This is an optimization exercise on Yosys and OpenROAD, whose aim is small area, not a production implementation. In this exercise RTL edits were held to simulation tests only and were not proved equivalent to the original. The series may have gaps, and a smaller design here may also do less where the tests do not look.

==> flow/design.v <==
module cr_xor #(parameter W = 8) (
  input  [W-1:0] a,
  input  [W-1:0] b,
  output [W-1:0] y
);
  assign y = a ^ b;
endmodule
module cr_xnor #(parameter W = 8) (
  input  [W-1:0] a,
  input  [W-1:0] b,
  output [W-1:0] y
);
  assign y = ~(a ^ b);
endmodule
module cr_cmux (
  input  s,
  input  a1,
  input  a0,
  output y
);
  assign y = ~(s ? a1 : a0);
endmodule
module cr_addn #(parameter N = 16) (
  input  [N-1:0] a,
  input  [N-1:0] bn,
  input          cin,
  output [N-1:0] s,
  output         co
);
  wire [N-1:0] p;       
  wire [N:0]   c;
  assign c[0] = cin;
  genvar i;
  generate
    for (i = 0; i < N; i = i + 1) begin : g_b
      if (i % 2 == 0) begin : g_e
        cr_xor  #(.W(1)) u_p (.a(a[i]), .b(bn[i]), .y(p[i]));
        cr_xor  #(.W(1)) u_s (.a(p[i]), .b(c[i]),  .y(s[i]));
      end else begin : g_o
        cr_xnor #(.W(1)) u_p (.a(a[i]), .b(bn[i]), .y(p[i]));
        cr_xnor #(.W(1)) u_s (.a(p[i]), .b(c[i]),  .y(s[i]));
      end
      cr_cmux u_c (.s(p[i]), .a1(c[i]), .a0(bn[i]), .y(c[i+1]));
    end
  endgenerate
  assign co = c[N];
endmodule
module cr_prefix #(parameter W = 8) (
  input  [W-1:0] x,
  output [W-1:0] a1n,
  output [W-1:0] a0n
);
  assign a1n[0] = ~x[0];
  assign a0n[0] = x[0];
  genvar i;
  generate
    for (i = 1; i < W; i = i + 1) begin : g_b
      assign a1n[i] = a1n[i-1] | ~x[i];
      assign a0n[i] = a0n[i-1] | x[i];
    end
  endgenerate
endmodule
module cr_nand2 (
  input  a,
  input  b,
  output y
);
  assign y = ~(a & b);
endmodule
module cr_o22ai (
  input  a1,
  input  b1,
  input  a2,
  input  b2,
  output y
);
  assign y = ~((a1 | b1) & (a2 | b2));
endmodule
module cr_incdec #(parameter W = 8) (
  input  [W-1:0] x,
  input          incn,
  input          decn,
  output [W-1:0] y
);
  wire [W-1:0] f;
  cr_nand2 u_f0 (.a(incn), .b(decn), .y(f[0]));
  generate
    if (W > 1) begin : g_p
      wire [W-2:0] a1n, a0n;
      cr_prefix #(.W(W-1)) u_p (.x(x[W-2:0]), .a1n(a1n), .a0n(a0n));
      genvar i;
      for (i = 1; i < W; i = i + 1) begin : g_b
        cr_o22ai u_f (.a1(incn), .b1(a1n[i-1]), .a2(decn), .b2(a0n[i-1]), .y(f[i]));
      end
    end
  endgenerate
  cr_xor #(.W(W)) u_y (.a(x), .b(f), .y(y));
endmodule
module cr_tmsbx (
  input      p1,
  input      p0,
  input      d,
  input      q15,
  input      q14,
  output reg inc,
  output reg dec
);
  always @(*) begin
    case ({p1, p0, d, q15, q14})
      5'd0: {inc, dec} = 2'b00;
      5'd1: {inc, dec} = 2'b00;
      5'd2: {inc, dec} = 2'b01;
      5'd3: {inc, dec} = 2'b01;
      5'd4: {inc, dec} = 2'b00;
      5'd5: {inc, dec} = 2'b01;
      5'd6: {inc, dec} = 2'b00;
      5'd7: {inc, dec} = 2'b00;
      5'd8: {inc, dec} = 2'b00;
      5'd9: {inc, dec} = 2'b00;
      5'd10: {inc, dec} = 2'b01;
      5'd11: {inc, dec} = 2'b00;
      5'd12: {inc, dec} = 2'b00;
      5'd13: {inc, dec} = 2'b00;
      5'd14: {inc, dec} = 2'b00;
      5'd15: {inc, dec} = 2'b00;
      5'd16: {inc, dec} = 2'b00;
      5'd17: {inc, dec} = 2'b00;
      5'd18: {inc, dec} = 2'b00;
      5'd19: {inc, dec} = 2'b00;
      5'd20: {inc, dec} = 2'b00;
      5'd21: {inc, dec} = 2'b00;
      5'd22: {inc, dec} = 2'b10;
      5'd23: {inc, dec} = 2'b00;
      5'd24: {inc, dec} = 2'b00;
      5'd25: {inc, dec} = 2'b10;
      5'd26: {inc, dec} = 2'b00;
      5'd27: {inc, dec} = 2'b00;
      5'd28: {inc, dec} = 2'b00;
      5'd29: {inc, dec} = 2'b00;
      5'd30: {inc, dec} = 2'b10;
      5'd31: {inc, dec} = 2'b10;
    endcase
  end
endmodule
module cr_toutx (
  input      p1,
  input      p0,
  input      d14,
  input      q15,
  input      q14,
  input      d15,
  input      s14,
  output reg s1,
  output reg s0,
  output reg inc,
  output reg dec
);
  always @(*) begin
    case ({p1, p0, d14, q15, q14, d15, s14})
      7'd0: {s1, s0, inc, dec} = 4'b0000;
      7'd1: {s1, s0, inc, dec} = 4'b1101;
      7'd2: {s1, s0, inc, dec} = 4'b0000;
      7'd3: {s1, s0, inc, dec} = 4'b0100;
      7'd4: {s1, s0, inc, dec} = 4'b0100;
      7'd5: {s1, s0, inc, dec} = 4'b0000;
      7'd6: {s1, s0, inc, dec} = 4'b0100;
      7'd7: {s1, s0, inc, dec} = 4'b1000;
      7'd8: {s1, s0, inc, dec} = 4'b1001;
      7'd9: {s1, s0, inc, dec} = 4'b0101;
      7'd10: {s1, s0, inc, dec} = 4'b1001;
      7'd11: {s1, s0, inc, dec} = 4'b1101;
      7'd12: {s1, s0, inc, dec} = 4'b1101;
      7'd13: {s1, s0, inc, dec} = 4'b1001;
      7'd14: {s1, s0, inc, dec} = 4'b1101;
      7'd15: {s1, s0, inc, dec} = 4'b0000;
      7'd16: {s1, s0, inc, dec} = 4'b0000;
      7'd17: {s1, s0, inc, dec} = 4'b1101;
      7'd18: {s1, s0, inc, dec} = 4'b0000;
      7'd19: {s1, s0, inc, dec} = 4'b0100;
      7'd20: {s1, s0, inc, dec} = 4'b1101;
      7'd21: {s1, s0, inc, dec} = 4'b1001;
      7'd22: {s1, s0, inc, dec} = 4'b1101;
      7'd23: {s1, s0, inc, dec} = 4'b0000;
      7'd24: {s1, s0, inc, dec} = 4'b1000;
      7'd25: {s1, s0, inc, dec} = 4'b0100;
      7'd26: {s1, s0, inc, dec} = 4'b1000;
      7'd27: {s1, s0, inc, dec} = 4'b1100;
      7'd28: {s1, s0, inc, dec} = 4'b0100;
      7'd29: {s1, s0, inc, dec} = 4'b0000;
      7'd30: {s1, s0, inc, dec} = 4'b0100;
      7'd31: {s1, s0, inc, dec} = 4'b1000;
      7'd32: {s1, s0, inc, dec} = 4'b0100;
      7'd33: {s1, s0, inc, dec} = 4'b0000;
      7'd34: {s1, s0, inc, dec} = 4'b0100;
      7'd35: {s1, s0, inc, dec} = 4'b1000;
      7'd36: {s1, s0, inc, dec} = 4'b1000;
      7'd37: {s1, s0, inc, dec} = 4'b0100;
      7'd38: {s1, s0, inc, dec} = 4'b1000;
      7'd39: {s1, s0, inc, dec} = 4'b1100;
      7'd40: {s1, s0, inc, dec} = 4'b1101;
      7'd41: {s1, s0, inc, dec} = 4'b1001;
      7'd42: {s1, s0, inc, dec} = 4'b1101;
      7'd43: {s1, s0, inc, dec} = 4'b0000;
      7'd44: {s1, s0, inc, dec} = 4'b0000;
      7'd45: {s1, s0, inc, dec} = 4'b1101;
      7'd46: {s1, s0, inc, dec} = 4'b0000;
      7'd47: {s1, s0, inc, dec} = 4'b0100;
      7'd48: {s1, s0, inc, dec} = 4'b0100;
      7'd49: {s1, s0, inc, dec} = 4'b0000;
      7'd50: {s1, s0, inc, dec} = 4'b0100;
      7'd51: {s1, s0, inc, dec} = 4'b1000;
      7'd52: {s1, s0, inc, dec} = 4'b0000;
      7'd53: {s1, s0, inc, dec} = 4'b1101;
      7'd54: {s1, s0, inc, dec} = 4'b0000;
      7'd55: {s1, s0, inc, dec} = 4'b0100;
      7'd56: {s1, s0, inc, dec} = 4'b1100;
      7'd57: {s1, s0, inc, dec} = 4'b1000;
      7'd58: {s1, s0, inc, dec} = 4'b1100;
      7'd59: {s1, s0, inc, dec} = 4'b0010;
      7'd60: {s1, s0, inc, dec} = 4'b1000;
      7'd61: {s1, s0, inc, dec} = 4'b0100;
      7'd62: {s1, s0, inc, dec} = 4'b1000;
      7'd63: {s1, s0, inc, dec} = 4'b1100;
      7'd64: {s1, s0, inc, dec} = 4'b1000;
      7'd65: {s1, s0, inc, dec} = 4'b0100;
      7'd66: {s1, s0, inc, dec} = 4'b1000;
      7'd67: {s1, s0, inc, dec} = 4'b1100;
      7'd68: {s1, s0, inc, dec} = 4'b1100;
      7'd69: {s1, s0, inc, dec} = 4'b1000;
      7'd70: {s1, s0, inc, dec} = 4'b1100;
      7'd71: {s1, s0, inc, dec} = 4'b0010;
      7'd72: {s1, s0, inc, dec} = 4'b0000;
      7'd73: {s1, s0, inc, dec} = 4'b1101;
      7'd74: {s1, s0, inc, dec} = 4'b0000;
      7'd75: {s1, s0, inc, dec} = 4'b0100;
      7'd76: {s1, s0, inc, dec} = 4'b0100;
      7'd77: {s1, s0, inc, dec} = 4'b0000;
      7'd78: {s1, s0, inc, dec} = 4'b0100;
      7'd79: {s1, s0, inc, dec} = 4'b1000;
      7'd80: {s1, s0, inc, dec} = 4'b1000;
      7'd81: {s1, s0, inc, dec} = 4'b0100;
      7'd82: {s1, s0, inc, dec} = 4'b1000;
      7'd83: {s1, s0, inc, dec} = 4'b1100;
      7'd84: {s1, s0, inc, dec} = 4'b0100;
      7'd85: {s1, s0, inc, dec} = 4'b0000;
      7'd86: {s1, s0, inc, dec} = 4'b0100;
      7'd87: {s1, s0, inc, dec} = 4'b1000;
      7'd88: {s1, s0, inc, dec} = 4'b0010;
      7'd89: {s1, s0, inc, dec} = 4'b1100;
      7'd90: {s1, s0, inc, dec} = 4'b0010;
      7'd91: {s1, s0, inc, dec} = 4'b0110;
      7'd92: {s1, s0, inc, dec} = 4'b1100;
      7'd93: {s1, s0, inc, dec} = 4'b1000;
      7'd94: {s1, s0, inc, dec} = 4'b1100;
      7'd95: {s1, s0, inc, dec} = 4'b0010;
      7'd96: {s1, s0, inc, dec} = 4'b1100;
      7'd97: {s1, s0, inc, dec} = 4'b1000;
      7'd98: {s1, s0, inc, dec} = 4'b1100;
      7'd99: {s1, s0, inc, dec} = 4'b0010;
      7'd100: {s1, s0, inc, dec} = 4'b0010;
      7'd101: {s1, s0, inc, dec} = 4'b1100;
      7'd102: {s1, s0, inc, dec} = 4'b0010;
      7'd103: {s1, s0, inc, dec} = 4'b0110;
      7'd104: {s1, s0, inc, dec} = 4'b0100;
      7'd105: {s1, s0, inc, dec} = 4'b0000;
      7'd106: {s1, s0, inc, dec} = 4'b0100;
      7'd107: {s1, s0, inc, dec} = 4'b1000;
      7'd108: {s1, s0, inc, dec} = 4'b1000;
      7'd109: {s1, s0, inc, dec} = 4'b0100;
      7'd110: {s1, s0, inc, dec} = 4'b1000;
      7'd111: {s1, s0, inc, dec} = 4'b1100;
      7'd112: {s1, s0, inc, dec} = 4'b1100;
      7'd113: {s1, s0, inc, dec} = 4'b1000;
      7'd114: {s1, s0, inc, dec} = 4'b1100;
      7'd115: {s1, s0, inc, dec} = 4'b0010;
      7'd116: {s1, s0, inc, dec} = 4'b1000;
      7'd117: {s1, s0, inc, dec} = 4'b0100;
      7'd118: {s1, s0, inc, dec} = 4'b1000;
      7'd119: {s1, s0, inc, dec} = 4'b1100;
      7'd120: {s1, s0, inc, dec} = 4'b0110;
      7'd121: {s1, s0, inc, dec} = 4'b0010;
      7'd122: {s1, s0, inc, dec} = 4'b0110;
      7'd123: {s1, s0, inc, dec} = 4'b1010;
      7'd124: {s1, s0, inc, dec} = 4'b0010;
      7'd125: {s1, s0, inc, dec} = 4'b1100;
      7'd126: {s1, s0, inc, dec} = 4'b0010;
      7'd127: {s1, s0, inc, dec} = 4'b0110;
    endcase
  end
endmodule
module cr_tmsby (
  input      p1,
  input      p0,
  input      d,
  input      q15,
  input      q14,
  output reg inc,
  output reg dec
);
  always @(*) begin
    case ({p1, p0, d, q15, q14})
      5'd0: {inc, dec} = 2'b00;
      5'd1: {inc, dec} = 2'b01;
      5'd2: {inc, dec} = 2'b00;
      5'd3: {inc, dec} = 2'b00;
      5'd4: {inc, dec} = 2'b00;
      5'd5: {inc, dec} = 2'b00;
      5'd6: {inc, dec} = 2'b01;
      5'd7: {inc, dec} = 2'b01;
      5'd8: {inc, dec} = 2'b00;
      5'd9: {inc, dec} = 2'b00;
      5'd10: {inc, dec} = 2'b00;
      5'd11: {inc, dec} = 2'b00;
      5'd12: {inc, dec} = 2'b00;
      5'd13: {inc, dec} = 2'b00;
      5'd14: {inc, dec} = 2'b01;
      5'd15: {inc, dec} = 2'b00;
      5'd16: {inc, dec} = 2'b00;
      5'd17: {inc, dec} = 2'b00;
      5'd18: {inc, dec} = 2'b10;
      5'd19: {inc, dec} = 2'b00;
      5'd20: {inc, dec} = 2'b00;
      5'd21: {inc, dec} = 2'b00;
      5'd22: {inc, dec} = 2'b00;
      5'd23: {inc, dec} = 2'b00;
      5'd24: {inc, dec} = 2'b00;
      5'd25: {inc, dec} = 2'b00;
      5'd26: {inc, dec} = 2'b10;
      5'd27: {inc, dec} = 2'b10;
      5'd28: {inc, dec} = 2'b00;
      5'd29: {inc, dec} = 2'b10;
      5'd30: {inc, dec} = 2'b00;
      5'd31: {inc, dec} = 2'b00;
    endcase
  end
endmodule
module cr_touty (
  input      p1,
  input      p0,
  input      d14,
  input      q15,
  input      q14,
  input      d15,
  input      s14,
  output reg s1,
  output reg s0,
  output reg inc,
  output reg dec
);
  always @(*) begin
    case ({p1, p0, d14, q15, q14, d15, s14})
      7'd0: {s1, s0, inc, dec} = 4'b0000;
      7'd1: {s1, s0, inc, dec} = 4'b0100;
      7'd2: {s1, s0, inc, dec} = 4'b0000;
      7'd3: {s1, s0, inc, dec} = 4'b1101;
      7'd4: {s1, s0, inc, dec} = 4'b1101;
      7'd5: {s1, s0, inc, dec} = 4'b0000;
      7'd6: {s1, s0, inc, dec} = 4'b1101;
      7'd7: {s1, s0, inc, dec} = 4'b1001;
      7'd8: {s1, s0, inc, dec} = 4'b1000;
      7'd9: {s1, s0, inc, dec} = 4'b1100;
      7'd10: {s1, s0, inc, dec} = 4'b1000;
      7'd11: {s1, s0, inc, dec} = 4'b0100;
      7'd12: {s1, s0, inc, dec} = 4'b0100;
      7'd13: {s1, s0, inc, dec} = 4'b1000;
      7'd14: {s1, s0, inc, dec} = 4'b0100;
      7'd15: {s1, s0, inc, dec} = 4'b0000;
      7'd16: {s1, s0, inc, dec} = 4'b0000;
      7'd17: {s1, s0, inc, dec} = 4'b0100;
      7'd18: {s1, s0, inc, dec} = 4'b0000;
      7'd19: {s1, s0, inc, dec} = 4'b1101;
      7'd20: {s1, s0, inc, dec} = 4'b0100;
      7'd21: {s1, s0, inc, dec} = 4'b1000;
      7'd22: {s1, s0, inc, dec} = 4'b0100;
      7'd23: {s1, s0, inc, dec} = 4'b0000;
      7'd24: {s1, s0, inc, dec} = 4'b1001;
      7'd25: {s1, s0, inc, dec} = 4'b1101;
      7'd26: {s1, s0, inc, dec} = 4'b1001;
      7'd27: {s1, s0, inc, dec} = 4'b0101;
      7'd28: {s1, s0, inc, dec} = 4'b1101;
      7'd29: {s1, s0, inc, dec} = 4'b0000;
      7'd30: {s1, s0, inc, dec} = 4'b1101;
      7'd31: {s1, s0, inc, dec} = 4'b1001;
      7'd32: {s1, s0, inc, dec} = 4'b0100;
      7'd33: {s1, s0, inc, dec} = 4'b1000;
      7'd34: {s1, s0, inc, dec} = 4'b0100;
      7'd35: {s1, s0, inc, dec} = 4'b0000;
      7'd36: {s1, s0, inc, dec} = 4'b0000;
      7'd37: {s1, s0, inc, dec} = 4'b0100;
      7'd38: {s1, s0, inc, dec} = 4'b0000;
      7'd39: {s1, s0, inc, dec} = 4'b1101;
      7'd40: {s1, s0, inc, dec} = 4'b1100;
      7'd41: {s1, s0, inc, dec} = 4'b0010;
      7'd42: {s1, s0, inc, dec} = 4'b1100;
      7'd43: {s1, s0, inc, dec} = 4'b1000;
      7'd44: {s1, s0, inc, dec} = 4'b1000;
      7'd45: {s1, s0, inc, dec} = 4'b1100;
      7'd46: {s1, s0, inc, dec} = 4'b1000;
      7'd47: {s1, s0, inc, dec} = 4'b0100;
      7'd48: {s1, s0, inc, dec} = 4'b0100;
      7'd49: {s1, s0, inc, dec} = 4'b1000;
      7'd50: {s1, s0, inc, dec} = 4'b0100;
      7'd51: {s1, s0, inc, dec} = 4'b0000;
      7'd52: {s1, s0, inc, dec} = 4'b1000;
      7'd53: {s1, s0, inc, dec} = 4'b1100;
      7'd54: {s1, s0, inc, dec} = 4'b1000;
      7'd55: {s1, s0, inc, dec} = 4'b0100;
      7'd56: {s1, s0, inc, dec} = 4'b1101;
      7'd57: {s1, s0, inc, dec} = 4'b0000;
      7'd58: {s1, s0, inc, dec} = 4'b1101;
      7'd59: {s1, s0, inc, dec} = 4'b1001;
      7'd60: {s1, s0, inc, dec} = 4'b0000;
      7'd61: {s1, s0, inc, dec} = 4'b0100;
      7'd62: {s1, s0, inc, dec} = 4'b0000;
      7'd63: {s1, s0, inc, dec} = 4'b1101;
      7'd64: {s1, s0, inc, dec} = 4'b1000;
      7'd65: {s1, s0, inc, dec} = 4'b1100;
      7'd66: {s1, s0, inc, dec} = 4'b1000;
      7'd67: {s1, s0, inc, dec} = 4'b0100;
      7'd68: {s1, s0, inc, dec} = 4'b0100;
      7'd69: {s1, s0, inc, dec} = 4'b1000;
      7'd70: {s1, s0, inc, dec} = 4'b0100;
      7'd71: {s1, s0, inc, dec} = 4'b0000;
      7'd72: {s1, s0, inc, dec} = 4'b0010;
      7'd73: {s1, s0, inc, dec} = 4'b0110;
      7'd74: {s1, s0, inc, dec} = 4'b0010;
      7'd75: {s1, s0, inc, dec} = 4'b1100;
      7'd76: {s1, s0, inc, dec} = 4'b1100;
      7'd77: {s1, s0, inc, dec} = 4'b0010;
      7'd78: {s1, s0, inc, dec} = 4'b1100;
      7'd79: {s1, s0, inc, dec} = 4'b1000;
      7'd80: {s1, s0, inc, dec} = 4'b1000;
      7'd81: {s1, s0, inc, dec} = 4'b1100;
      7'd82: {s1, s0, inc, dec} = 4'b1000;
      7'd83: {s1, s0, inc, dec} = 4'b0100;
      7'd84: {s1, s0, inc, dec} = 4'b1100;
      7'd85: {s1, s0, inc, dec} = 4'b0010;
      7'd86: {s1, s0, inc, dec} = 4'b1100;
      7'd87: {s1, s0, inc, dec} = 4'b1000;
      7'd88: {s1, s0, inc, dec} = 4'b0000;
      7'd89: {s1, s0, inc, dec} = 4'b0100;
      7'd90: {s1, s0, inc, dec} = 4'b0000;
      7'd91: {s1, s0, inc, dec} = 4'b1101;
      7'd92: {s1, s0, inc, dec} = 4'b0100;
      7'd93: {s1, s0, inc, dec} = 4'b1000;
      7'd94: {s1, s0, inc, dec} = 4'b0100;
      7'd95: {s1, s0, inc, dec} = 4'b0000;
      7'd96: {s1, s0, inc, dec} = 4'b1100;
      7'd97: {s1, s0, inc, dec} = 4'b0010;
      7'd98: {s1, s0, inc, dec} = 4'b1100;
      7'd99: {s1, s0, inc, dec} = 4'b1000;
      7'd100: {s1, s0, inc, dec} = 4'b1000;
      7'd101: {s1, s0, inc, dec} = 4'b1100;
      7'd102: {s1, s0, inc, dec} = 4'b1000;
      7'd103: {s1, s0, inc, dec} = 4'b0100;
      7'd104: {s1, s0, inc, dec} = 4'b0110;
      7'd105: {s1, s0, inc, dec} = 4'b1010;
      7'd106: {s1, s0, inc, dec} = 4'b0110;
      7'd107: {s1, s0, inc, dec} = 4'b0010;
      7'd108: {s1, s0, inc, dec} = 4'b0010;
      7'd109: {s1, s0, inc, dec} = 4'b0110;
      7'd110: {s1, s0, inc, dec} = 4'b0010;
      7'd111: {s1, s0, inc, dec} = 4'b1100;
      7'd112: {s1, s0, inc, dec} = 4'b1100;
      7'd113: {s1, s0, inc, dec} = 4'b0010;
      7'd114: {s1, s0, inc, dec} = 4'b1100;
      7'd115: {s1, s0, inc, dec} = 4'b1000;
      7'd116: {s1, s0, inc, dec} = 4'b0010;
      7'd117: {s1, s0, inc, dec} = 4'b0110;
      7'd118: {s1, s0, inc, dec} = 4'b0010;
      7'd119: {s1, s0, inc, dec} = 4'b1100;
      7'd120: {s1, s0, inc, dec} = 4'b0100;
      7'd121: {s1, s0, inc, dec} = 4'b1000;
      7'd122: {s1, s0, inc, dec} = 4'b0100;
      7'd123: {s1, s0, inc, dec} = 4'b0000;
      7'd124: {s1, s0, inc, dec} = 4'b1000;
      7'd125: {s1, s0, inc, dec} = 4'b1100;
      7'd126: {s1, s0, inc, dec} = 4'b1000;
      7'd127: {s1, s0, inc, dec} = 4'b0100;
    endcase
  end
endmodule
module cordic (
  input                clk,
  input                reset,
  input                operands_val,
  input  signed [15:0] x_start,
  input  signed [15:0] y_start,
  input  signed [15:0] angle,
  output signed [15:0] sine,
  output signed [15:0] cosine,
  output               out_valid
);
  localparam [15:0] ODD = 16'haaaa;
  reg [8:0] vld;
  always @(posedge clk) begin
    if (reset) vld <= 9'd0;
    else       vld <= {vld[7:0], operands_val};
  end
  assign out_valid = vld[8];
  wire [15:0] a_au = {~angle[15], angle[14:0]};    
  wire a_nowrap = (a_au[15] | (a_au[14] | (a_au[13] & (a_au[12] & (a_au[11] | (a_au[10] | (a_au[9] & (a_au[8] | (a_au[7] | (a_au[6] & (a_au[5] | (a_au[4] | (a_au[3] | (a_au[2] & (a_au[1] | (a_au[0] | 1'b1))))))))))))))));    
  wire a_big = (a_au[15] & (a_au[14] & (a_au[13] & (a_au[12] & (a_au[11] | (a_au[10] | (a_au[9] & (a_au[8] | (a_au[7] | (a_au[6] & (a_au[5] | (a_au[4] | (a_au[3] | (a_au[2] & (a_au[1] | (a_au[0] | 1'b1))))))))))))))));    
  wire a_nsmall = (a_au[15] | (a_au[14] & (a_au[13] & (a_au[12] & (a_au[11] | (a_au[10] | (a_au[9] & (a_au[8] | (a_au[7] | (a_au[6] & (a_au[5] | (a_au[4] | (a_au[3] | (a_au[2] & (a_au[1] | (a_au[0] | 1'b1))))))))))))))));    
  wire a_sat = a_big | ~a_nsmall;    
  wire a_ge_0_a = (a_au[15] & (a_au[14] | (a_au[13] & (a_au[12] & (a_au[11] | (a_au[10] | (a_au[9] & (a_au[8] | (a_au[7] | (a_au[6] & (a_au[5] | (a_au[4] | (a_au[3] | (a_au[2] & (a_au[1] | (a_au[0] | 1'b1))))))))))))))));    
  wire a_ge_0 = a_ge_0_a | ~a_nowrap;    
  wire a_s1 = a_ge_0;
  wire a_ge_7596_a = (a_au[15] & (a_au[14] & (a_au[13] | (a_au[12] | (a_au[11] & (a_au[10] & (a_au[9] & (a_au[8] & (a_au[7] & (a_au[6] & (a_au[5] & (a_au[4] & (a_au[3] | (a_au[2] | (a_au[1] | (a_au[0] | 1'b1))))))))))))))));    
  wire a_ge_7596 = a_ge_7596_a | ~a_nowrap;    
  wire a_ge_m7596_a = (a_au[15] & (a_au[14] | (a_au[13] | (a_au[12] & (a_au[11] | (a_au[10] & (a_au[9] | (a_au[8] | (a_au[7] & (a_au[6] | (a_au[5] | (a_au[4] & (a_au[3] & (a_au[2] | (a_au[1] | (a_au[0] | 1'b1))))))))))))))));    
  wire a_ge_m7596 = a_ge_m7596_a | ~a_nowrap;    
  wire a_s2 = a_sat ? a_s1 : a_s1 ? a_ge_7596 : a_ge_m7596;
  wire a_ge_11609_a = (a_au[15] & (a_au[14] & (a_au[13] | (a_au[12] & (a_au[11] & (a_au[10] & (a_au[9] & (a_au[8] & (a_au[7] & (a_au[6] | (a_au[5] | (a_au[4] & (a_au[3] & (a_au[2] & (a_au[1] | (a_au[0] & 1'b1))))))))))))))));    
  wire a_ge_11609 = a_ge_11609_a | ~a_nowrap;    
  wire a_ge_3583_a = (a_au[15] & (a_au[14] & (a_au[13] | (a_au[12] | (a_au[11] | (a_au[10] | (a_au[9] | (a_au[8] | (a_au[7] | (a_au[6] & (a_au[5] | (a_au[4] | (a_au[3] | (a_au[2] | (a_au[1] & (a_au[0] & 1'b1))))))))))))))));    
  wire a_ge_3583 = a_ge_3583_a | ~a_nowrap;    
  wire a_ge_m3583_a = (a_au[15] & (a_au[14] | (a_au[13] & (a_au[12] | (a_au[11] | (a_au[10] & (a_au[9] | (a_au[8] | (a_au[7] | (a_au[6] & (a_au[5] | (a_au[4] | (a_au[3] | (a_au[2] & (a_au[1] | (a_au[0] & 1'b1))))))))))))))));    
  wire a_ge_m3583 = a_ge_m3583_a | ~a_nowrap;    
  wire a_ge_m11609_a = (a_au[15] & (a_au[14] | (a_au[13] | (a_au[12] | (a_au[11] | (a_au[10] & (a_au[9] | (a_au[8] | (a_au[7] & (a_au[6] & (a_au[5] & (a_au[4] | (a_au[3] & (a_au[2] | (a_au[1] & (a_au[0] & 1'b1))))))))))))))));    
  wire a_ge_m11609 = a_ge_m11609_a | ~a_nowrap;    
  wire a_s3 = a_sat ? a_s1 : a_s1 ? (a_s2 ? a_ge_11609 : a_ge_3583) : (a_s2 ? a_ge_m3583 : a_ge_m11609);
  wire a_ge_13646_a = (a_au[15] & (a_au[14] & (a_au[13] & (a_au[12] | (a_au[11] | (a_au[10] & (a_au[9] & (a_au[8] & (a_au[7] & (a_au[6] | (a_au[5] | (a_au[4] & (a_au[3] | (a_au[2] | (a_au[1] & (a_au[0] | 1'b1))))))))))))))));    
  wire a_ge_13646 = a_ge_13646_a | ~a_nowrap;    
  wire a_ge_9572_a = (a_au[15] & (a_au[14] & (a_au[13] | (a_au[12] & (a_au[11] | (a_au[10] & (a_au[9] & (a_au[8] & (a_au[7] & (a_au[6] | (a_au[5] & (a_au[4] | (a_au[3] & (a_au[2] | (a_au[1] | (a_au[0] | 1'b1))))))))))))))));    
  wire a_ge_9572 = a_ge_9572_a | ~a_nowrap;    
  wire a_ge_5620_a = (a_au[15] & (a_au[14] & (a_au[13] | (a_au[12] | (a_au[11] & (a_au[10] | (a_au[9] | (a_au[8] | (a_au[7] | (a_au[6] | (a_au[5] & (a_au[4] & (a_au[3] & (a_au[2] | (a_au[1] | (a_au[0] | 1'b1))))))))))))))));    
  wire a_ge_5620 = a_ge_5620_a | ~a_nowrap;    
  wire a_ge_1546_a = (a_au[15] & (a_au[14] | (a_au[13] & (a_au[12] & (a_au[11] & (a_au[10] | (a_au[9] | (a_au[8] | (a_au[7] | (a_au[6] & (a_au[5] | (a_au[4] | (a_au[3] & (a_au[2] & (a_au[1] & (a_au[0] | 1'b1))))))))))))))));    
  wire a_ge_1546 = a_ge_1546_a | ~a_nowrap;    
  wire a_ge_m1546_a = (a_au[15] & (a_au[14] | (a_au[13] & (a_au[12] | (a_au[11] & (a_au[10] & (a_au[9] | (a_au[8] | (a_au[7] | (a_au[6] | (a_au[5] & (a_au[4] & (a_au[3] & (a_au[2] | (a_au[1] & (a_au[0] | 1'b1))))))))))))))));    
  wire a_ge_m1546 = a_ge_m1546_a | ~a_nowrap;    
  wire a_ge_m5620_a = (a_au[15] & (a_au[14] | (a_au[13] | (a_au[12] & (a_au[11] & (a_au[10] & (a_au[9] | (a_au[8] | (a_au[7] | (a_au[6] & (a_au[5] | (a_au[4] & (a_au[3] | (a_au[2] | (a_au[1] | (a_au[0] | 1'b1))))))))))))))));    
  wire a_ge_m5620 = a_ge_m5620_a | ~a_nowrap;    
  wire a_ge_m9572_a = (a_au[15] & (a_au[14] | (a_au[13] | (a_au[12] | (a_au[11] & (a_au[10] & (a_au[9] | (a_au[8] | (a_au[7] & (a_au[6] & (a_au[5] & (a_au[4] | (a_au[3] | (a_au[2] | (a_au[1] | (a_au[0] | 1'b1))))))))))))))));    
  wire a_ge_m9572 = a_ge_m9572_a | ~a_nowrap;    
  wire a_ge_m13646_a = (a_au[15] | (a_au[14] & (a_au[13] & (a_au[12] & (a_au[11] & (a_au[10] & (a_au[9] | (a_au[8] | (a_au[7] & (a_au[6] & (a_au[5] & (a_au[4] & (a_au[3] | (a_au[2] & (a_au[1] & (a_au[0] | 1'b1))))))))))))))));    
  wire a_ge_m13646 = a_ge_m13646_a | ~a_nowrap;    
  wire [7:0] a_g4 = {a_ge_m13646, a_ge_m9572, a_ge_m5620, a_ge_m1546, a_ge_1546, a_ge_5620, a_ge_9572, a_ge_13646};
  wire a_s4 = a_sat ? a_s1 : a_g4[~{a_s1, a_s2, a_s3}];
  wire [11:0] a_t = angle[11:0] - 12'd580;    
  wire [15:0] x0_0_s;
  wire x0_0_co;
  wire [15:0] x0_0_bn = {~(y_start[15] ^ 1'b1), y_start[14] ^ 1'b1, ~(y_start[13] ^ 1'b1), y_start[12] ^ 1'b1, ~(y_start[11] ^ 1'b1), y_start[10] ^ 1'b1, ~(y_start[9] ^ 1'b1), y_start[8] ^ 1'b1, ~(y_start[7] ^ 1'b1), y_start[6] ^ 1'b1, ~(y_start[5] ^ 1'b1), y_start[4] ^ 1'b1, ~(y_start[3] ^ 1'b1), y_start[2] ^ 1'b1, ~(y_start[1] ^ 1'b1), y_start[0] ^ 1'b1};
  cr_addn #(.N(16)) u_x0_0 (.a(x_start[15:0]), .bn(x0_0_bn), .cin(1'b1), .s(x0_0_s), .co(x0_0_co));
  wire [15:0] y0_0_s;
  wire y0_0_co;
  wire [15:0] y0_0_bn = {~(x_start[15] ^ 1'b0), x_start[14] ^ 1'b0, ~(x_start[13] ^ 1'b0), x_start[12] ^ 1'b0, ~(x_start[11] ^ 1'b0), x_start[10] ^ 1'b0, ~(x_start[9] ^ 1'b0), x_start[8] ^ 1'b0, ~(x_start[7] ^ 1'b0), x_start[6] ^ 1'b0, ~(x_start[5] ^ 1'b0), x_start[4] ^ 1'b0, ~(x_start[3] ^ 1'b0), x_start[2] ^ 1'b0, ~(x_start[1] ^ 1'b0), x_start[0] ^ 1'b0};
  cr_addn #(.N(16)) u_y0_0 (.a(y_start[15:0]), .bn(y0_0_bn), .cin(1'b0), .s(y0_0_s), .co(y0_0_co));
  wire [15:0] x0 = {x0_0_s};
  wire [15:0] y0 = {y0_0_s};
  wire dir1 = a_s1;
  wire [3:0] x1_0_s;
  wire x1_0_co;
  wire [3:0] x1_0_bn = {~(y0[4] ^ dir1), y0[3] ^ dir1, ~(y0[2] ^ dir1), y0[1] ^ dir1};
  cr_addn #(.N(4)) u_x1_0 (.a(x0[3:0]), .bn(x1_0_bn), .cin(dir1), .s(x1_0_s), .co(x1_0_co));
  wire [3:0] y1_0_s;
  wire y1_0_co;
  wire [3:0] y1_0_bn = {~(x0[4] ^ ~dir1), x0[3] ^ ~dir1, ~(x0[2] ^ ~dir1), x0[1] ^ ~dir1};
  cr_addn #(.N(4)) u_y1_0 (.a(y0[3:0]), .bn(y1_0_bn), .cin(~dir1), .s(y1_0_s), .co(y1_0_co));
  reg [3:0] xl0, yl0;
  reg cx0, cy0;
  reg [15:4] xa0, ya0;
  reg [11:0] tr0;
  reg sr0;
  reg [4:1] dr0;
  always @(posedge clk) begin
    xl0 <= {x1_0_s};
    yl0 <= {y1_0_s};
    cx0 <= x1_0_co;
    cy0 <= y1_0_co;
    xa0 <= x0[15:4];
    ya0 <= y0[15:4];
    tr0 <= a_t;
    sr0 <= a_sat;
    dr0 <= {a_s4, a_s3, a_s2, a_s1};
  end
  wire [15:0] xv0 = {xa0, 4'd0};
  wire [15:0] yv0 = {ya0, 4'd0};
  wire [11:0] x1_4_s;
  wire x1_4_co;
  wire [11:0] x1_4_bn = {~(yv0[15] ^ (dr0[1])), yv0[15] ^ (dr0[1]), ~(yv0[14] ^ (dr0[1])), yv0[13] ^ (dr0[1]), ~(yv0[12] ^ (dr0[1])), yv0[11] ^ (dr0[1]), ~(yv0[10] ^ (dr0[1])), yv0[9] ^ (dr0[1]), ~(yv0[8] ^ (dr0[1])), yv0[7] ^ (dr0[1]), ~(yv0[6] ^ (dr0[1])), yv0[5] ^ (dr0[1])};
  cr_addn #(.N(12)) u_x1_4 (.a(xv0[15:4]), .bn(x1_4_bn), .cin(cx0), .s(x1_4_s), .co(x1_4_co));
  wire [11:0] y1_4_s;
  wire y1_4_co;
  wire [11:0] y1_4_bn = {~(xv0[15] ^ ~(dr0[1])), xv0[15] ^ ~(dr0[1]), ~(xv0[14] ^ ~(dr0[1])), xv0[13] ^ ~(dr0[1]), ~(xv0[12] ^ ~(dr0[1])), xv0[11] ^ ~(dr0[1]), ~(xv0[10] ^ ~(dr0[1])), xv0[9] ^ ~(dr0[1]), ~(xv0[8] ^ ~(dr0[1])), xv0[7] ^ ~(dr0[1]), ~(xv0[6] ^ ~(dr0[1])), xv0[5] ^ ~(dr0[1])};
  cr_addn #(.N(12)) u_y1_4 (.a(yv0[15:4]), .bn(y1_4_bn), .cin(cy0), .s(y1_4_s), .co(y1_4_co));
  wire [15:0] x1 = {x1_4_s, xl0};
  wire [15:0] y1 = {y1_4_s, yl0};
  reg [11:0] b_c;    
  always @(*) begin
    case ({dr0[1], dr0[2], dr0[3], dr0[4]})
      4'b1111: b_c = 12'h94c;
      4'b1110: b_c = 12'h150;
      4'b1101: b_c = 12'h962;
      4'b1100: b_c = 12'h166;
      4'b1011: b_c = 12'h9f2;
      4'b1010: b_c = 12'h1f6;
      4'b1001: b_c = 12'ha08;
      4'b1000: b_c = 12'h20c;
      4'b0111: b_c = 12'hdf4;
      4'b0110: b_c = 12'h5f8;
      4'b0101: b_c = 12'he0a;
      4'b0100: b_c = 12'h60e;
      4'b0011: b_c = 12'he9a;
      4'b0010: b_c = 12'h69e;
      4'b0001: b_c = 12'heb0;
      4'b0000: b_c = 12'h6b4;
    endcase
  end
  wire [11:0] b_u = tr0 - b_c;    
  wire b_hi = ~b_u[11] & b_u[10];
  wire b_lo = b_u[11] & ~b_u[10];
  wire [10:0] u_dir = sr0 ? {11{dr0[1]}} : b_hi ? 11'h7ff : b_lo ? 11'h000 : {~b_u[10], b_u[9:0]};
  wire dir2 = dr0[2];
  wire [11:0] x2_0_s;
  wire x2_0_co;
  wire [11:0] x2_0_bn = {~(y1[13] ^ dir2), y1[12] ^ dir2, ~(y1[11] ^ dir2), y1[10] ^ dir2, ~(y1[9] ^ dir2), y1[8] ^ dir2, ~(y1[7] ^ dir2), y1[6] ^ dir2, ~(y1[5] ^ dir2), y1[4] ^ dir2, ~(y1[3] ^ dir2), y1[2] ^ dir2};
  cr_addn #(.N(12)) u_x2_0 (.a(x1[11:0]), .bn(x2_0_bn), .cin(dir2), .s(x2_0_s), .co(x2_0_co));
  wire [11:0] y2_0_s;
  wire y2_0_co;
  wire [11:0] y2_0_bn = {~(x1[13] ^ ~dir2), x1[12] ^ ~dir2, ~(x1[11] ^ ~dir2), x1[10] ^ ~dir2, ~(x1[9] ^ ~dir2), x1[8] ^ ~dir2, ~(x1[7] ^ ~dir2), x1[6] ^ ~dir2, ~(x1[5] ^ ~dir2), x1[4] ^ ~dir2, ~(x1[3] ^ ~dir2), x1[2] ^ ~dir2};
  cr_addn #(.N(12)) u_y2_0 (.a(y1[11:0]), .bn(y2_0_bn), .cin(~dir2), .s(y2_0_s), .co(y2_0_co));
  reg [11:0] xl1, yl1;
  reg cx1, cy1;
  reg [15:12] xa1, ya1;
  reg [15:2] dr1;
  always @(posedge clk) begin
    xl1 <= {x2_0_s};
    yl1 <= {y2_0_s};
    cx1 <= x2_0_co;
    cy1 <= y2_0_co;
    xa1 <= x1[15:12];
    ya1 <= y1[15:12];
    dr1 <= {u_dir[0], u_dir[1], u_dir[2], u_dir[3], u_dir[4], u_dir[5], u_dir[6], u_dir[7], u_dir[8], u_dir[9], u_dir[10], dr0[4], dr0[3], dr0[2]};
  end
  wire [15:0] xv1 = {xa1, 12'd0};
  wire [15:0] yv1 = {ya1, 12'd0};
  wire [1:0] x2_12_s;
  wire x2_12_co;
  wire [1:0] x2_12_bn = {~(yv1[15] ^ (dr1[2])), yv1[14] ^ (dr1[2])};
  cr_addn #(.N(2)) u_x2_12 (.a(xv1[13:12]), .bn(x2_12_bn), .cin(cx1), .s(x2_12_s), .co(x2_12_co));
  wire [1:0] y2_12_s;
  wire y2_12_co;
  wire [1:0] y2_12_bn = {~(xv1[15] ^ ~(dr1[2])), xv1[14] ^ ~(dr1[2])};
  cr_addn #(.N(2)) u_y2_12 (.a(yv1[13:12]), .bn(y2_12_bn), .cin(cy1), .s(y2_12_s), .co(y2_12_co));
  wire x2_t_cl = x2_12_co;
  wire x2_t_sg = yv1[15] ^ (dr1[2]);
  wire [1:0] x2_t_s;
  cr_incdec #(.W(2)) u_x2_t (.x(xv1[15:14]), .incn(~(x2_t_cl & ~x2_t_sg)), .decn(~(~x2_t_cl & x2_t_sg)), .y(x2_t_s));
  wire y2_t_cl = y2_12_co;
  wire y2_t_sg = xv1[15] ^ ~(dr1[2]);
  wire [1:0] y2_t_s;
  cr_incdec #(.W(2)) u_y2_t (.x(yv1[15:14]), .incn(~(y2_t_cl & ~y2_t_sg)), .decn(~(~y2_t_cl & y2_t_sg)), .y(y2_t_s));
  wire [15:0] x2 = {x2_t_s, x2_12_s, xl1};
  wire [15:0] y2 = {y2_t_s, y2_12_s, yl1};
  wire dir3 = dr1[3];
  wire [12:0] x3_0_s;
  wire x3_0_co;
  wire [12:0] x3_0_bn = {y2[15] ^ dir3, ~(y2[14] ^ dir3), y2[13] ^ dir3, ~(y2[12] ^ dir3), y2[11] ^ dir3, ~(y2[10] ^ dir3), y2[9] ^ dir3, ~(y2[8] ^ dir3), y2[7] ^ dir3, ~(y2[6] ^ dir3), y2[5] ^ dir3, ~(y2[4] ^ dir3), y2[3] ^ dir3};
  cr_addn #(.N(13)) u_x3_0 (.a(x2[12:0]), .bn(x3_0_bn), .cin(dir3), .s(x3_0_s), .co(x3_0_co));
  wire [12:0] y3_0_s;
  wire y3_0_co;
  wire [12:0] y3_0_bn = {x2[15] ^ ~dir3, ~(x2[14] ^ ~dir3), x2[13] ^ ~dir3, ~(x2[12] ^ ~dir3), x2[11] ^ ~dir3, ~(x2[10] ^ ~dir3), x2[9] ^ ~dir3, ~(x2[8] ^ ~dir3), x2[7] ^ ~dir3, ~(x2[6] ^ ~dir3), x2[5] ^ ~dir3, ~(x2[4] ^ ~dir3), x2[3] ^ ~dir3};
  cr_addn #(.N(13)) u_y3_0 (.a(y2[12:0]), .bn(y3_0_bn), .cin(~dir3), .s(y3_0_s), .co(y3_0_co));
  wire x3_t_cl = ~x3_0_co;
  wire x3_t_sg = y2[15] ^ dir3;
  wire [2:0] x3_t_s;
  cr_incdec #(.W(3)) u_x3_t (.x(x2[15:13]), .incn(~(x3_t_cl & ~x3_t_sg)), .decn(~(~x3_t_cl & x3_t_sg)), .y(x3_t_s));
  wire y3_t_cl = ~y3_0_co;
  wire y3_t_sg = x2[15] ^ ~dir3;
  wire [2:0] y3_t_s;
  cr_incdec #(.W(3)) u_y3_t (.x(y2[15:13]), .incn(~(y3_t_cl & ~y3_t_sg)), .decn(~(~y3_t_cl & y3_t_sg)), .y(y3_t_s));
  wire [15:0] x3 = {x3_t_s, x3_0_s};
  wire [15:0] y3 = {y3_t_s, y3_0_s};
  wire dir4 = dr1[4];
  wire [7:0] x4_0_s;
  wire x4_0_co;
  wire [7:0] x4_0_bn = {~(y3[11] ^ dir4), y3[10] ^ dir4, ~(y3[9] ^ dir4), y3[8] ^ dir4, ~(y3[7] ^ dir4), y3[6] ^ dir4, ~(y3[5] ^ dir4), y3[4] ^ dir4};
  cr_addn #(.N(8)) u_x4_0 (.a(x3[7:0]), .bn(x4_0_bn), .cin(dir4), .s(x4_0_s), .co(x4_0_co));
  wire [7:0] y4_0_s;
  wire y4_0_co;
  wire [7:0] y4_0_bn = {~(x3[11] ^ ~dir4), x3[10] ^ ~dir4, ~(x3[9] ^ ~dir4), x3[8] ^ ~dir4, ~(x3[7] ^ ~dir4), x3[6] ^ ~dir4, ~(x3[5] ^ ~dir4), x3[4] ^ ~dir4};
  cr_addn #(.N(8)) u_y4_0 (.a(y3[7:0]), .bn(y4_0_bn), .cin(~dir4), .s(y4_0_s), .co(y4_0_co));
  reg [7:0] xl2, yl2;
  reg cx2, cy2;
  reg [15:8] xa2, ya2;
  reg [15:4] dr2;
  always @(posedge clk) begin
    xl2 <= {x4_0_s};
    yl2 <= {y4_0_s};
    cx2 <= x4_0_co;
    cy2 <= y4_0_co;
    xa2 <= x3[15:8];
    ya2 <= y3[15:8];
    dr2 <= {dr1[15], dr1[14], dr1[13], dr1[12], dr1[11], dr1[10], dr1[9], dr1[8], dr1[7], dr1[6], dr1[5], dr1[4]};
  end
  wire [15:0] xv2 = {xa2, 8'd0};
  wire [15:0] yv2 = {ya2, 8'd0};
  wire [3:0] x4_8_s;
  wire x4_8_co;
  wire [3:0] x4_8_bn = {~(yv2[15] ^ (dr2[4])), yv2[14] ^ (dr2[4]), ~(yv2[13] ^ (dr2[4])), yv2[12] ^ (dr2[4])};
  cr_addn #(.N(4)) u_x4_8 (.a(xv2[11:8]), .bn(x4_8_bn), .cin(cx2), .s(x4_8_s), .co(x4_8_co));
  wire [3:0] y4_8_s;
  wire y4_8_co;
  wire [3:0] y4_8_bn = {~(xv2[15] ^ ~(dr2[4])), xv2[14] ^ ~(dr2[4]), ~(xv2[13] ^ ~(dr2[4])), xv2[12] ^ ~(dr2[4])};
  cr_addn #(.N(4)) u_y4_8 (.a(yv2[11:8]), .bn(y4_8_bn), .cin(cy2), .s(y4_8_s), .co(y4_8_co));
  wire x4_t_cl = x4_8_co;
  wire x4_t_sg = yv2[15] ^ (dr2[4]);
  wire [3:0] x4_t_s;
  cr_incdec #(.W(4)) u_x4_t (.x(xv2[15:12]), .incn(~(x4_t_cl & ~x4_t_sg)), .decn(~(~x4_t_cl & x4_t_sg)), .y(x4_t_s));
  wire y4_t_cl = y4_8_co;
  wire y4_t_sg = xv2[15] ^ ~(dr2[4]);
  wire [3:0] y4_t_s;
  cr_incdec #(.W(4)) u_y4_t (.x(yv2[15:12]), .incn(~(y4_t_cl & ~y4_t_sg)), .decn(~(~y4_t_cl & y4_t_sg)), .y(y4_t_s));
  wire [15:0] x4 = {x4_t_s, x4_8_s, xl2};
  wire [15:0] y4 = {y4_t_s, y4_8_s, yl2};
  wire dir5 = dr2[5];
  wire [10:0] x5_0_s;
  wire x5_0_co;
  wire [10:0] x5_0_bn = {y4[15] ^ dir5, ~(y4[14] ^ dir5), y4[13] ^ dir5, ~(y4[12] ^ dir5), y4[11] ^ dir5, ~(y4[10] ^ dir5), y4[9] ^ dir5, ~(y4[8] ^ dir5), y4[7] ^ dir5, ~(y4[6] ^ dir5), y4[5] ^ dir5};
  cr_addn #(.N(11)) u_x5_0 (.a(x4[10:0]), .bn(x5_0_bn), .cin(dir5), .s(x5_0_s), .co(x5_0_co));
  wire [10:0] y5_0_s;
  wire y5_0_co;
  wire [10:0] y5_0_bn = {x4[15] ^ ~dir5, ~(x4[14] ^ ~dir5), x4[13] ^ ~dir5, ~(x4[12] ^ ~dir5), x4[11] ^ ~dir5, ~(x4[10] ^ ~dir5), x4[9] ^ ~dir5, ~(x4[8] ^ ~dir5), x4[7] ^ ~dir5, ~(x4[6] ^ ~dir5), x4[5] ^ ~dir5};
  cr_addn #(.N(11)) u_y5_0 (.a(y4[10:0]), .bn(y5_0_bn), .cin(~dir5), .s(y5_0_s), .co(y5_0_co));
  wire x5_t_cl = ~x5_0_co;
  wire x5_t_sg = y4[15] ^ dir5;
  wire [4:0] x5_t_s;
  cr_incdec #(.W(5)) u_x5_t (.x(x4[15:11]), .incn(~(x5_t_cl & ~x5_t_sg)), .decn(~(~x5_t_cl & x5_t_sg)), .y(x5_t_s));
  wire y5_t_cl = ~y5_0_co;
  wire y5_t_sg = x4[15] ^ ~dir5;
  wire [4:0] y5_t_s;
  cr_incdec #(.W(5)) u_y5_t (.x(y4[15:11]), .incn(~(y5_t_cl & ~y5_t_sg)), .decn(~(~y5_t_cl & y5_t_sg)), .y(y5_t_s));
  wire [15:0] x5 = {x5_t_s, x5_0_s};
  wire [15:0] y5 = {y5_t_s, y5_0_s};
  wire dir6 = dr2[6];
  wire [3:0] x6_0_s;
  wire x6_0_co;
  wire [3:0] x6_0_bn = {~(y5[9] ^ dir6), y5[8] ^ dir6, ~(y5[7] ^ dir6), y5[6] ^ dir6};
  cr_addn #(.N(4)) u_x6_0 (.a(x5[3:0]), .bn(x6_0_bn), .cin(dir6), .s(x6_0_s), .co(x6_0_co));
  wire [3:0] y6_0_s;
  wire y6_0_co;
  wire [3:0] y6_0_bn = {~(x5[9] ^ ~dir6), x5[8] ^ ~dir6, ~(x5[7] ^ ~dir6), x5[6] ^ ~dir6};
  cr_addn #(.N(4)) u_y6_0 (.a(y5[3:0]), .bn(y6_0_bn), .cin(~dir6), .s(y6_0_s), .co(y6_0_co));
  reg [3:0] xl3, yl3;
  reg cx3, cy3;
  reg [15:4] xa3, ya3;
  reg [15:6] dr3;
  always @(posedge clk) begin
    xl3 <= {x6_0_s};
    yl3 <= {y6_0_s};
    cx3 <= x6_0_co;
    cy3 <= y6_0_co;
    xa3 <= x5[15:4];
    ya3 <= y5[15:4];
    dr3 <= {dr2[15], dr2[14], dr2[13], dr2[12], dr2[11], dr2[10], dr2[9], dr2[8], dr2[7], dr2[6]};
  end
  wire [15:0] xv3 = {xa3, 4'd0};
  wire [15:0] yv3 = {ya3, 4'd0};
  wire [5:0] x6_4_s;
  wire x6_4_co;
  wire [5:0] x6_4_bn = {~(yv3[15] ^ (dr3[6])), yv3[14] ^ (dr3[6]), ~(yv3[13] ^ (dr3[6])), yv3[12] ^ (dr3[6]), ~(yv3[11] ^ (dr3[6])), yv3[10] ^ (dr3[6])};
  cr_addn #(.N(6)) u_x6_4 (.a(xv3[9:4]), .bn(x6_4_bn), .cin(cx3), .s(x6_4_s), .co(x6_4_co));
  wire [5:0] y6_4_s;
  wire y6_4_co;
  wire [5:0] y6_4_bn = {~(xv3[15] ^ ~(dr3[6])), xv3[14] ^ ~(dr3[6]), ~(xv3[13] ^ ~(dr3[6])), xv3[12] ^ ~(dr3[6]), ~(xv3[11] ^ ~(dr3[6])), xv3[10] ^ ~(dr3[6])};
  cr_addn #(.N(6)) u_y6_4 (.a(yv3[9:4]), .bn(y6_4_bn), .cin(cy3), .s(y6_4_s), .co(y6_4_co));
  wire x6_t_cl = x6_4_co;
  wire x6_t_sg = yv3[15] ^ (dr3[6]);
  wire [5:0] x6_t_s;
  cr_incdec #(.W(6)) u_x6_t (.x(xv3[15:10]), .incn(~(x6_t_cl & ~x6_t_sg)), .decn(~(~x6_t_cl & x6_t_sg)), .y(x6_t_s));
  wire y6_t_cl = y6_4_co;
  wire y6_t_sg = xv3[15] ^ ~(dr3[6]);
  wire [5:0] y6_t_s;
  cr_incdec #(.W(6)) u_y6_t (.x(yv3[15:10]), .incn(~(y6_t_cl & ~y6_t_sg)), .decn(~(~y6_t_cl & y6_t_sg)), .y(y6_t_s));
  wire [15:0] x6 = {x6_t_s, x6_4_s, xl3};
  wire [15:0] y6 = {y6_t_s, y6_4_s, yl3};
  wire dir7 = dr3[7];
  wire [7:0] x7_0_s;
  wire x7_0_co;
  wire [7:0] x7_0_bn = {~(y6[14] ^ dir7), y6[13] ^ dir7, ~(y6[12] ^ dir7), y6[11] ^ dir7, ~(y6[10] ^ dir7), y6[9] ^ dir7, ~(y6[8] ^ dir7), y6[7] ^ dir7};
  cr_addn #(.N(8)) u_x7_0 (.a(x6[7:0]), .bn(x7_0_bn), .cin(dir7), .s(x7_0_s), .co(x7_0_co));
  wire [7:0] y7_0_s;
  wire y7_0_co;
  wire [7:0] y7_0_bn = {~(x6[14] ^ ~dir7), x6[13] ^ ~dir7, ~(x6[12] ^ ~dir7), x6[11] ^ ~dir7, ~(x6[10] ^ ~dir7), x6[9] ^ ~dir7, ~(x6[8] ^ ~dir7), x6[7] ^ ~dir7};
  cr_addn #(.N(8)) u_y7_0 (.a(y6[7:0]), .bn(y7_0_bn), .cin(~dir7), .s(y7_0_s), .co(y7_0_co));
  reg [7:0] xl4, yl4;
  reg cx4, cy4;
  reg [15:8] xa4, ya4;
  reg [15:7] dr4;
  always @(posedge clk) begin
    xl4 <= {x7_0_s};
    yl4 <= {y7_0_s};
    cx4 <= x7_0_co;
    cy4 <= y7_0_co;
    xa4 <= x6[15:8];
    ya4 <= y6[15:8];
    dr4 <= {dr3[15], dr3[14], dr3[13], dr3[12], dr3[11], dr3[10], dr3[9], dr3[8], dr3[7]};
  end
  wire [15:0] xv4 = {xa4, 8'd0};
  wire [15:0] yv4 = {ya4, 8'd0};
  wire [0:0] x7_8_s;
  wire x7_8_co;
  wire [0:0] x7_8_bn = {yv4[15] ^ (dr4[7])};
  cr_addn #(.N(1)) u_x7_8 (.a(xv4[8:8]), .bn(x7_8_bn), .cin(cx4), .s(x7_8_s), .co(x7_8_co));
  wire [0:0] y7_8_s;
  wire y7_8_co;
  wire [0:0] y7_8_bn = {xv4[15] ^ ~(dr4[7])};
  cr_addn #(.N(1)) u_y7_8 (.a(yv4[8:8]), .bn(y7_8_bn), .cin(cy4), .s(y7_8_s), .co(y7_8_co));
  wire x7_t_cl = ~x7_8_co;
  wire x7_t_sg = yv4[15] ^ (dr4[7]);
  wire [6:0] x7_t_s;
  cr_incdec #(.W(7)) u_x7_t (.x(xv4[15:9]), .incn(~(x7_t_cl & ~x7_t_sg)), .decn(~(~x7_t_cl & x7_t_sg)), .y(x7_t_s));
  wire y7_t_cl = ~y7_8_co;
  wire y7_t_sg = xv4[15] ^ ~(dr4[7]);
  wire [6:0] y7_t_s;
  cr_incdec #(.W(7)) u_y7_t (.x(yv4[15:9]), .incn(~(y7_t_cl & ~y7_t_sg)), .decn(~(~y7_t_cl & y7_t_sg)), .y(y7_t_s));
  wire [15:0] x7 = {x7_t_s, x7_8_s, xl4};
  wire [15:0] y7 = {y7_t_s, y7_8_s, yl4};
  wire dir8 = dr4[8];
  wire [7:0] x8_0_s;
  wire x8_0_co;
  wire [7:0] x8_0_bn = {~(y7[15] ^ dir8), y7[14] ^ dir8, ~(y7[13] ^ dir8), y7[12] ^ dir8, ~(y7[11] ^ dir8), y7[10] ^ dir8, ~(y7[9] ^ dir8), y7[8] ^ dir8};
  cr_addn #(.N(8)) u_x8_0 (.a(x7[7:0]), .bn(x8_0_bn), .cin(dir8), .s(x8_0_s), .co(x8_0_co));
  wire [7:0] y8_0_s;
  wire y8_0_co;
  wire [7:0] y8_0_bn = {~(x7[15] ^ ~dir8), x7[14] ^ ~dir8, ~(x7[13] ^ ~dir8), x7[12] ^ ~dir8, ~(x7[11] ^ ~dir8), x7[10] ^ ~dir8, ~(x7[9] ^ ~dir8), x7[8] ^ ~dir8};
  cr_addn #(.N(8)) u_y8_0 (.a(y7[7:0]), .bn(y8_0_bn), .cin(~dir8), .s(y8_0_s), .co(y8_0_co));
  wire x8_t_cl = x8_0_co;
  wire x8_t_sg = y7[15] ^ dir8;
  wire [7:0] x8_t_s;
  cr_incdec #(.W(8)) u_x8_t (.x(x7[15:8]), .incn(~(x8_t_cl & ~x8_t_sg)), .decn(~(~x8_t_cl & x8_t_sg)), .y(x8_t_s));
  wire y8_t_cl = y8_0_co;
  wire y8_t_sg = x7[15] ^ ~dir8;
  wire [7:0] y8_t_s;
  cr_incdec #(.W(8)) u_y8_t (.x(y7[15:8]), .incn(~(y8_t_cl & ~y8_t_sg)), .decn(~(~y8_t_cl & y8_t_sg)), .y(y8_t_s));
  wire [15:0] x8 = {x8_t_s, x8_0_s};
  wire [15:0] y8 = {y8_t_s, y8_0_s};
  reg [15:0] xr5, yr5;
  reg [15:9] dr5;
  always @(posedge clk) begin
    xr5 <= x8;
    yr5 <= y8;
    dr5 <= {dr4[15], dr4[14], dr4[13], dr4[12], dr4[11], dr4[10], dr4[9]};
  end
  wire dir9 = dr5[9];
  wire [6:0] x9_0_s;
  wire x9_0_co;
  wire [6:0] x9_0_bn = {yr5[15] ^ dir9, ~(yr5[14] ^ dir9), yr5[13] ^ dir9, ~(yr5[12] ^ dir9), yr5[11] ^ dir9, ~(yr5[10] ^ dir9), yr5[9] ^ dir9};
  cr_addn #(.N(7)) u_x9_0 (.a(xr5[6:0]), .bn(x9_0_bn), .cin(dir9), .s(x9_0_s), .co(x9_0_co));
  wire [6:0] y9_0_s;
  wire y9_0_co;
  wire [6:0] y9_0_bn = {xr5[15] ^ ~dir9, ~(xr5[14] ^ ~dir9), xr5[13] ^ ~dir9, ~(xr5[12] ^ ~dir9), xr5[11] ^ ~dir9, ~(xr5[10] ^ ~dir9), xr5[9] ^ ~dir9};
  cr_addn #(.N(7)) u_y9_0 (.a(yr5[6:0]), .bn(y9_0_bn), .cin(~dir9), .s(y9_0_s), .co(y9_0_co));
  wire x9_t_cl = ~x9_0_co;
  wire x9_t_sg = yr5[15] ^ dir9;
  wire [8:0] x9_t_s;
  cr_incdec #(.W(9)) u_x9_t (.x(xr5[15:7]), .incn(~(x9_t_cl & ~x9_t_sg)), .decn(~(~x9_t_cl & x9_t_sg)), .y(x9_t_s));
  wire y9_t_cl = ~y9_0_co;
  wire y9_t_sg = xr5[15] ^ ~dir9;
  wire [8:0] y9_t_s;
  cr_incdec #(.W(9)) u_y9_t (.x(yr5[15:7]), .incn(~(y9_t_cl & ~y9_t_sg)), .decn(~(~y9_t_cl & y9_t_sg)), .y(y9_t_s));
  wire [15:0] x9 = {x9_t_s, x9_0_s};
  wire [15:0] y9 = {y9_t_s, y9_0_s};
  wire dir10 = dr5[10];
  wire [3:0] x10_0_s;
  wire x10_0_co;
  wire [3:0] x10_0_bn = {~(y9[13] ^ dir10), y9[12] ^ dir10, ~(y9[11] ^ dir10), y9[10] ^ dir10};
  cr_addn #(.N(4)) u_x10_0 (.a(x9[3:0]), .bn(x10_0_bn), .cin(dir10), .s(x10_0_s), .co(x10_0_co));
  wire [3:0] y10_0_s;
  wire y10_0_co;
  wire [3:0] y10_0_bn = {~(x9[13] ^ ~dir10), x9[12] ^ ~dir10, ~(x9[11] ^ ~dir10), x9[10] ^ ~dir10};
  cr_addn #(.N(4)) u_y10_0 (.a(y9[3:0]), .bn(y10_0_bn), .cin(~dir10), .s(y10_0_s), .co(y10_0_co));
  reg [3:0] xl6, yl6;
  reg cx6, cy6;
  reg [15:4] xa6, ya6;
  reg [15:10] dr6;
  always @(posedge clk) begin
    xl6 <= {x10_0_s};
    yl6 <= {y10_0_s};
    cx6 <= x10_0_co;
    cy6 <= y10_0_co;
    xa6 <= x9[15:4];
    ya6 <= y9[15:4];
    dr6 <= {dr5[15], dr5[14], dr5[13], dr5[12], dr5[11], dr5[10]};
  end
  wire [15:0] xv6 = {xa6, 4'd0};
  wire [15:0] yv6 = {ya6, 4'd0};
  wire [1:0] x10_4_s;
  wire x10_4_co;
  wire [1:0] x10_4_bn = {~(yv6[15] ^ (dr6[10])), yv6[14] ^ (dr6[10])};
  cr_addn #(.N(2)) u_x10_4 (.a(xv6[5:4]), .bn(x10_4_bn), .cin(cx6), .s(x10_4_s), .co(x10_4_co));
  wire [1:0] y10_4_s;
  wire y10_4_co;
  wire [1:0] y10_4_bn = {~(xv6[15] ^ ~(dr6[10])), xv6[14] ^ ~(dr6[10])};
  cr_addn #(.N(2)) u_y10_4 (.a(yv6[5:4]), .bn(y10_4_bn), .cin(cy6), .s(y10_4_s), .co(y10_4_co));
  wire x10_t_cl = x10_4_co;
  wire x10_t_sg = yv6[15] ^ (dr6[10]);
  wire [9:0] x10_t_s;
  cr_incdec #(.W(10)) u_x10_t (.x(xv6[15:6]), .incn(~(x10_t_cl & ~x10_t_sg)), .decn(~(~x10_t_cl & x10_t_sg)), .y(x10_t_s));
  wire y10_t_cl = y10_4_co;
  wire y10_t_sg = xv6[15] ^ ~(dr6[10]);
  wire [9:0] y10_t_s;
  cr_incdec #(.W(10)) u_y10_t (.x(yv6[15:6]), .incn(~(y10_t_cl & ~y10_t_sg)), .decn(~(~y10_t_cl & y10_t_sg)), .y(y10_t_s));
  wire [15:0] x10 = {x10_t_s, x10_4_s, xl6};
  wire [15:0] y10 = {y10_t_s, y10_4_s, yl6};
  wire dir11 = dr6[11];
  wire [4:0] x11_0_s;
  wire x11_0_co;
  wire [4:0] x11_0_bn = {y10[15] ^ dir11, ~(y10[14] ^ dir11), y10[13] ^ dir11, ~(y10[12] ^ dir11), y10[11] ^ dir11};
  cr_addn #(.N(5)) u_x11_0 (.a(x10[4:0]), .bn(x11_0_bn), .cin(dir11), .s(x11_0_s), .co(x11_0_co));
  wire [4:0] y11_0_s;
  wire y11_0_co;
  wire [4:0] y11_0_bn = {x10[15] ^ ~dir11, ~(x10[14] ^ ~dir11), x10[13] ^ ~dir11, ~(x10[12] ^ ~dir11), x10[11] ^ ~dir11};
  cr_addn #(.N(5)) u_y11_0 (.a(y10[4:0]), .bn(y11_0_bn), .cin(~dir11), .s(y11_0_s), .co(y11_0_co));
  wire x11_t_cl = ~x11_0_co;
  wire x11_t_sg = y10[15] ^ dir11;
  wire [10:0] x11_t_s;
  cr_incdec #(.W(11)) u_x11_t (.x(x10[15:5]), .incn(~(x11_t_cl & ~x11_t_sg)), .decn(~(~x11_t_cl & x11_t_sg)), .y(x11_t_s));
  wire y11_t_cl = ~y11_0_co;
  wire y11_t_sg = x10[15] ^ ~dir11;
  wire [10:0] y11_t_s;
  cr_incdec #(.W(11)) u_y11_t (.x(y10[15:5]), .incn(~(y11_t_cl & ~y11_t_sg)), .decn(~(~y11_t_cl & y11_t_sg)), .y(y11_t_s));
  wire [15:0] x11 = {x11_t_s, x11_0_s};
  wire [15:0] y11 = {y11_t_s, y11_0_s};
  reg [15:0] xr7, yr7;
  reg [15:12] dr7;
  always @(posedge clk) begin
    xr7 <= x11;
    yr7 <= y11;
    dr7 <= {dr6[15], dr6[14], dr6[13], dr6[12]};
  end
  wire dir12 = dr7[12];
  wire [3:0] x12_0_s;
  wire x12_0_co;
  wire [3:0] x12_0_bn = {~(yr7[15] ^ dir12), yr7[14] ^ dir12, ~(yr7[13] ^ dir12), yr7[12] ^ dir12};
  cr_addn #(.N(4)) u_x12_0 (.a(xr7[3:0]), .bn(x12_0_bn), .cin(dir12), .s(x12_0_s), .co(x12_0_co));
  wire [3:0] y12_0_s;
  wire y12_0_co;
  wire [3:0] y12_0_bn = {~(xr7[15] ^ ~dir12), xr7[14] ^ ~dir12, ~(xr7[13] ^ ~dir12), xr7[12] ^ ~dir12};
  cr_addn #(.N(4)) u_y12_0 (.a(yr7[3:0]), .bn(y12_0_bn), .cin(~dir12), .s(y12_0_s), .co(y12_0_co));
  wire x12_t_cl = x12_0_co;
  wire x12_t_sg = yr7[15] ^ dir12;
  wire [11:0] x12_t_s;
  cr_incdec #(.W(12)) u_x12_t (.x(xr7[15:4]), .incn(~(x12_t_cl & ~x12_t_sg)), .decn(~(~x12_t_cl & x12_t_sg)), .y(x12_t_s));
  wire y12_t_cl = y12_0_co;
  wire y12_t_sg = xr7[15] ^ ~dir12;
  wire [11:0] y12_t_s;
  cr_incdec #(.W(12)) u_y12_t (.x(yr7[15:4]), .incn(~(y12_t_cl & ~y12_t_sg)), .decn(~(~y12_t_cl & y12_t_sg)), .y(y12_t_s));
  wire [15:0] x12 = {x12_t_s, x12_0_s};
  wire [15:0] y12 = {y12_t_s, y12_0_s};
  wire dir13 = dr7[13];
  wire [2:0] x13_0_s;
  wire x13_0_co;
  wire [2:0] x13_0_bn = {y12[15] ^ dir13, ~(y12[14] ^ dir13), y12[13] ^ dir13};
  cr_addn #(.N(3)) u_x13_0 (.a(x12[2:0]), .bn(x13_0_bn), .cin(dir13), .s(x13_0_s), .co(x13_0_co));
  wire [2:0] y13_0_s;
  wire y13_0_co;
  wire [2:0] y13_0_bn = {x12[15] ^ ~dir13, ~(x12[14] ^ ~dir13), x12[13] ^ ~dir13};
  cr_addn #(.N(3)) u_y13_0 (.a(y12[2:0]), .bn(y13_0_bn), .cin(~dir13), .s(y13_0_s), .co(y13_0_co));
  wire x13_t_cl = ~x13_0_co;
  wire x13_t_sg = y12[15] ^ dir13;
  wire [12:0] x13_t_s;
  cr_incdec #(.W(13)) u_x13_t (.x(x12[15:3]), .incn(~(x13_t_cl & ~x13_t_sg)), .decn(~(~x13_t_cl & x13_t_sg)), .y(x13_t_s));
  wire y13_t_cl = ~y13_0_co;
  wire y13_t_sg = x12[15] ^ ~dir13;
  wire [12:0] y13_t_s;
  cr_incdec #(.W(13)) u_y13_t (.x(y12[15:3]), .incn(~(y13_t_cl & ~y13_t_sg)), .decn(~(~y13_t_cl & y13_t_sg)), .y(y13_t_s));
  wire [15:0] x13 = {x13_t_s, x13_0_s};
  wire [15:0] y13 = {y13_t_s, y13_0_s};
  reg [15:0] xr8, yr8;
  reg [15:14] dr8;
  always @(posedge clk) begin
    xr8 <= x13;
    yr8 <= y13;
    dr8 <= {dr7[15], dr7[14]};
  end
  wire m_d14 = dr8[14];
  wire m_d15 = dr8[15];
  wire m_xi, m_xd;
  cr_tmsbx u_mx (.p1(xr8[1]), .p0(xr8[0]), .d(m_d14), .q15(yr8[15]), .q14(yr8[14]), .inc(m_xi), .dec(m_xd));
  wire [12:0] m_xa1n, m_xa0n;
  cr_prefix #(.W(13)) u_mxp (.x(xr8[14:2]), .a1n(m_xa1n), .a0n(m_xa0n));
  wire m_xf;
  cr_o22ai u_mxf (.a1(~m_xi), .b1(m_xa1n[12]), .a2(~m_xd), .b2(m_xa0n[12]), .y(m_xf));
  wire m_x14s = xr8[15] ^ m_xf;
  wire m_yi, m_yd;
  cr_tmsby u_my (.p1(yr8[1]), .p0(yr8[0]), .d(m_d14), .q15(xr8[15]), .q14(xr8[14]), .inc(m_yi), .dec(m_yd));
  wire [12:0] m_ya1n, m_ya0n;
  cr_prefix #(.W(13)) u_myp (.x(yr8[14:2]), .a1n(m_ya1n), .a0n(m_ya0n));
  wire m_yf;
  cr_o22ai u_myf (.a1(~m_yi), .b1(m_ya1n[12]), .a2(~m_yd), .b2(m_ya0n[12]), .y(m_yf));
  wire m_y14s = yr8[15] ^ m_yf;
  wire [1:0] m_xl;
  wire m_xI, m_xD;
  cr_toutx u_ox (.p1(xr8[1]), .p0(xr8[0]), .d14(m_d14), .q15(yr8[15]), .q14(yr8[14]), .d15(m_d15), .s14(m_y14s), .s1(m_xl[1]), .s0(m_xl[0]), .inc(m_xI), .dec(m_xD));
  wire [13:0] m_xt;
  cr_incdec #(.W(14)) u_mxt (.x(xr8[15:2]), .incn(~m_xI), .decn(~m_xD), .y(m_xt));
  wire [15:0] x15 = {m_xt, m_xl};
  wire [1:0] m_yl;
  wire m_yI, m_yD;
  cr_touty u_oy (.p1(yr8[1]), .p0(yr8[0]), .d14(m_d14), .q15(xr8[15]), .q14(xr8[14]), .d15(m_d15), .s14(m_x14s), .s1(m_yl[1]), .s0(m_yl[0]), .inc(m_yI), .dec(m_yD));
  wire [13:0] m_yt;
  cr_incdec #(.W(14)) u_myt (.x(yr8[15:2]), .incn(~m_yI), .decn(~m_yD), .y(m_yt));
  wire [15:0] y15 = {m_yt, m_yl};
  assign cosine = x15;
  assign sine   = y15;
endmodule
==> flow/flow/run.sh <==
#!/bin/bash
# Own layout flow: the standard ORFS flow (standard.sh, including its
# standard synthesis), with two changes to how the layout is built:
#  - the input/output port buffers are sky130_fd_sc_hd__buf_1 cells;
#  - clock tree synthesis inserts no dummy loads and clusters up to 24 sinks.
# ORFS writes each step's full log under orfs/logs/; make's own output goes
# to make.log in this folder.
set -euo pipefail
export BUFFER_PORTS_ARGS="-buffer_cell sky130_fd_sc_hd__buf_1"
export CTS_ARGS="-sink_clustering_enable -repair_clock_nets -dont_use_dummy_load -sink_clustering_size 24 -sink_clustering_max_diameter 100"
bash standard.sh finish > make.log 2>&1
==> flow/standard.sh <==
#!/bin/bash
# synth_recipe.tcl (not shown) runs the flow's synth.tcl, then flattens the netlist and writes it again
# the make line also repeats each setting of config.mk as NAME=value (left out here)
make -C /OpenROAD-flow-scripts/flow DESIGN_CONFIG=/design/flow/config.mk WORK_HOME=/design/flow/orfs CLKGATE_MAP_FILE= SYNTH_SCRIPT=/design/flow/synth_recipe.tcl "${@:-finish}"
==> flow/config.mk <==
export PLATFORM = sky130hd
export DESIGN_NAME = cordic
export DESIGN_NICKNAME = cordic
export VERILOG_FILES = /design/flow/design.v
export SDC_FILE = /design/flow/constraint.sdc
export NUM_CORES = 4
export LEC_CHECK = 0
export CAP_MARGIN = 0
export CORE_MARGIN = 2
export CORE_UTILIZATION = 60
export GPL_TIMING_DRIVEN = 0
export SLEW_MARGIN = 0
export SYNTH_HIERARCHICAL = 1
export SYNTH_MINIMUM_KEEP_SIZE = 0
==> flow/constraint.sdc <==
create_clock -name core_clock -period 5.0 [get_ports {clk}]
set_input_delay 1.0000 -clock core_clock [delete_from_list [all_inputs] [get_ports {clk}]]
set_output_delay 1.0000 -clock core_clock [all_outputs]
set_load 0.01 [all_outputs]
==> run_1/m4.png <==
Drawn at 1.5 px/micron. Cells faint in the background.
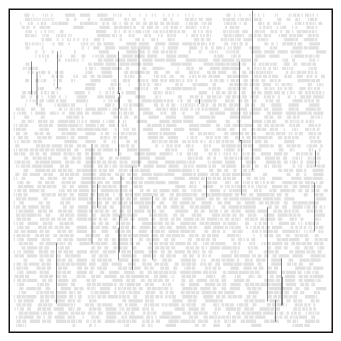
longest straight run: 106 microns
wire length on this layer: 912 microns
main direction: vertical
share of all routed wire: 1.7%

==> run_1/m2.png <==
Drawn at 1.5 px/micron.
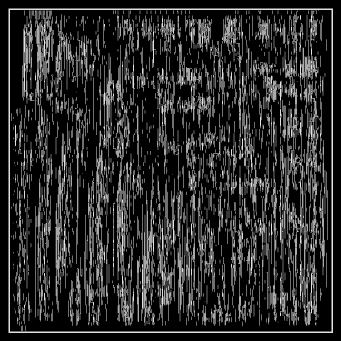
longest straight run: 77.2 microns
wire length on this layer: 26.7 mm
nets with wire on the layer: 2,638
routed wire length: 52,450 microns
routing usage on met2: 41.27%
Vias: 19,500

==> impl_metrics.py, run 1 <==
metrics = {
    "status": {
        "outcome": "no timing/DRC/antenna violations",
    },
    "global_routing": {
        "overflow": 0,
        "grt_pass1_wl_microns": 87900,
    },
    "placed_design": {
        "dp_hpwl_microns": 40560,
        "gp_congestion": 0.8583,
        "dpl-instance-area_sq_mm": 0.02759,
    },
    "setup_path": {
        "crit_end": "b_c[2]$_DFF_P_",
        "critPathMaxFanout": 13,
        "critPathCaptureType": "flop",
        "startpoint_type": "primary input",
        "worstReg2RegStart": "ya2[12]$_DFF_P_",
        "setup.worst_path.start": "angle[3]",
    },
    "timing": {
        "rsz0062_at_grt": "true",
        "tightest_slew_ps": 960.3,
        "hold_viol_final": 0,
        "setup_tns_ps": 0,
    },
    "finish": {
        "synthToLayoutAreaGrowth_pct": 9.139,
        "final_cell_count_no_fill": 3595,
        "clk_share_pct": 1.728,
        "largest_cell_class": "multi-input combinational cells",
        "sh_seq_area_pct": 27.64,
        "fill_cells": 3768,
    },
    "floorplan": {
        "die_area_sq_mm": 0.04592,
        "fp.dieW_microns": 214.3,
        "initial_utilization_pct": 60.40,
    },
    "flow_run": {
        "drv_cap": 0,
    },
    "cts": {
        "cts_tree": "built",
        "cts.path.max_buffers": 3,
        "cts_num_sinks": 399,
    },
    "route": {
        "routed_via_density": 5.425,
    },
    "yosys": {
        "synth_area_sq_mm": 0.02653,
        "synth_cells": 2857,
    },
}
==> run_1/clock_nets.png <==
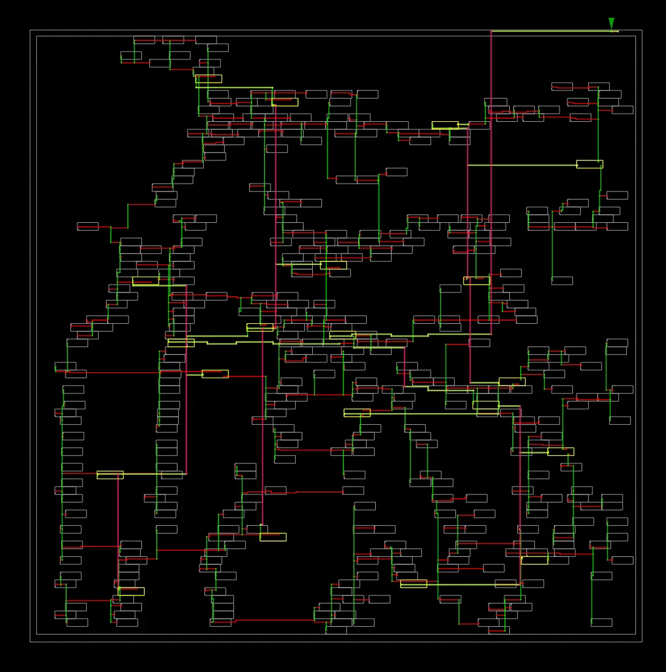
CTS buffer count: 20
clk_skew: 28.90 ps
# clk buffers: 20
clock latency (worst-skew pair): 550 ps

==> run_1/m1.png <==
Drawn at 2 px/micron. Cells faint in the background.
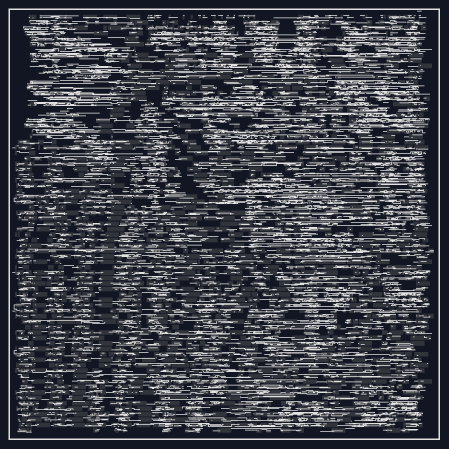

==> run 2: changes to the inputs <==
--- a/flow/config.mk
+++ b/flow/config.mk
@@ -8,7 +8,6 @@
 export CAP_MARGIN = 0
 export CORE_MARGIN = 2
 export CORE_UTILIZATION = 60
-export GPL_TIMING_DRIVEN = 0
 export SLEW_MARGIN = 0
 export SYNTH_HIERARCHICAL = 1
 export SYNTH_MINIMUM_KEEP_SIZE = 0
==> run_2/m1.png <==
Drawn at 2 px/micron. Cells faint in the background.
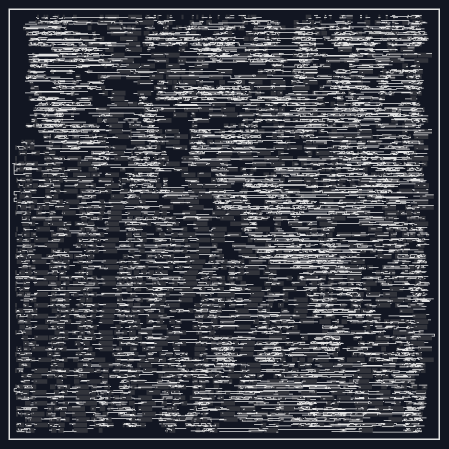
longest straight run: 38.6 microns
wire length on this layer: 23.1 mm
main direction: horizontal
nets with wire on the layer: 2,841

==> impl_metrics.py, run 2 <==
metrics = {
    "setup_path": {
        "critPathCaptureType": "output pin",
        "setup.worst_path.start": "yr8[2]$_DFF_P_",
        "worstReg2RegStart": "yr7[12]$_DFF_P_",
        "startpoint_type": "flop",
        "critPathMaxFanout": 14,
    },
    "finish": {
        "stdcell_area_sq_mm": 0.02807,
        "final_cell_count_no_fill": 3504,
        "sh_seq_area_pct": 28.50,
        "buffer_area_share_pct": 2.340,
        "largest_cell_class": "multi-input combinational cells",
        "synthToLayoutAreaGrowth_pct": 5.781,
        "fill_cells": 3904,
    },
    "timing": {
        "setup_tns_ps": 0,
        "skew_ps": 33.12,
        "rsz0062_at_grt": "true",
        "hold_viol_final": 0,
        "tightest_slew_ps": 966.2,
    },
    "cts": {
        "cts.path.max_buffers": 3,
        "cts_tree": "built",
        "insertion_delay_ps": 550,
        "cts_buffers": 20,
        "cts_num_sinks": 399,
    },
    "placed_design": {
        "dpl-instance-area_sq_mm": 0.02734,
        "dp_hpwl_microns": 39460,
        "gp_congestion": 0.8560,
    },
    "floorplan": {
        "initial_utilization_pct": 60.40,
        "die_area_sq_mm": 0.04592,
    },
    "route": {
        "routed_via_density": 5.449,
    },
    "status": {
        "outcome": "no timing/DRC/antenna violations",
    },
    "flow_run": {
        "drv_cap": 0,
    },
    "global_routing": {
        "overflow": 0,
        "grt_pass1_wl_microns": 85830,
    },
    "yosys": {
        "synth_area_sq_mm": 0.02653,
    },
}
==> run_2/m4.png <==
Drawn at 1.5 px/micron. Cells faint in the background.
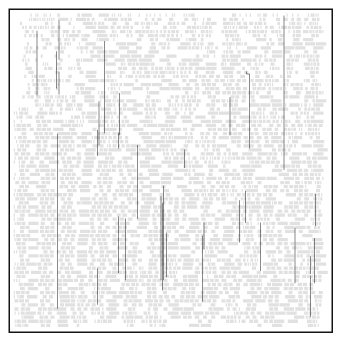
Vias: 19,090
routed wire length: 50,140 microns

==> run 3: changes to the inputs <==
--- a/flow/flow/run.sh
+++ b/flow/flow/run.sh
@@ -7,5 +7,5 @@
 # to make.log in this folder.
 set -euo pipefail
 export BUFFER_PORTS_ARGS="-buffer_cell sky130_fd_sc_hd__buf_1"
-export CTS_ARGS="-sink_clustering_enable -repair_clock_nets -dont_use_dummy_load -sink_clustering_size 24 -sink_clustering_max_diameter 100"
+export CTS_ARGS="-sink_clustering_enable -repair_clock_nets -dont_use_dummy_load -sink_clustering_size 24 -sink_clustering_max_diameter 100 -buf_list {sky130_fd_sc_hd__clkbuf_8 sky130_fd_sc_hd__clkbuf_16}"
 bash standard.sh finish > make.log 2>&1
==> run_3/m2.png <==
Drawn at 1.5 px/micron.
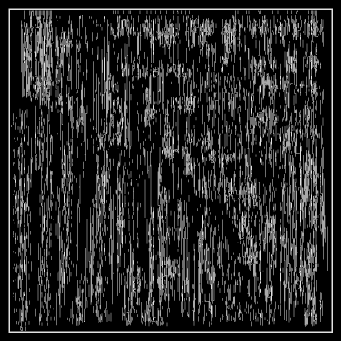
longest straight run: 54.4 microns
nets with wire on the layer: 2,559
wire length on this layer: 24.8 mm
share of all routed wire: 49%
main direction: vertical

==> impl_metrics.py, run 3 <==
metrics = {
    "global_routing": {
        "grt_pass1_wl_microns": 85830,
        "grt_pass1_vias": 18430,
        "grt_busiest_layer": "met2",
        "overflow": 0,
        "grtUsageMet3_pct": 1.759,
    },
    "timing": {
        "rsz0062_at_grt": "true",
        "setup_tns_ps": 0,
        "hold_viol_final": 0,
        "tightest_slew_ps": 966.2,
    },
    "route": {
        "routed-via-count": 19090,
        "routed_via_density": 5.449,
        "first_pass_iters": 5,
        "wl_microns": 50140,
    },
    "finish": {
        "synthToLayoutAreaGrowth_pct": 5.781,
        "fill_cells": 3904,
        "buffer_area_share_pct": 2.340,
        "largest_cell_class": "multi-input combinational cells",
        "sh_seq_area_pct": 28.50,
        "final_cell_mix": "605 x xor2_1, 389 x dfxtp_1, 386 x xnor2_1, 263 x mux2i_1, 184 x o22ai_1",
        "stdcell_area_sq_mm": 0.02807,
        "final_cell_count_no_fill": 3504,
    },
    "cts": {
        "cts.path.max_buffers": 3,
        "cts_setup_buffers": 0,
        "cts_buffers": 20,
        "cts_tree": "built",
        "insertion_delay_ps": 550,
    },
    "setup_path": {
        "crit_arrival_ps": 3680,
        "setup.worst_path.start": "yr8[2]$_DFF_P_",
        "startpoint_type": "flop",
        "critPathCaptureType": "output pin",
        "worstReg2RegStart": "yr7[12]$_DFF_P_",
        "critPathMaxFanout": 14,
    },
    "placed_design": {
        "dpl-instance-area_sq_mm": 0.02734,
        "dp_hpwl_microns": 39460,
        "gp_congestion": 0.8560,
    },
    "floorplan": {
        "die_area_sq_mm": 0.04592,
        "initial_utilization_pct": 60.40,
    },
    "status": {
        "outcome": "no timing/DRC/antenna violations",
    },
    "yosys": {
        "synth_area_sq_mm": 0.02653,
    },
    "flow_run": {
        "drv_cap": 0,
    },
}
==> run_3/clock_nets.png <==
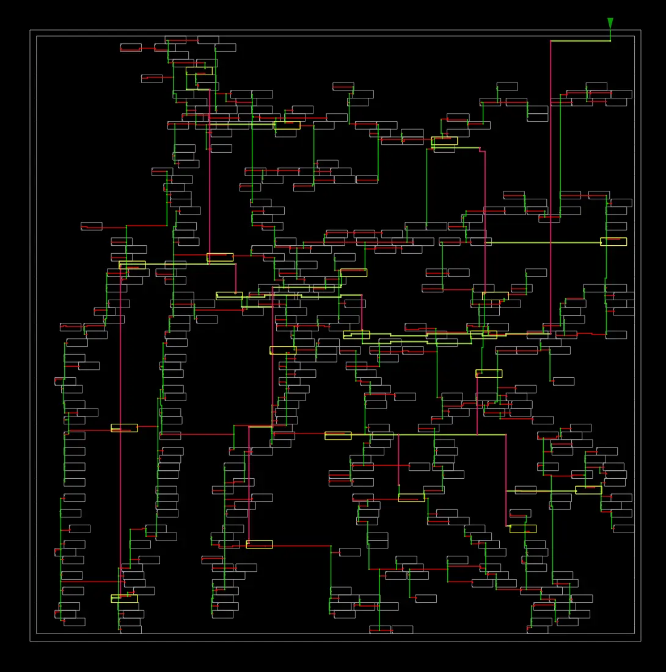
# clock sinks: 399
clk_skew: 33.12 ps

==> run_3/m3.png <==
Drawn at 3 px/micron. Cells faint in the background.
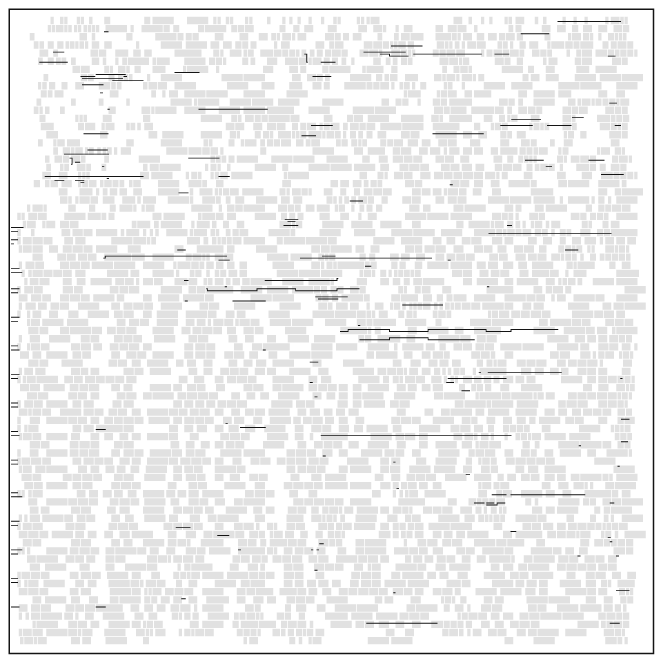

--- run 4: outline of the changes from run 3 ---
flow/design.v: 1009 -> 986 lines; modules unchanged: 12
  cordic: edited, 527 -> 504 lines
--- a/flow/flow/run.sh
+++ b/flow/flow/run.sh
@@ -8,4 +8,4 @@
 set -euo pipefail
 export BUFFER_PORTS_ARGS="-buffer_cell sky130_fd_sc_hd__buf_1"
-export CTS_ARGS="-sink_clustering_enable -repair_clock_nets -dont_use_dummy_load -sink_clustering_size 24 -sink_clustering_max_diameter 100 -buf_list {sky130_fd_sc_hd__clkbuf_8 sky130_fd_sc_hd__clkbuf_16}"
+export CTS_ARGS="-sink_clustering_enable -repair_clock_nets -dont_use_dummy_load -sink_clustering_size 24 -sink_clustering_max_diameter 100"
 bash standard.sh finish > make.log 2>&1
--- a/flow/config.mk
+++ b/flow/config.mk
@@ -9,4 +9,5 @@
 export CORE_MARGIN = 2
 export CORE_UTILIZATION = 60
+export SETUP_SLACK_MARGIN = 0.1
 export SLEW_MARGIN = 0
 export SYNTH_HIERARCHICAL = 1
==> run_4/m3.png <==
Drawn at 3 px/micron. Cells faint in the background.
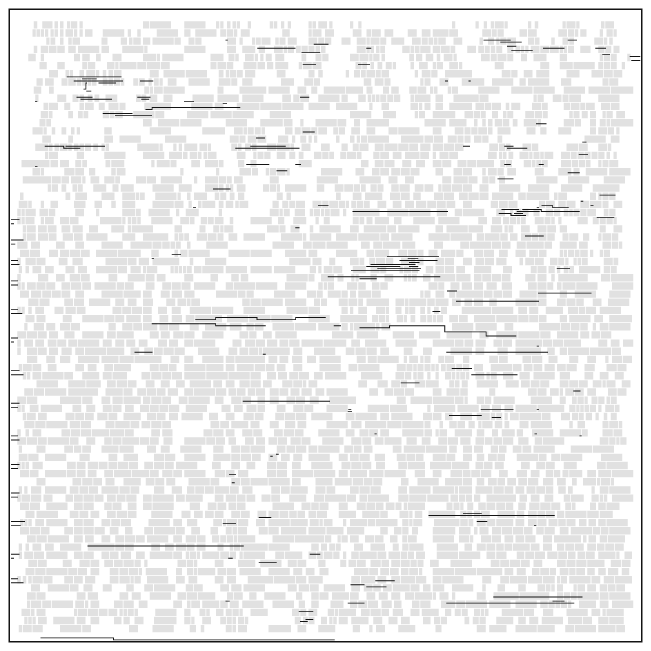
wire length on this layer: 1,300 microns
share of all routed wire: 2.5%
nets with wire on the layer: 128
M3 GR Usage: 2.026%
routed wire length: 52,330 microns
Vias: 19,390

==> run_4/m2.png <==
Drawn at 2 px/micron.
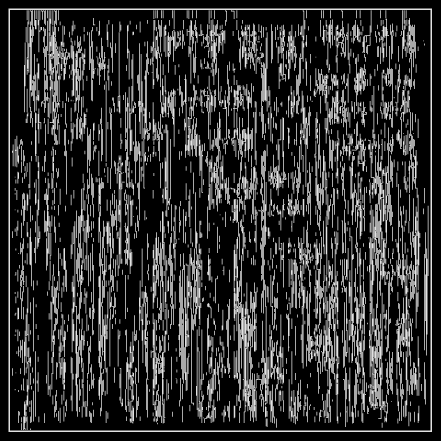
main direction: vertical
wire length on this layer: 26.4 mm

==> impl_metrics.py, run 4 <==
metrics = {
    "status": {
        "outcome": "no timing/DRC/antenna violations",
    },
    "placed_design": {
        "dpl-instance-area_sq_mm": 0.02652,
        "dp_hpwl_microns": 39060,
        "gp_congestion": 0.8654,
    },
    "cts": {
        "insertion_delay_ps": 520,
        "cts_tree": "built",
        "cts_buffers": 18,
        "cts_num_sinks": 352,
    },
    "finish": {
        "largest_cell_class": "multi-input combinational cells",
        "sh_seq_area_pct": 24.46,
        "synthToLayoutAreaGrowth_pct": 13.72,
        "final_cell_mix": "570 x xor2_1, 343 x xnor2_1, 324 x dfxtp_1, 239 x mux2i_1, 176 x buf_4",
        "final_cell_count_no_fill": 3518,
        "fill_cells": 3340,
        "buffer_area_share_pct": 5.730,
    },
    "setup_path": {
        "critPathMaxFanout": 8,
        "startpoint_type": "flop",
        "r2r_cells": 21,
        "crit_arrival_ps": 5330,
        "worstReg2RegStart": "dr3[7]$_DFF_P_",
        "critPathCaptureType": "flop",
        "setup.worst_path.start": "dr3[7]$_DFF_P_",
    },
    "flow_run": {
        "drv_cap": 0,
    },
    "global_routing": {
        "grt_pass1_vias": 18050,
        "grt_busiest_layer": "met2",
    },
    "yosys": {
        "avgSynthCellArea_sq_um": 9.156,
    },
    "floorplan": {
        "initial_utilization_pct": 60.88,
    },
    "timing": {
        "setup_tns_ps": 0,
        "tightest_slew_ps": 1051,
    },
    "route": {
        "routed_via_density": 5.513,
        "first_pass_iters": 5,
    },
}
==> run_4/m4.png <==
Drawn at 2 px/micron. Cells faint in the background.
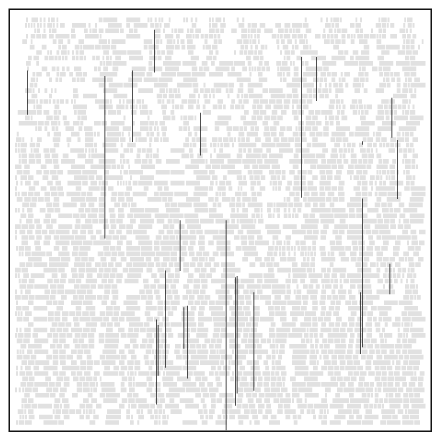

==> run 5: changes to the inputs <==
==> flow/flow/run.sh (replaced) <==
#!/bin/bash
# Own layout flow: the standard ORFS flow (standard.sh, including its
# standard synthesis), with two changes to how the layout is built:
#  - the input/output port buffers are sky130_fd_sc_hd__buf_1 cells;
#  - clock tree synthesis inserts no dummy loads and clusters up to 27 sinks.
# ORFS writes each step's full log under orfs/logs/; make's own output goes
# to make.log in this folder.
set -euo pipefail
export BUFFER_PORTS_ARGS="-buffer_cell sky130_fd_sc_hd__buf_1"
export CTS_ARGS="-sink_clustering_enable -repair_clock_nets -dont_use_dummy_load -sink_clustering_size 27 -sink_clustering_max_diameter 100"
bash standard.sh finish > make.log 2>&1
--- a/flow/config.mk
+++ b/flow/config.mk
@@ -7,7 +7,7 @@
 export LEC_CHECK = 0
 export CAP_MARGIN = 0
 export CORE_MARGIN = 2
-export CORE_UTILIZATION = 60
+export CORE_UTILIZATION = 70
 export SETUP_SLACK_MARGIN = 0.1
 export SLEW_MARGIN = 0
 export SYNTH_HIERARCHICAL = 1
==> run_5/m4.png <==
Drawn at 2 px/micron. Cells faint in the background.
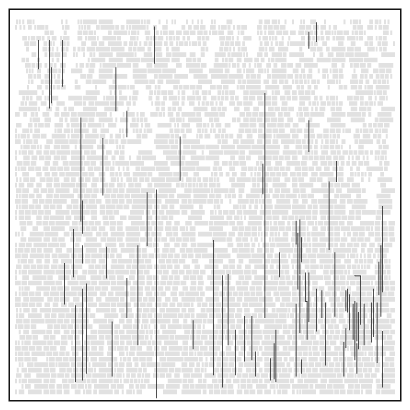
Vias: 20,280
routed wire length: 58,840 microns

==> impl_metrics.py, run 5 <==
metrics = {
    "finish": {
        "synthToLayoutAreaGrowth_pct": 13.71,
        "fill_cells": 2166,
        "final_cell_mix": "564 x xor2_1, 344 x xnor2_1, 325 x dfxtp_1, 233 x mux2i_1, 188 x buf_4",
    },
    "timing": {
        "finalSetupViolCount": 10,
        "setup_tns_ps": -600.0,
        "fin_ws_ps": -166.2,
    },
    "cts": {
        "insertion_delay_ps": 530,
        "cts_num_sinks": 352,
        "cts_buffers": 17,
    },
    "global_routing": {
        "grt_busiest_layer": "met2",
        "grtUsageMet3_pct": 1.848,
        "grt_pass1_vias": 18760,
    },
    "setup_path": {
        "crit_arrival_ps": 5540,
        "critPathMaxFanout": 7,
        "setup.worst_path.start": "dr0[1]$_DFF_P_",
        "critPathCaptureType": "flop",
        "worstReg2RegStart": "dr0[1]$_DFF_P_",
        "r2r_cells": 17,
        "startpoint_type": "flop",
    },
    "placed_design": {
        "dp_hpwl_microns": 39360,
        "dpl-instance-area_sq_mm": 0.02638,
    },
    "status": {
        "outcome": "failed layout checks",
        "so.violations": "setup timing",
    },
    "floorplan": {
        "initial_utilization_pct": 71.45,
    },
    "yosys": {
        "avgSynthCellArea_sq_um": 9.156,
    },
    "route": {
        "routed_via_density": 5.877,
    },
}
==> run_5/m3.png <==
Drawn at 3 px/micron. Cells faint in the background.
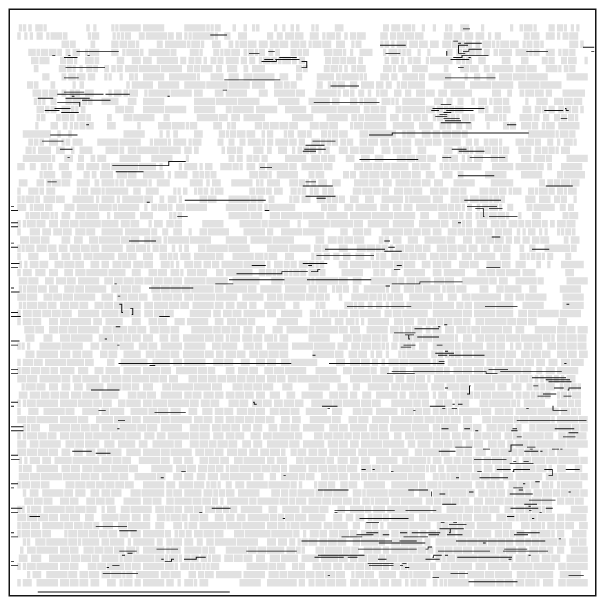
nets with wire on the layer: 246
share of all routed wire: 3.4%
main direction: horizontal
longest straight run: 63.7 microns
wire length on this layer: 2,010 microns

## port drivers added, routing unchanged
The results above use ideal ports. As a check the final layouts listed here were re-extracted and re-timed, cells and wires unchanged.
Step 1 sets driving cells, clkbuf_16 on the clock port and buf_2 on the other inputs (assumed; they add their load-dependent delay and slew).
Step 2 times the ports against the registers' clock, not the clock port: input delays grow and output delays shrink by t, the midpoint of the rising clock arrivals with the driver on.
a / b / c = ideal / step 1 / step 2; a / b = the first two.
| run | t, ns | setup slack, ns | worst setup path after step 2 |
|---|---|---|---|
| run 1 | 0.595 | 0.267 / 0.275 / -0.299 | input to register |
| run 2 | 0.587 | 0.322 / 0.265 / 0.338 | register to register |
| run 3 | 0.587 | 0.322 / 0.265 / 0.338 | register to register |
| run 4 | 0.562 | 0.130 / 0.130 / 0.130 | register to register |
| run 5 | 0.558 | -0.166 / -0.166 / -0.166 | register to register |
Met with ideal ports but missed after step 2: setup timing in run 1. For run 1, which loses most, drivers alone change the setup slack by +0.008 ns; drivers and shift together by -0.566 ns.
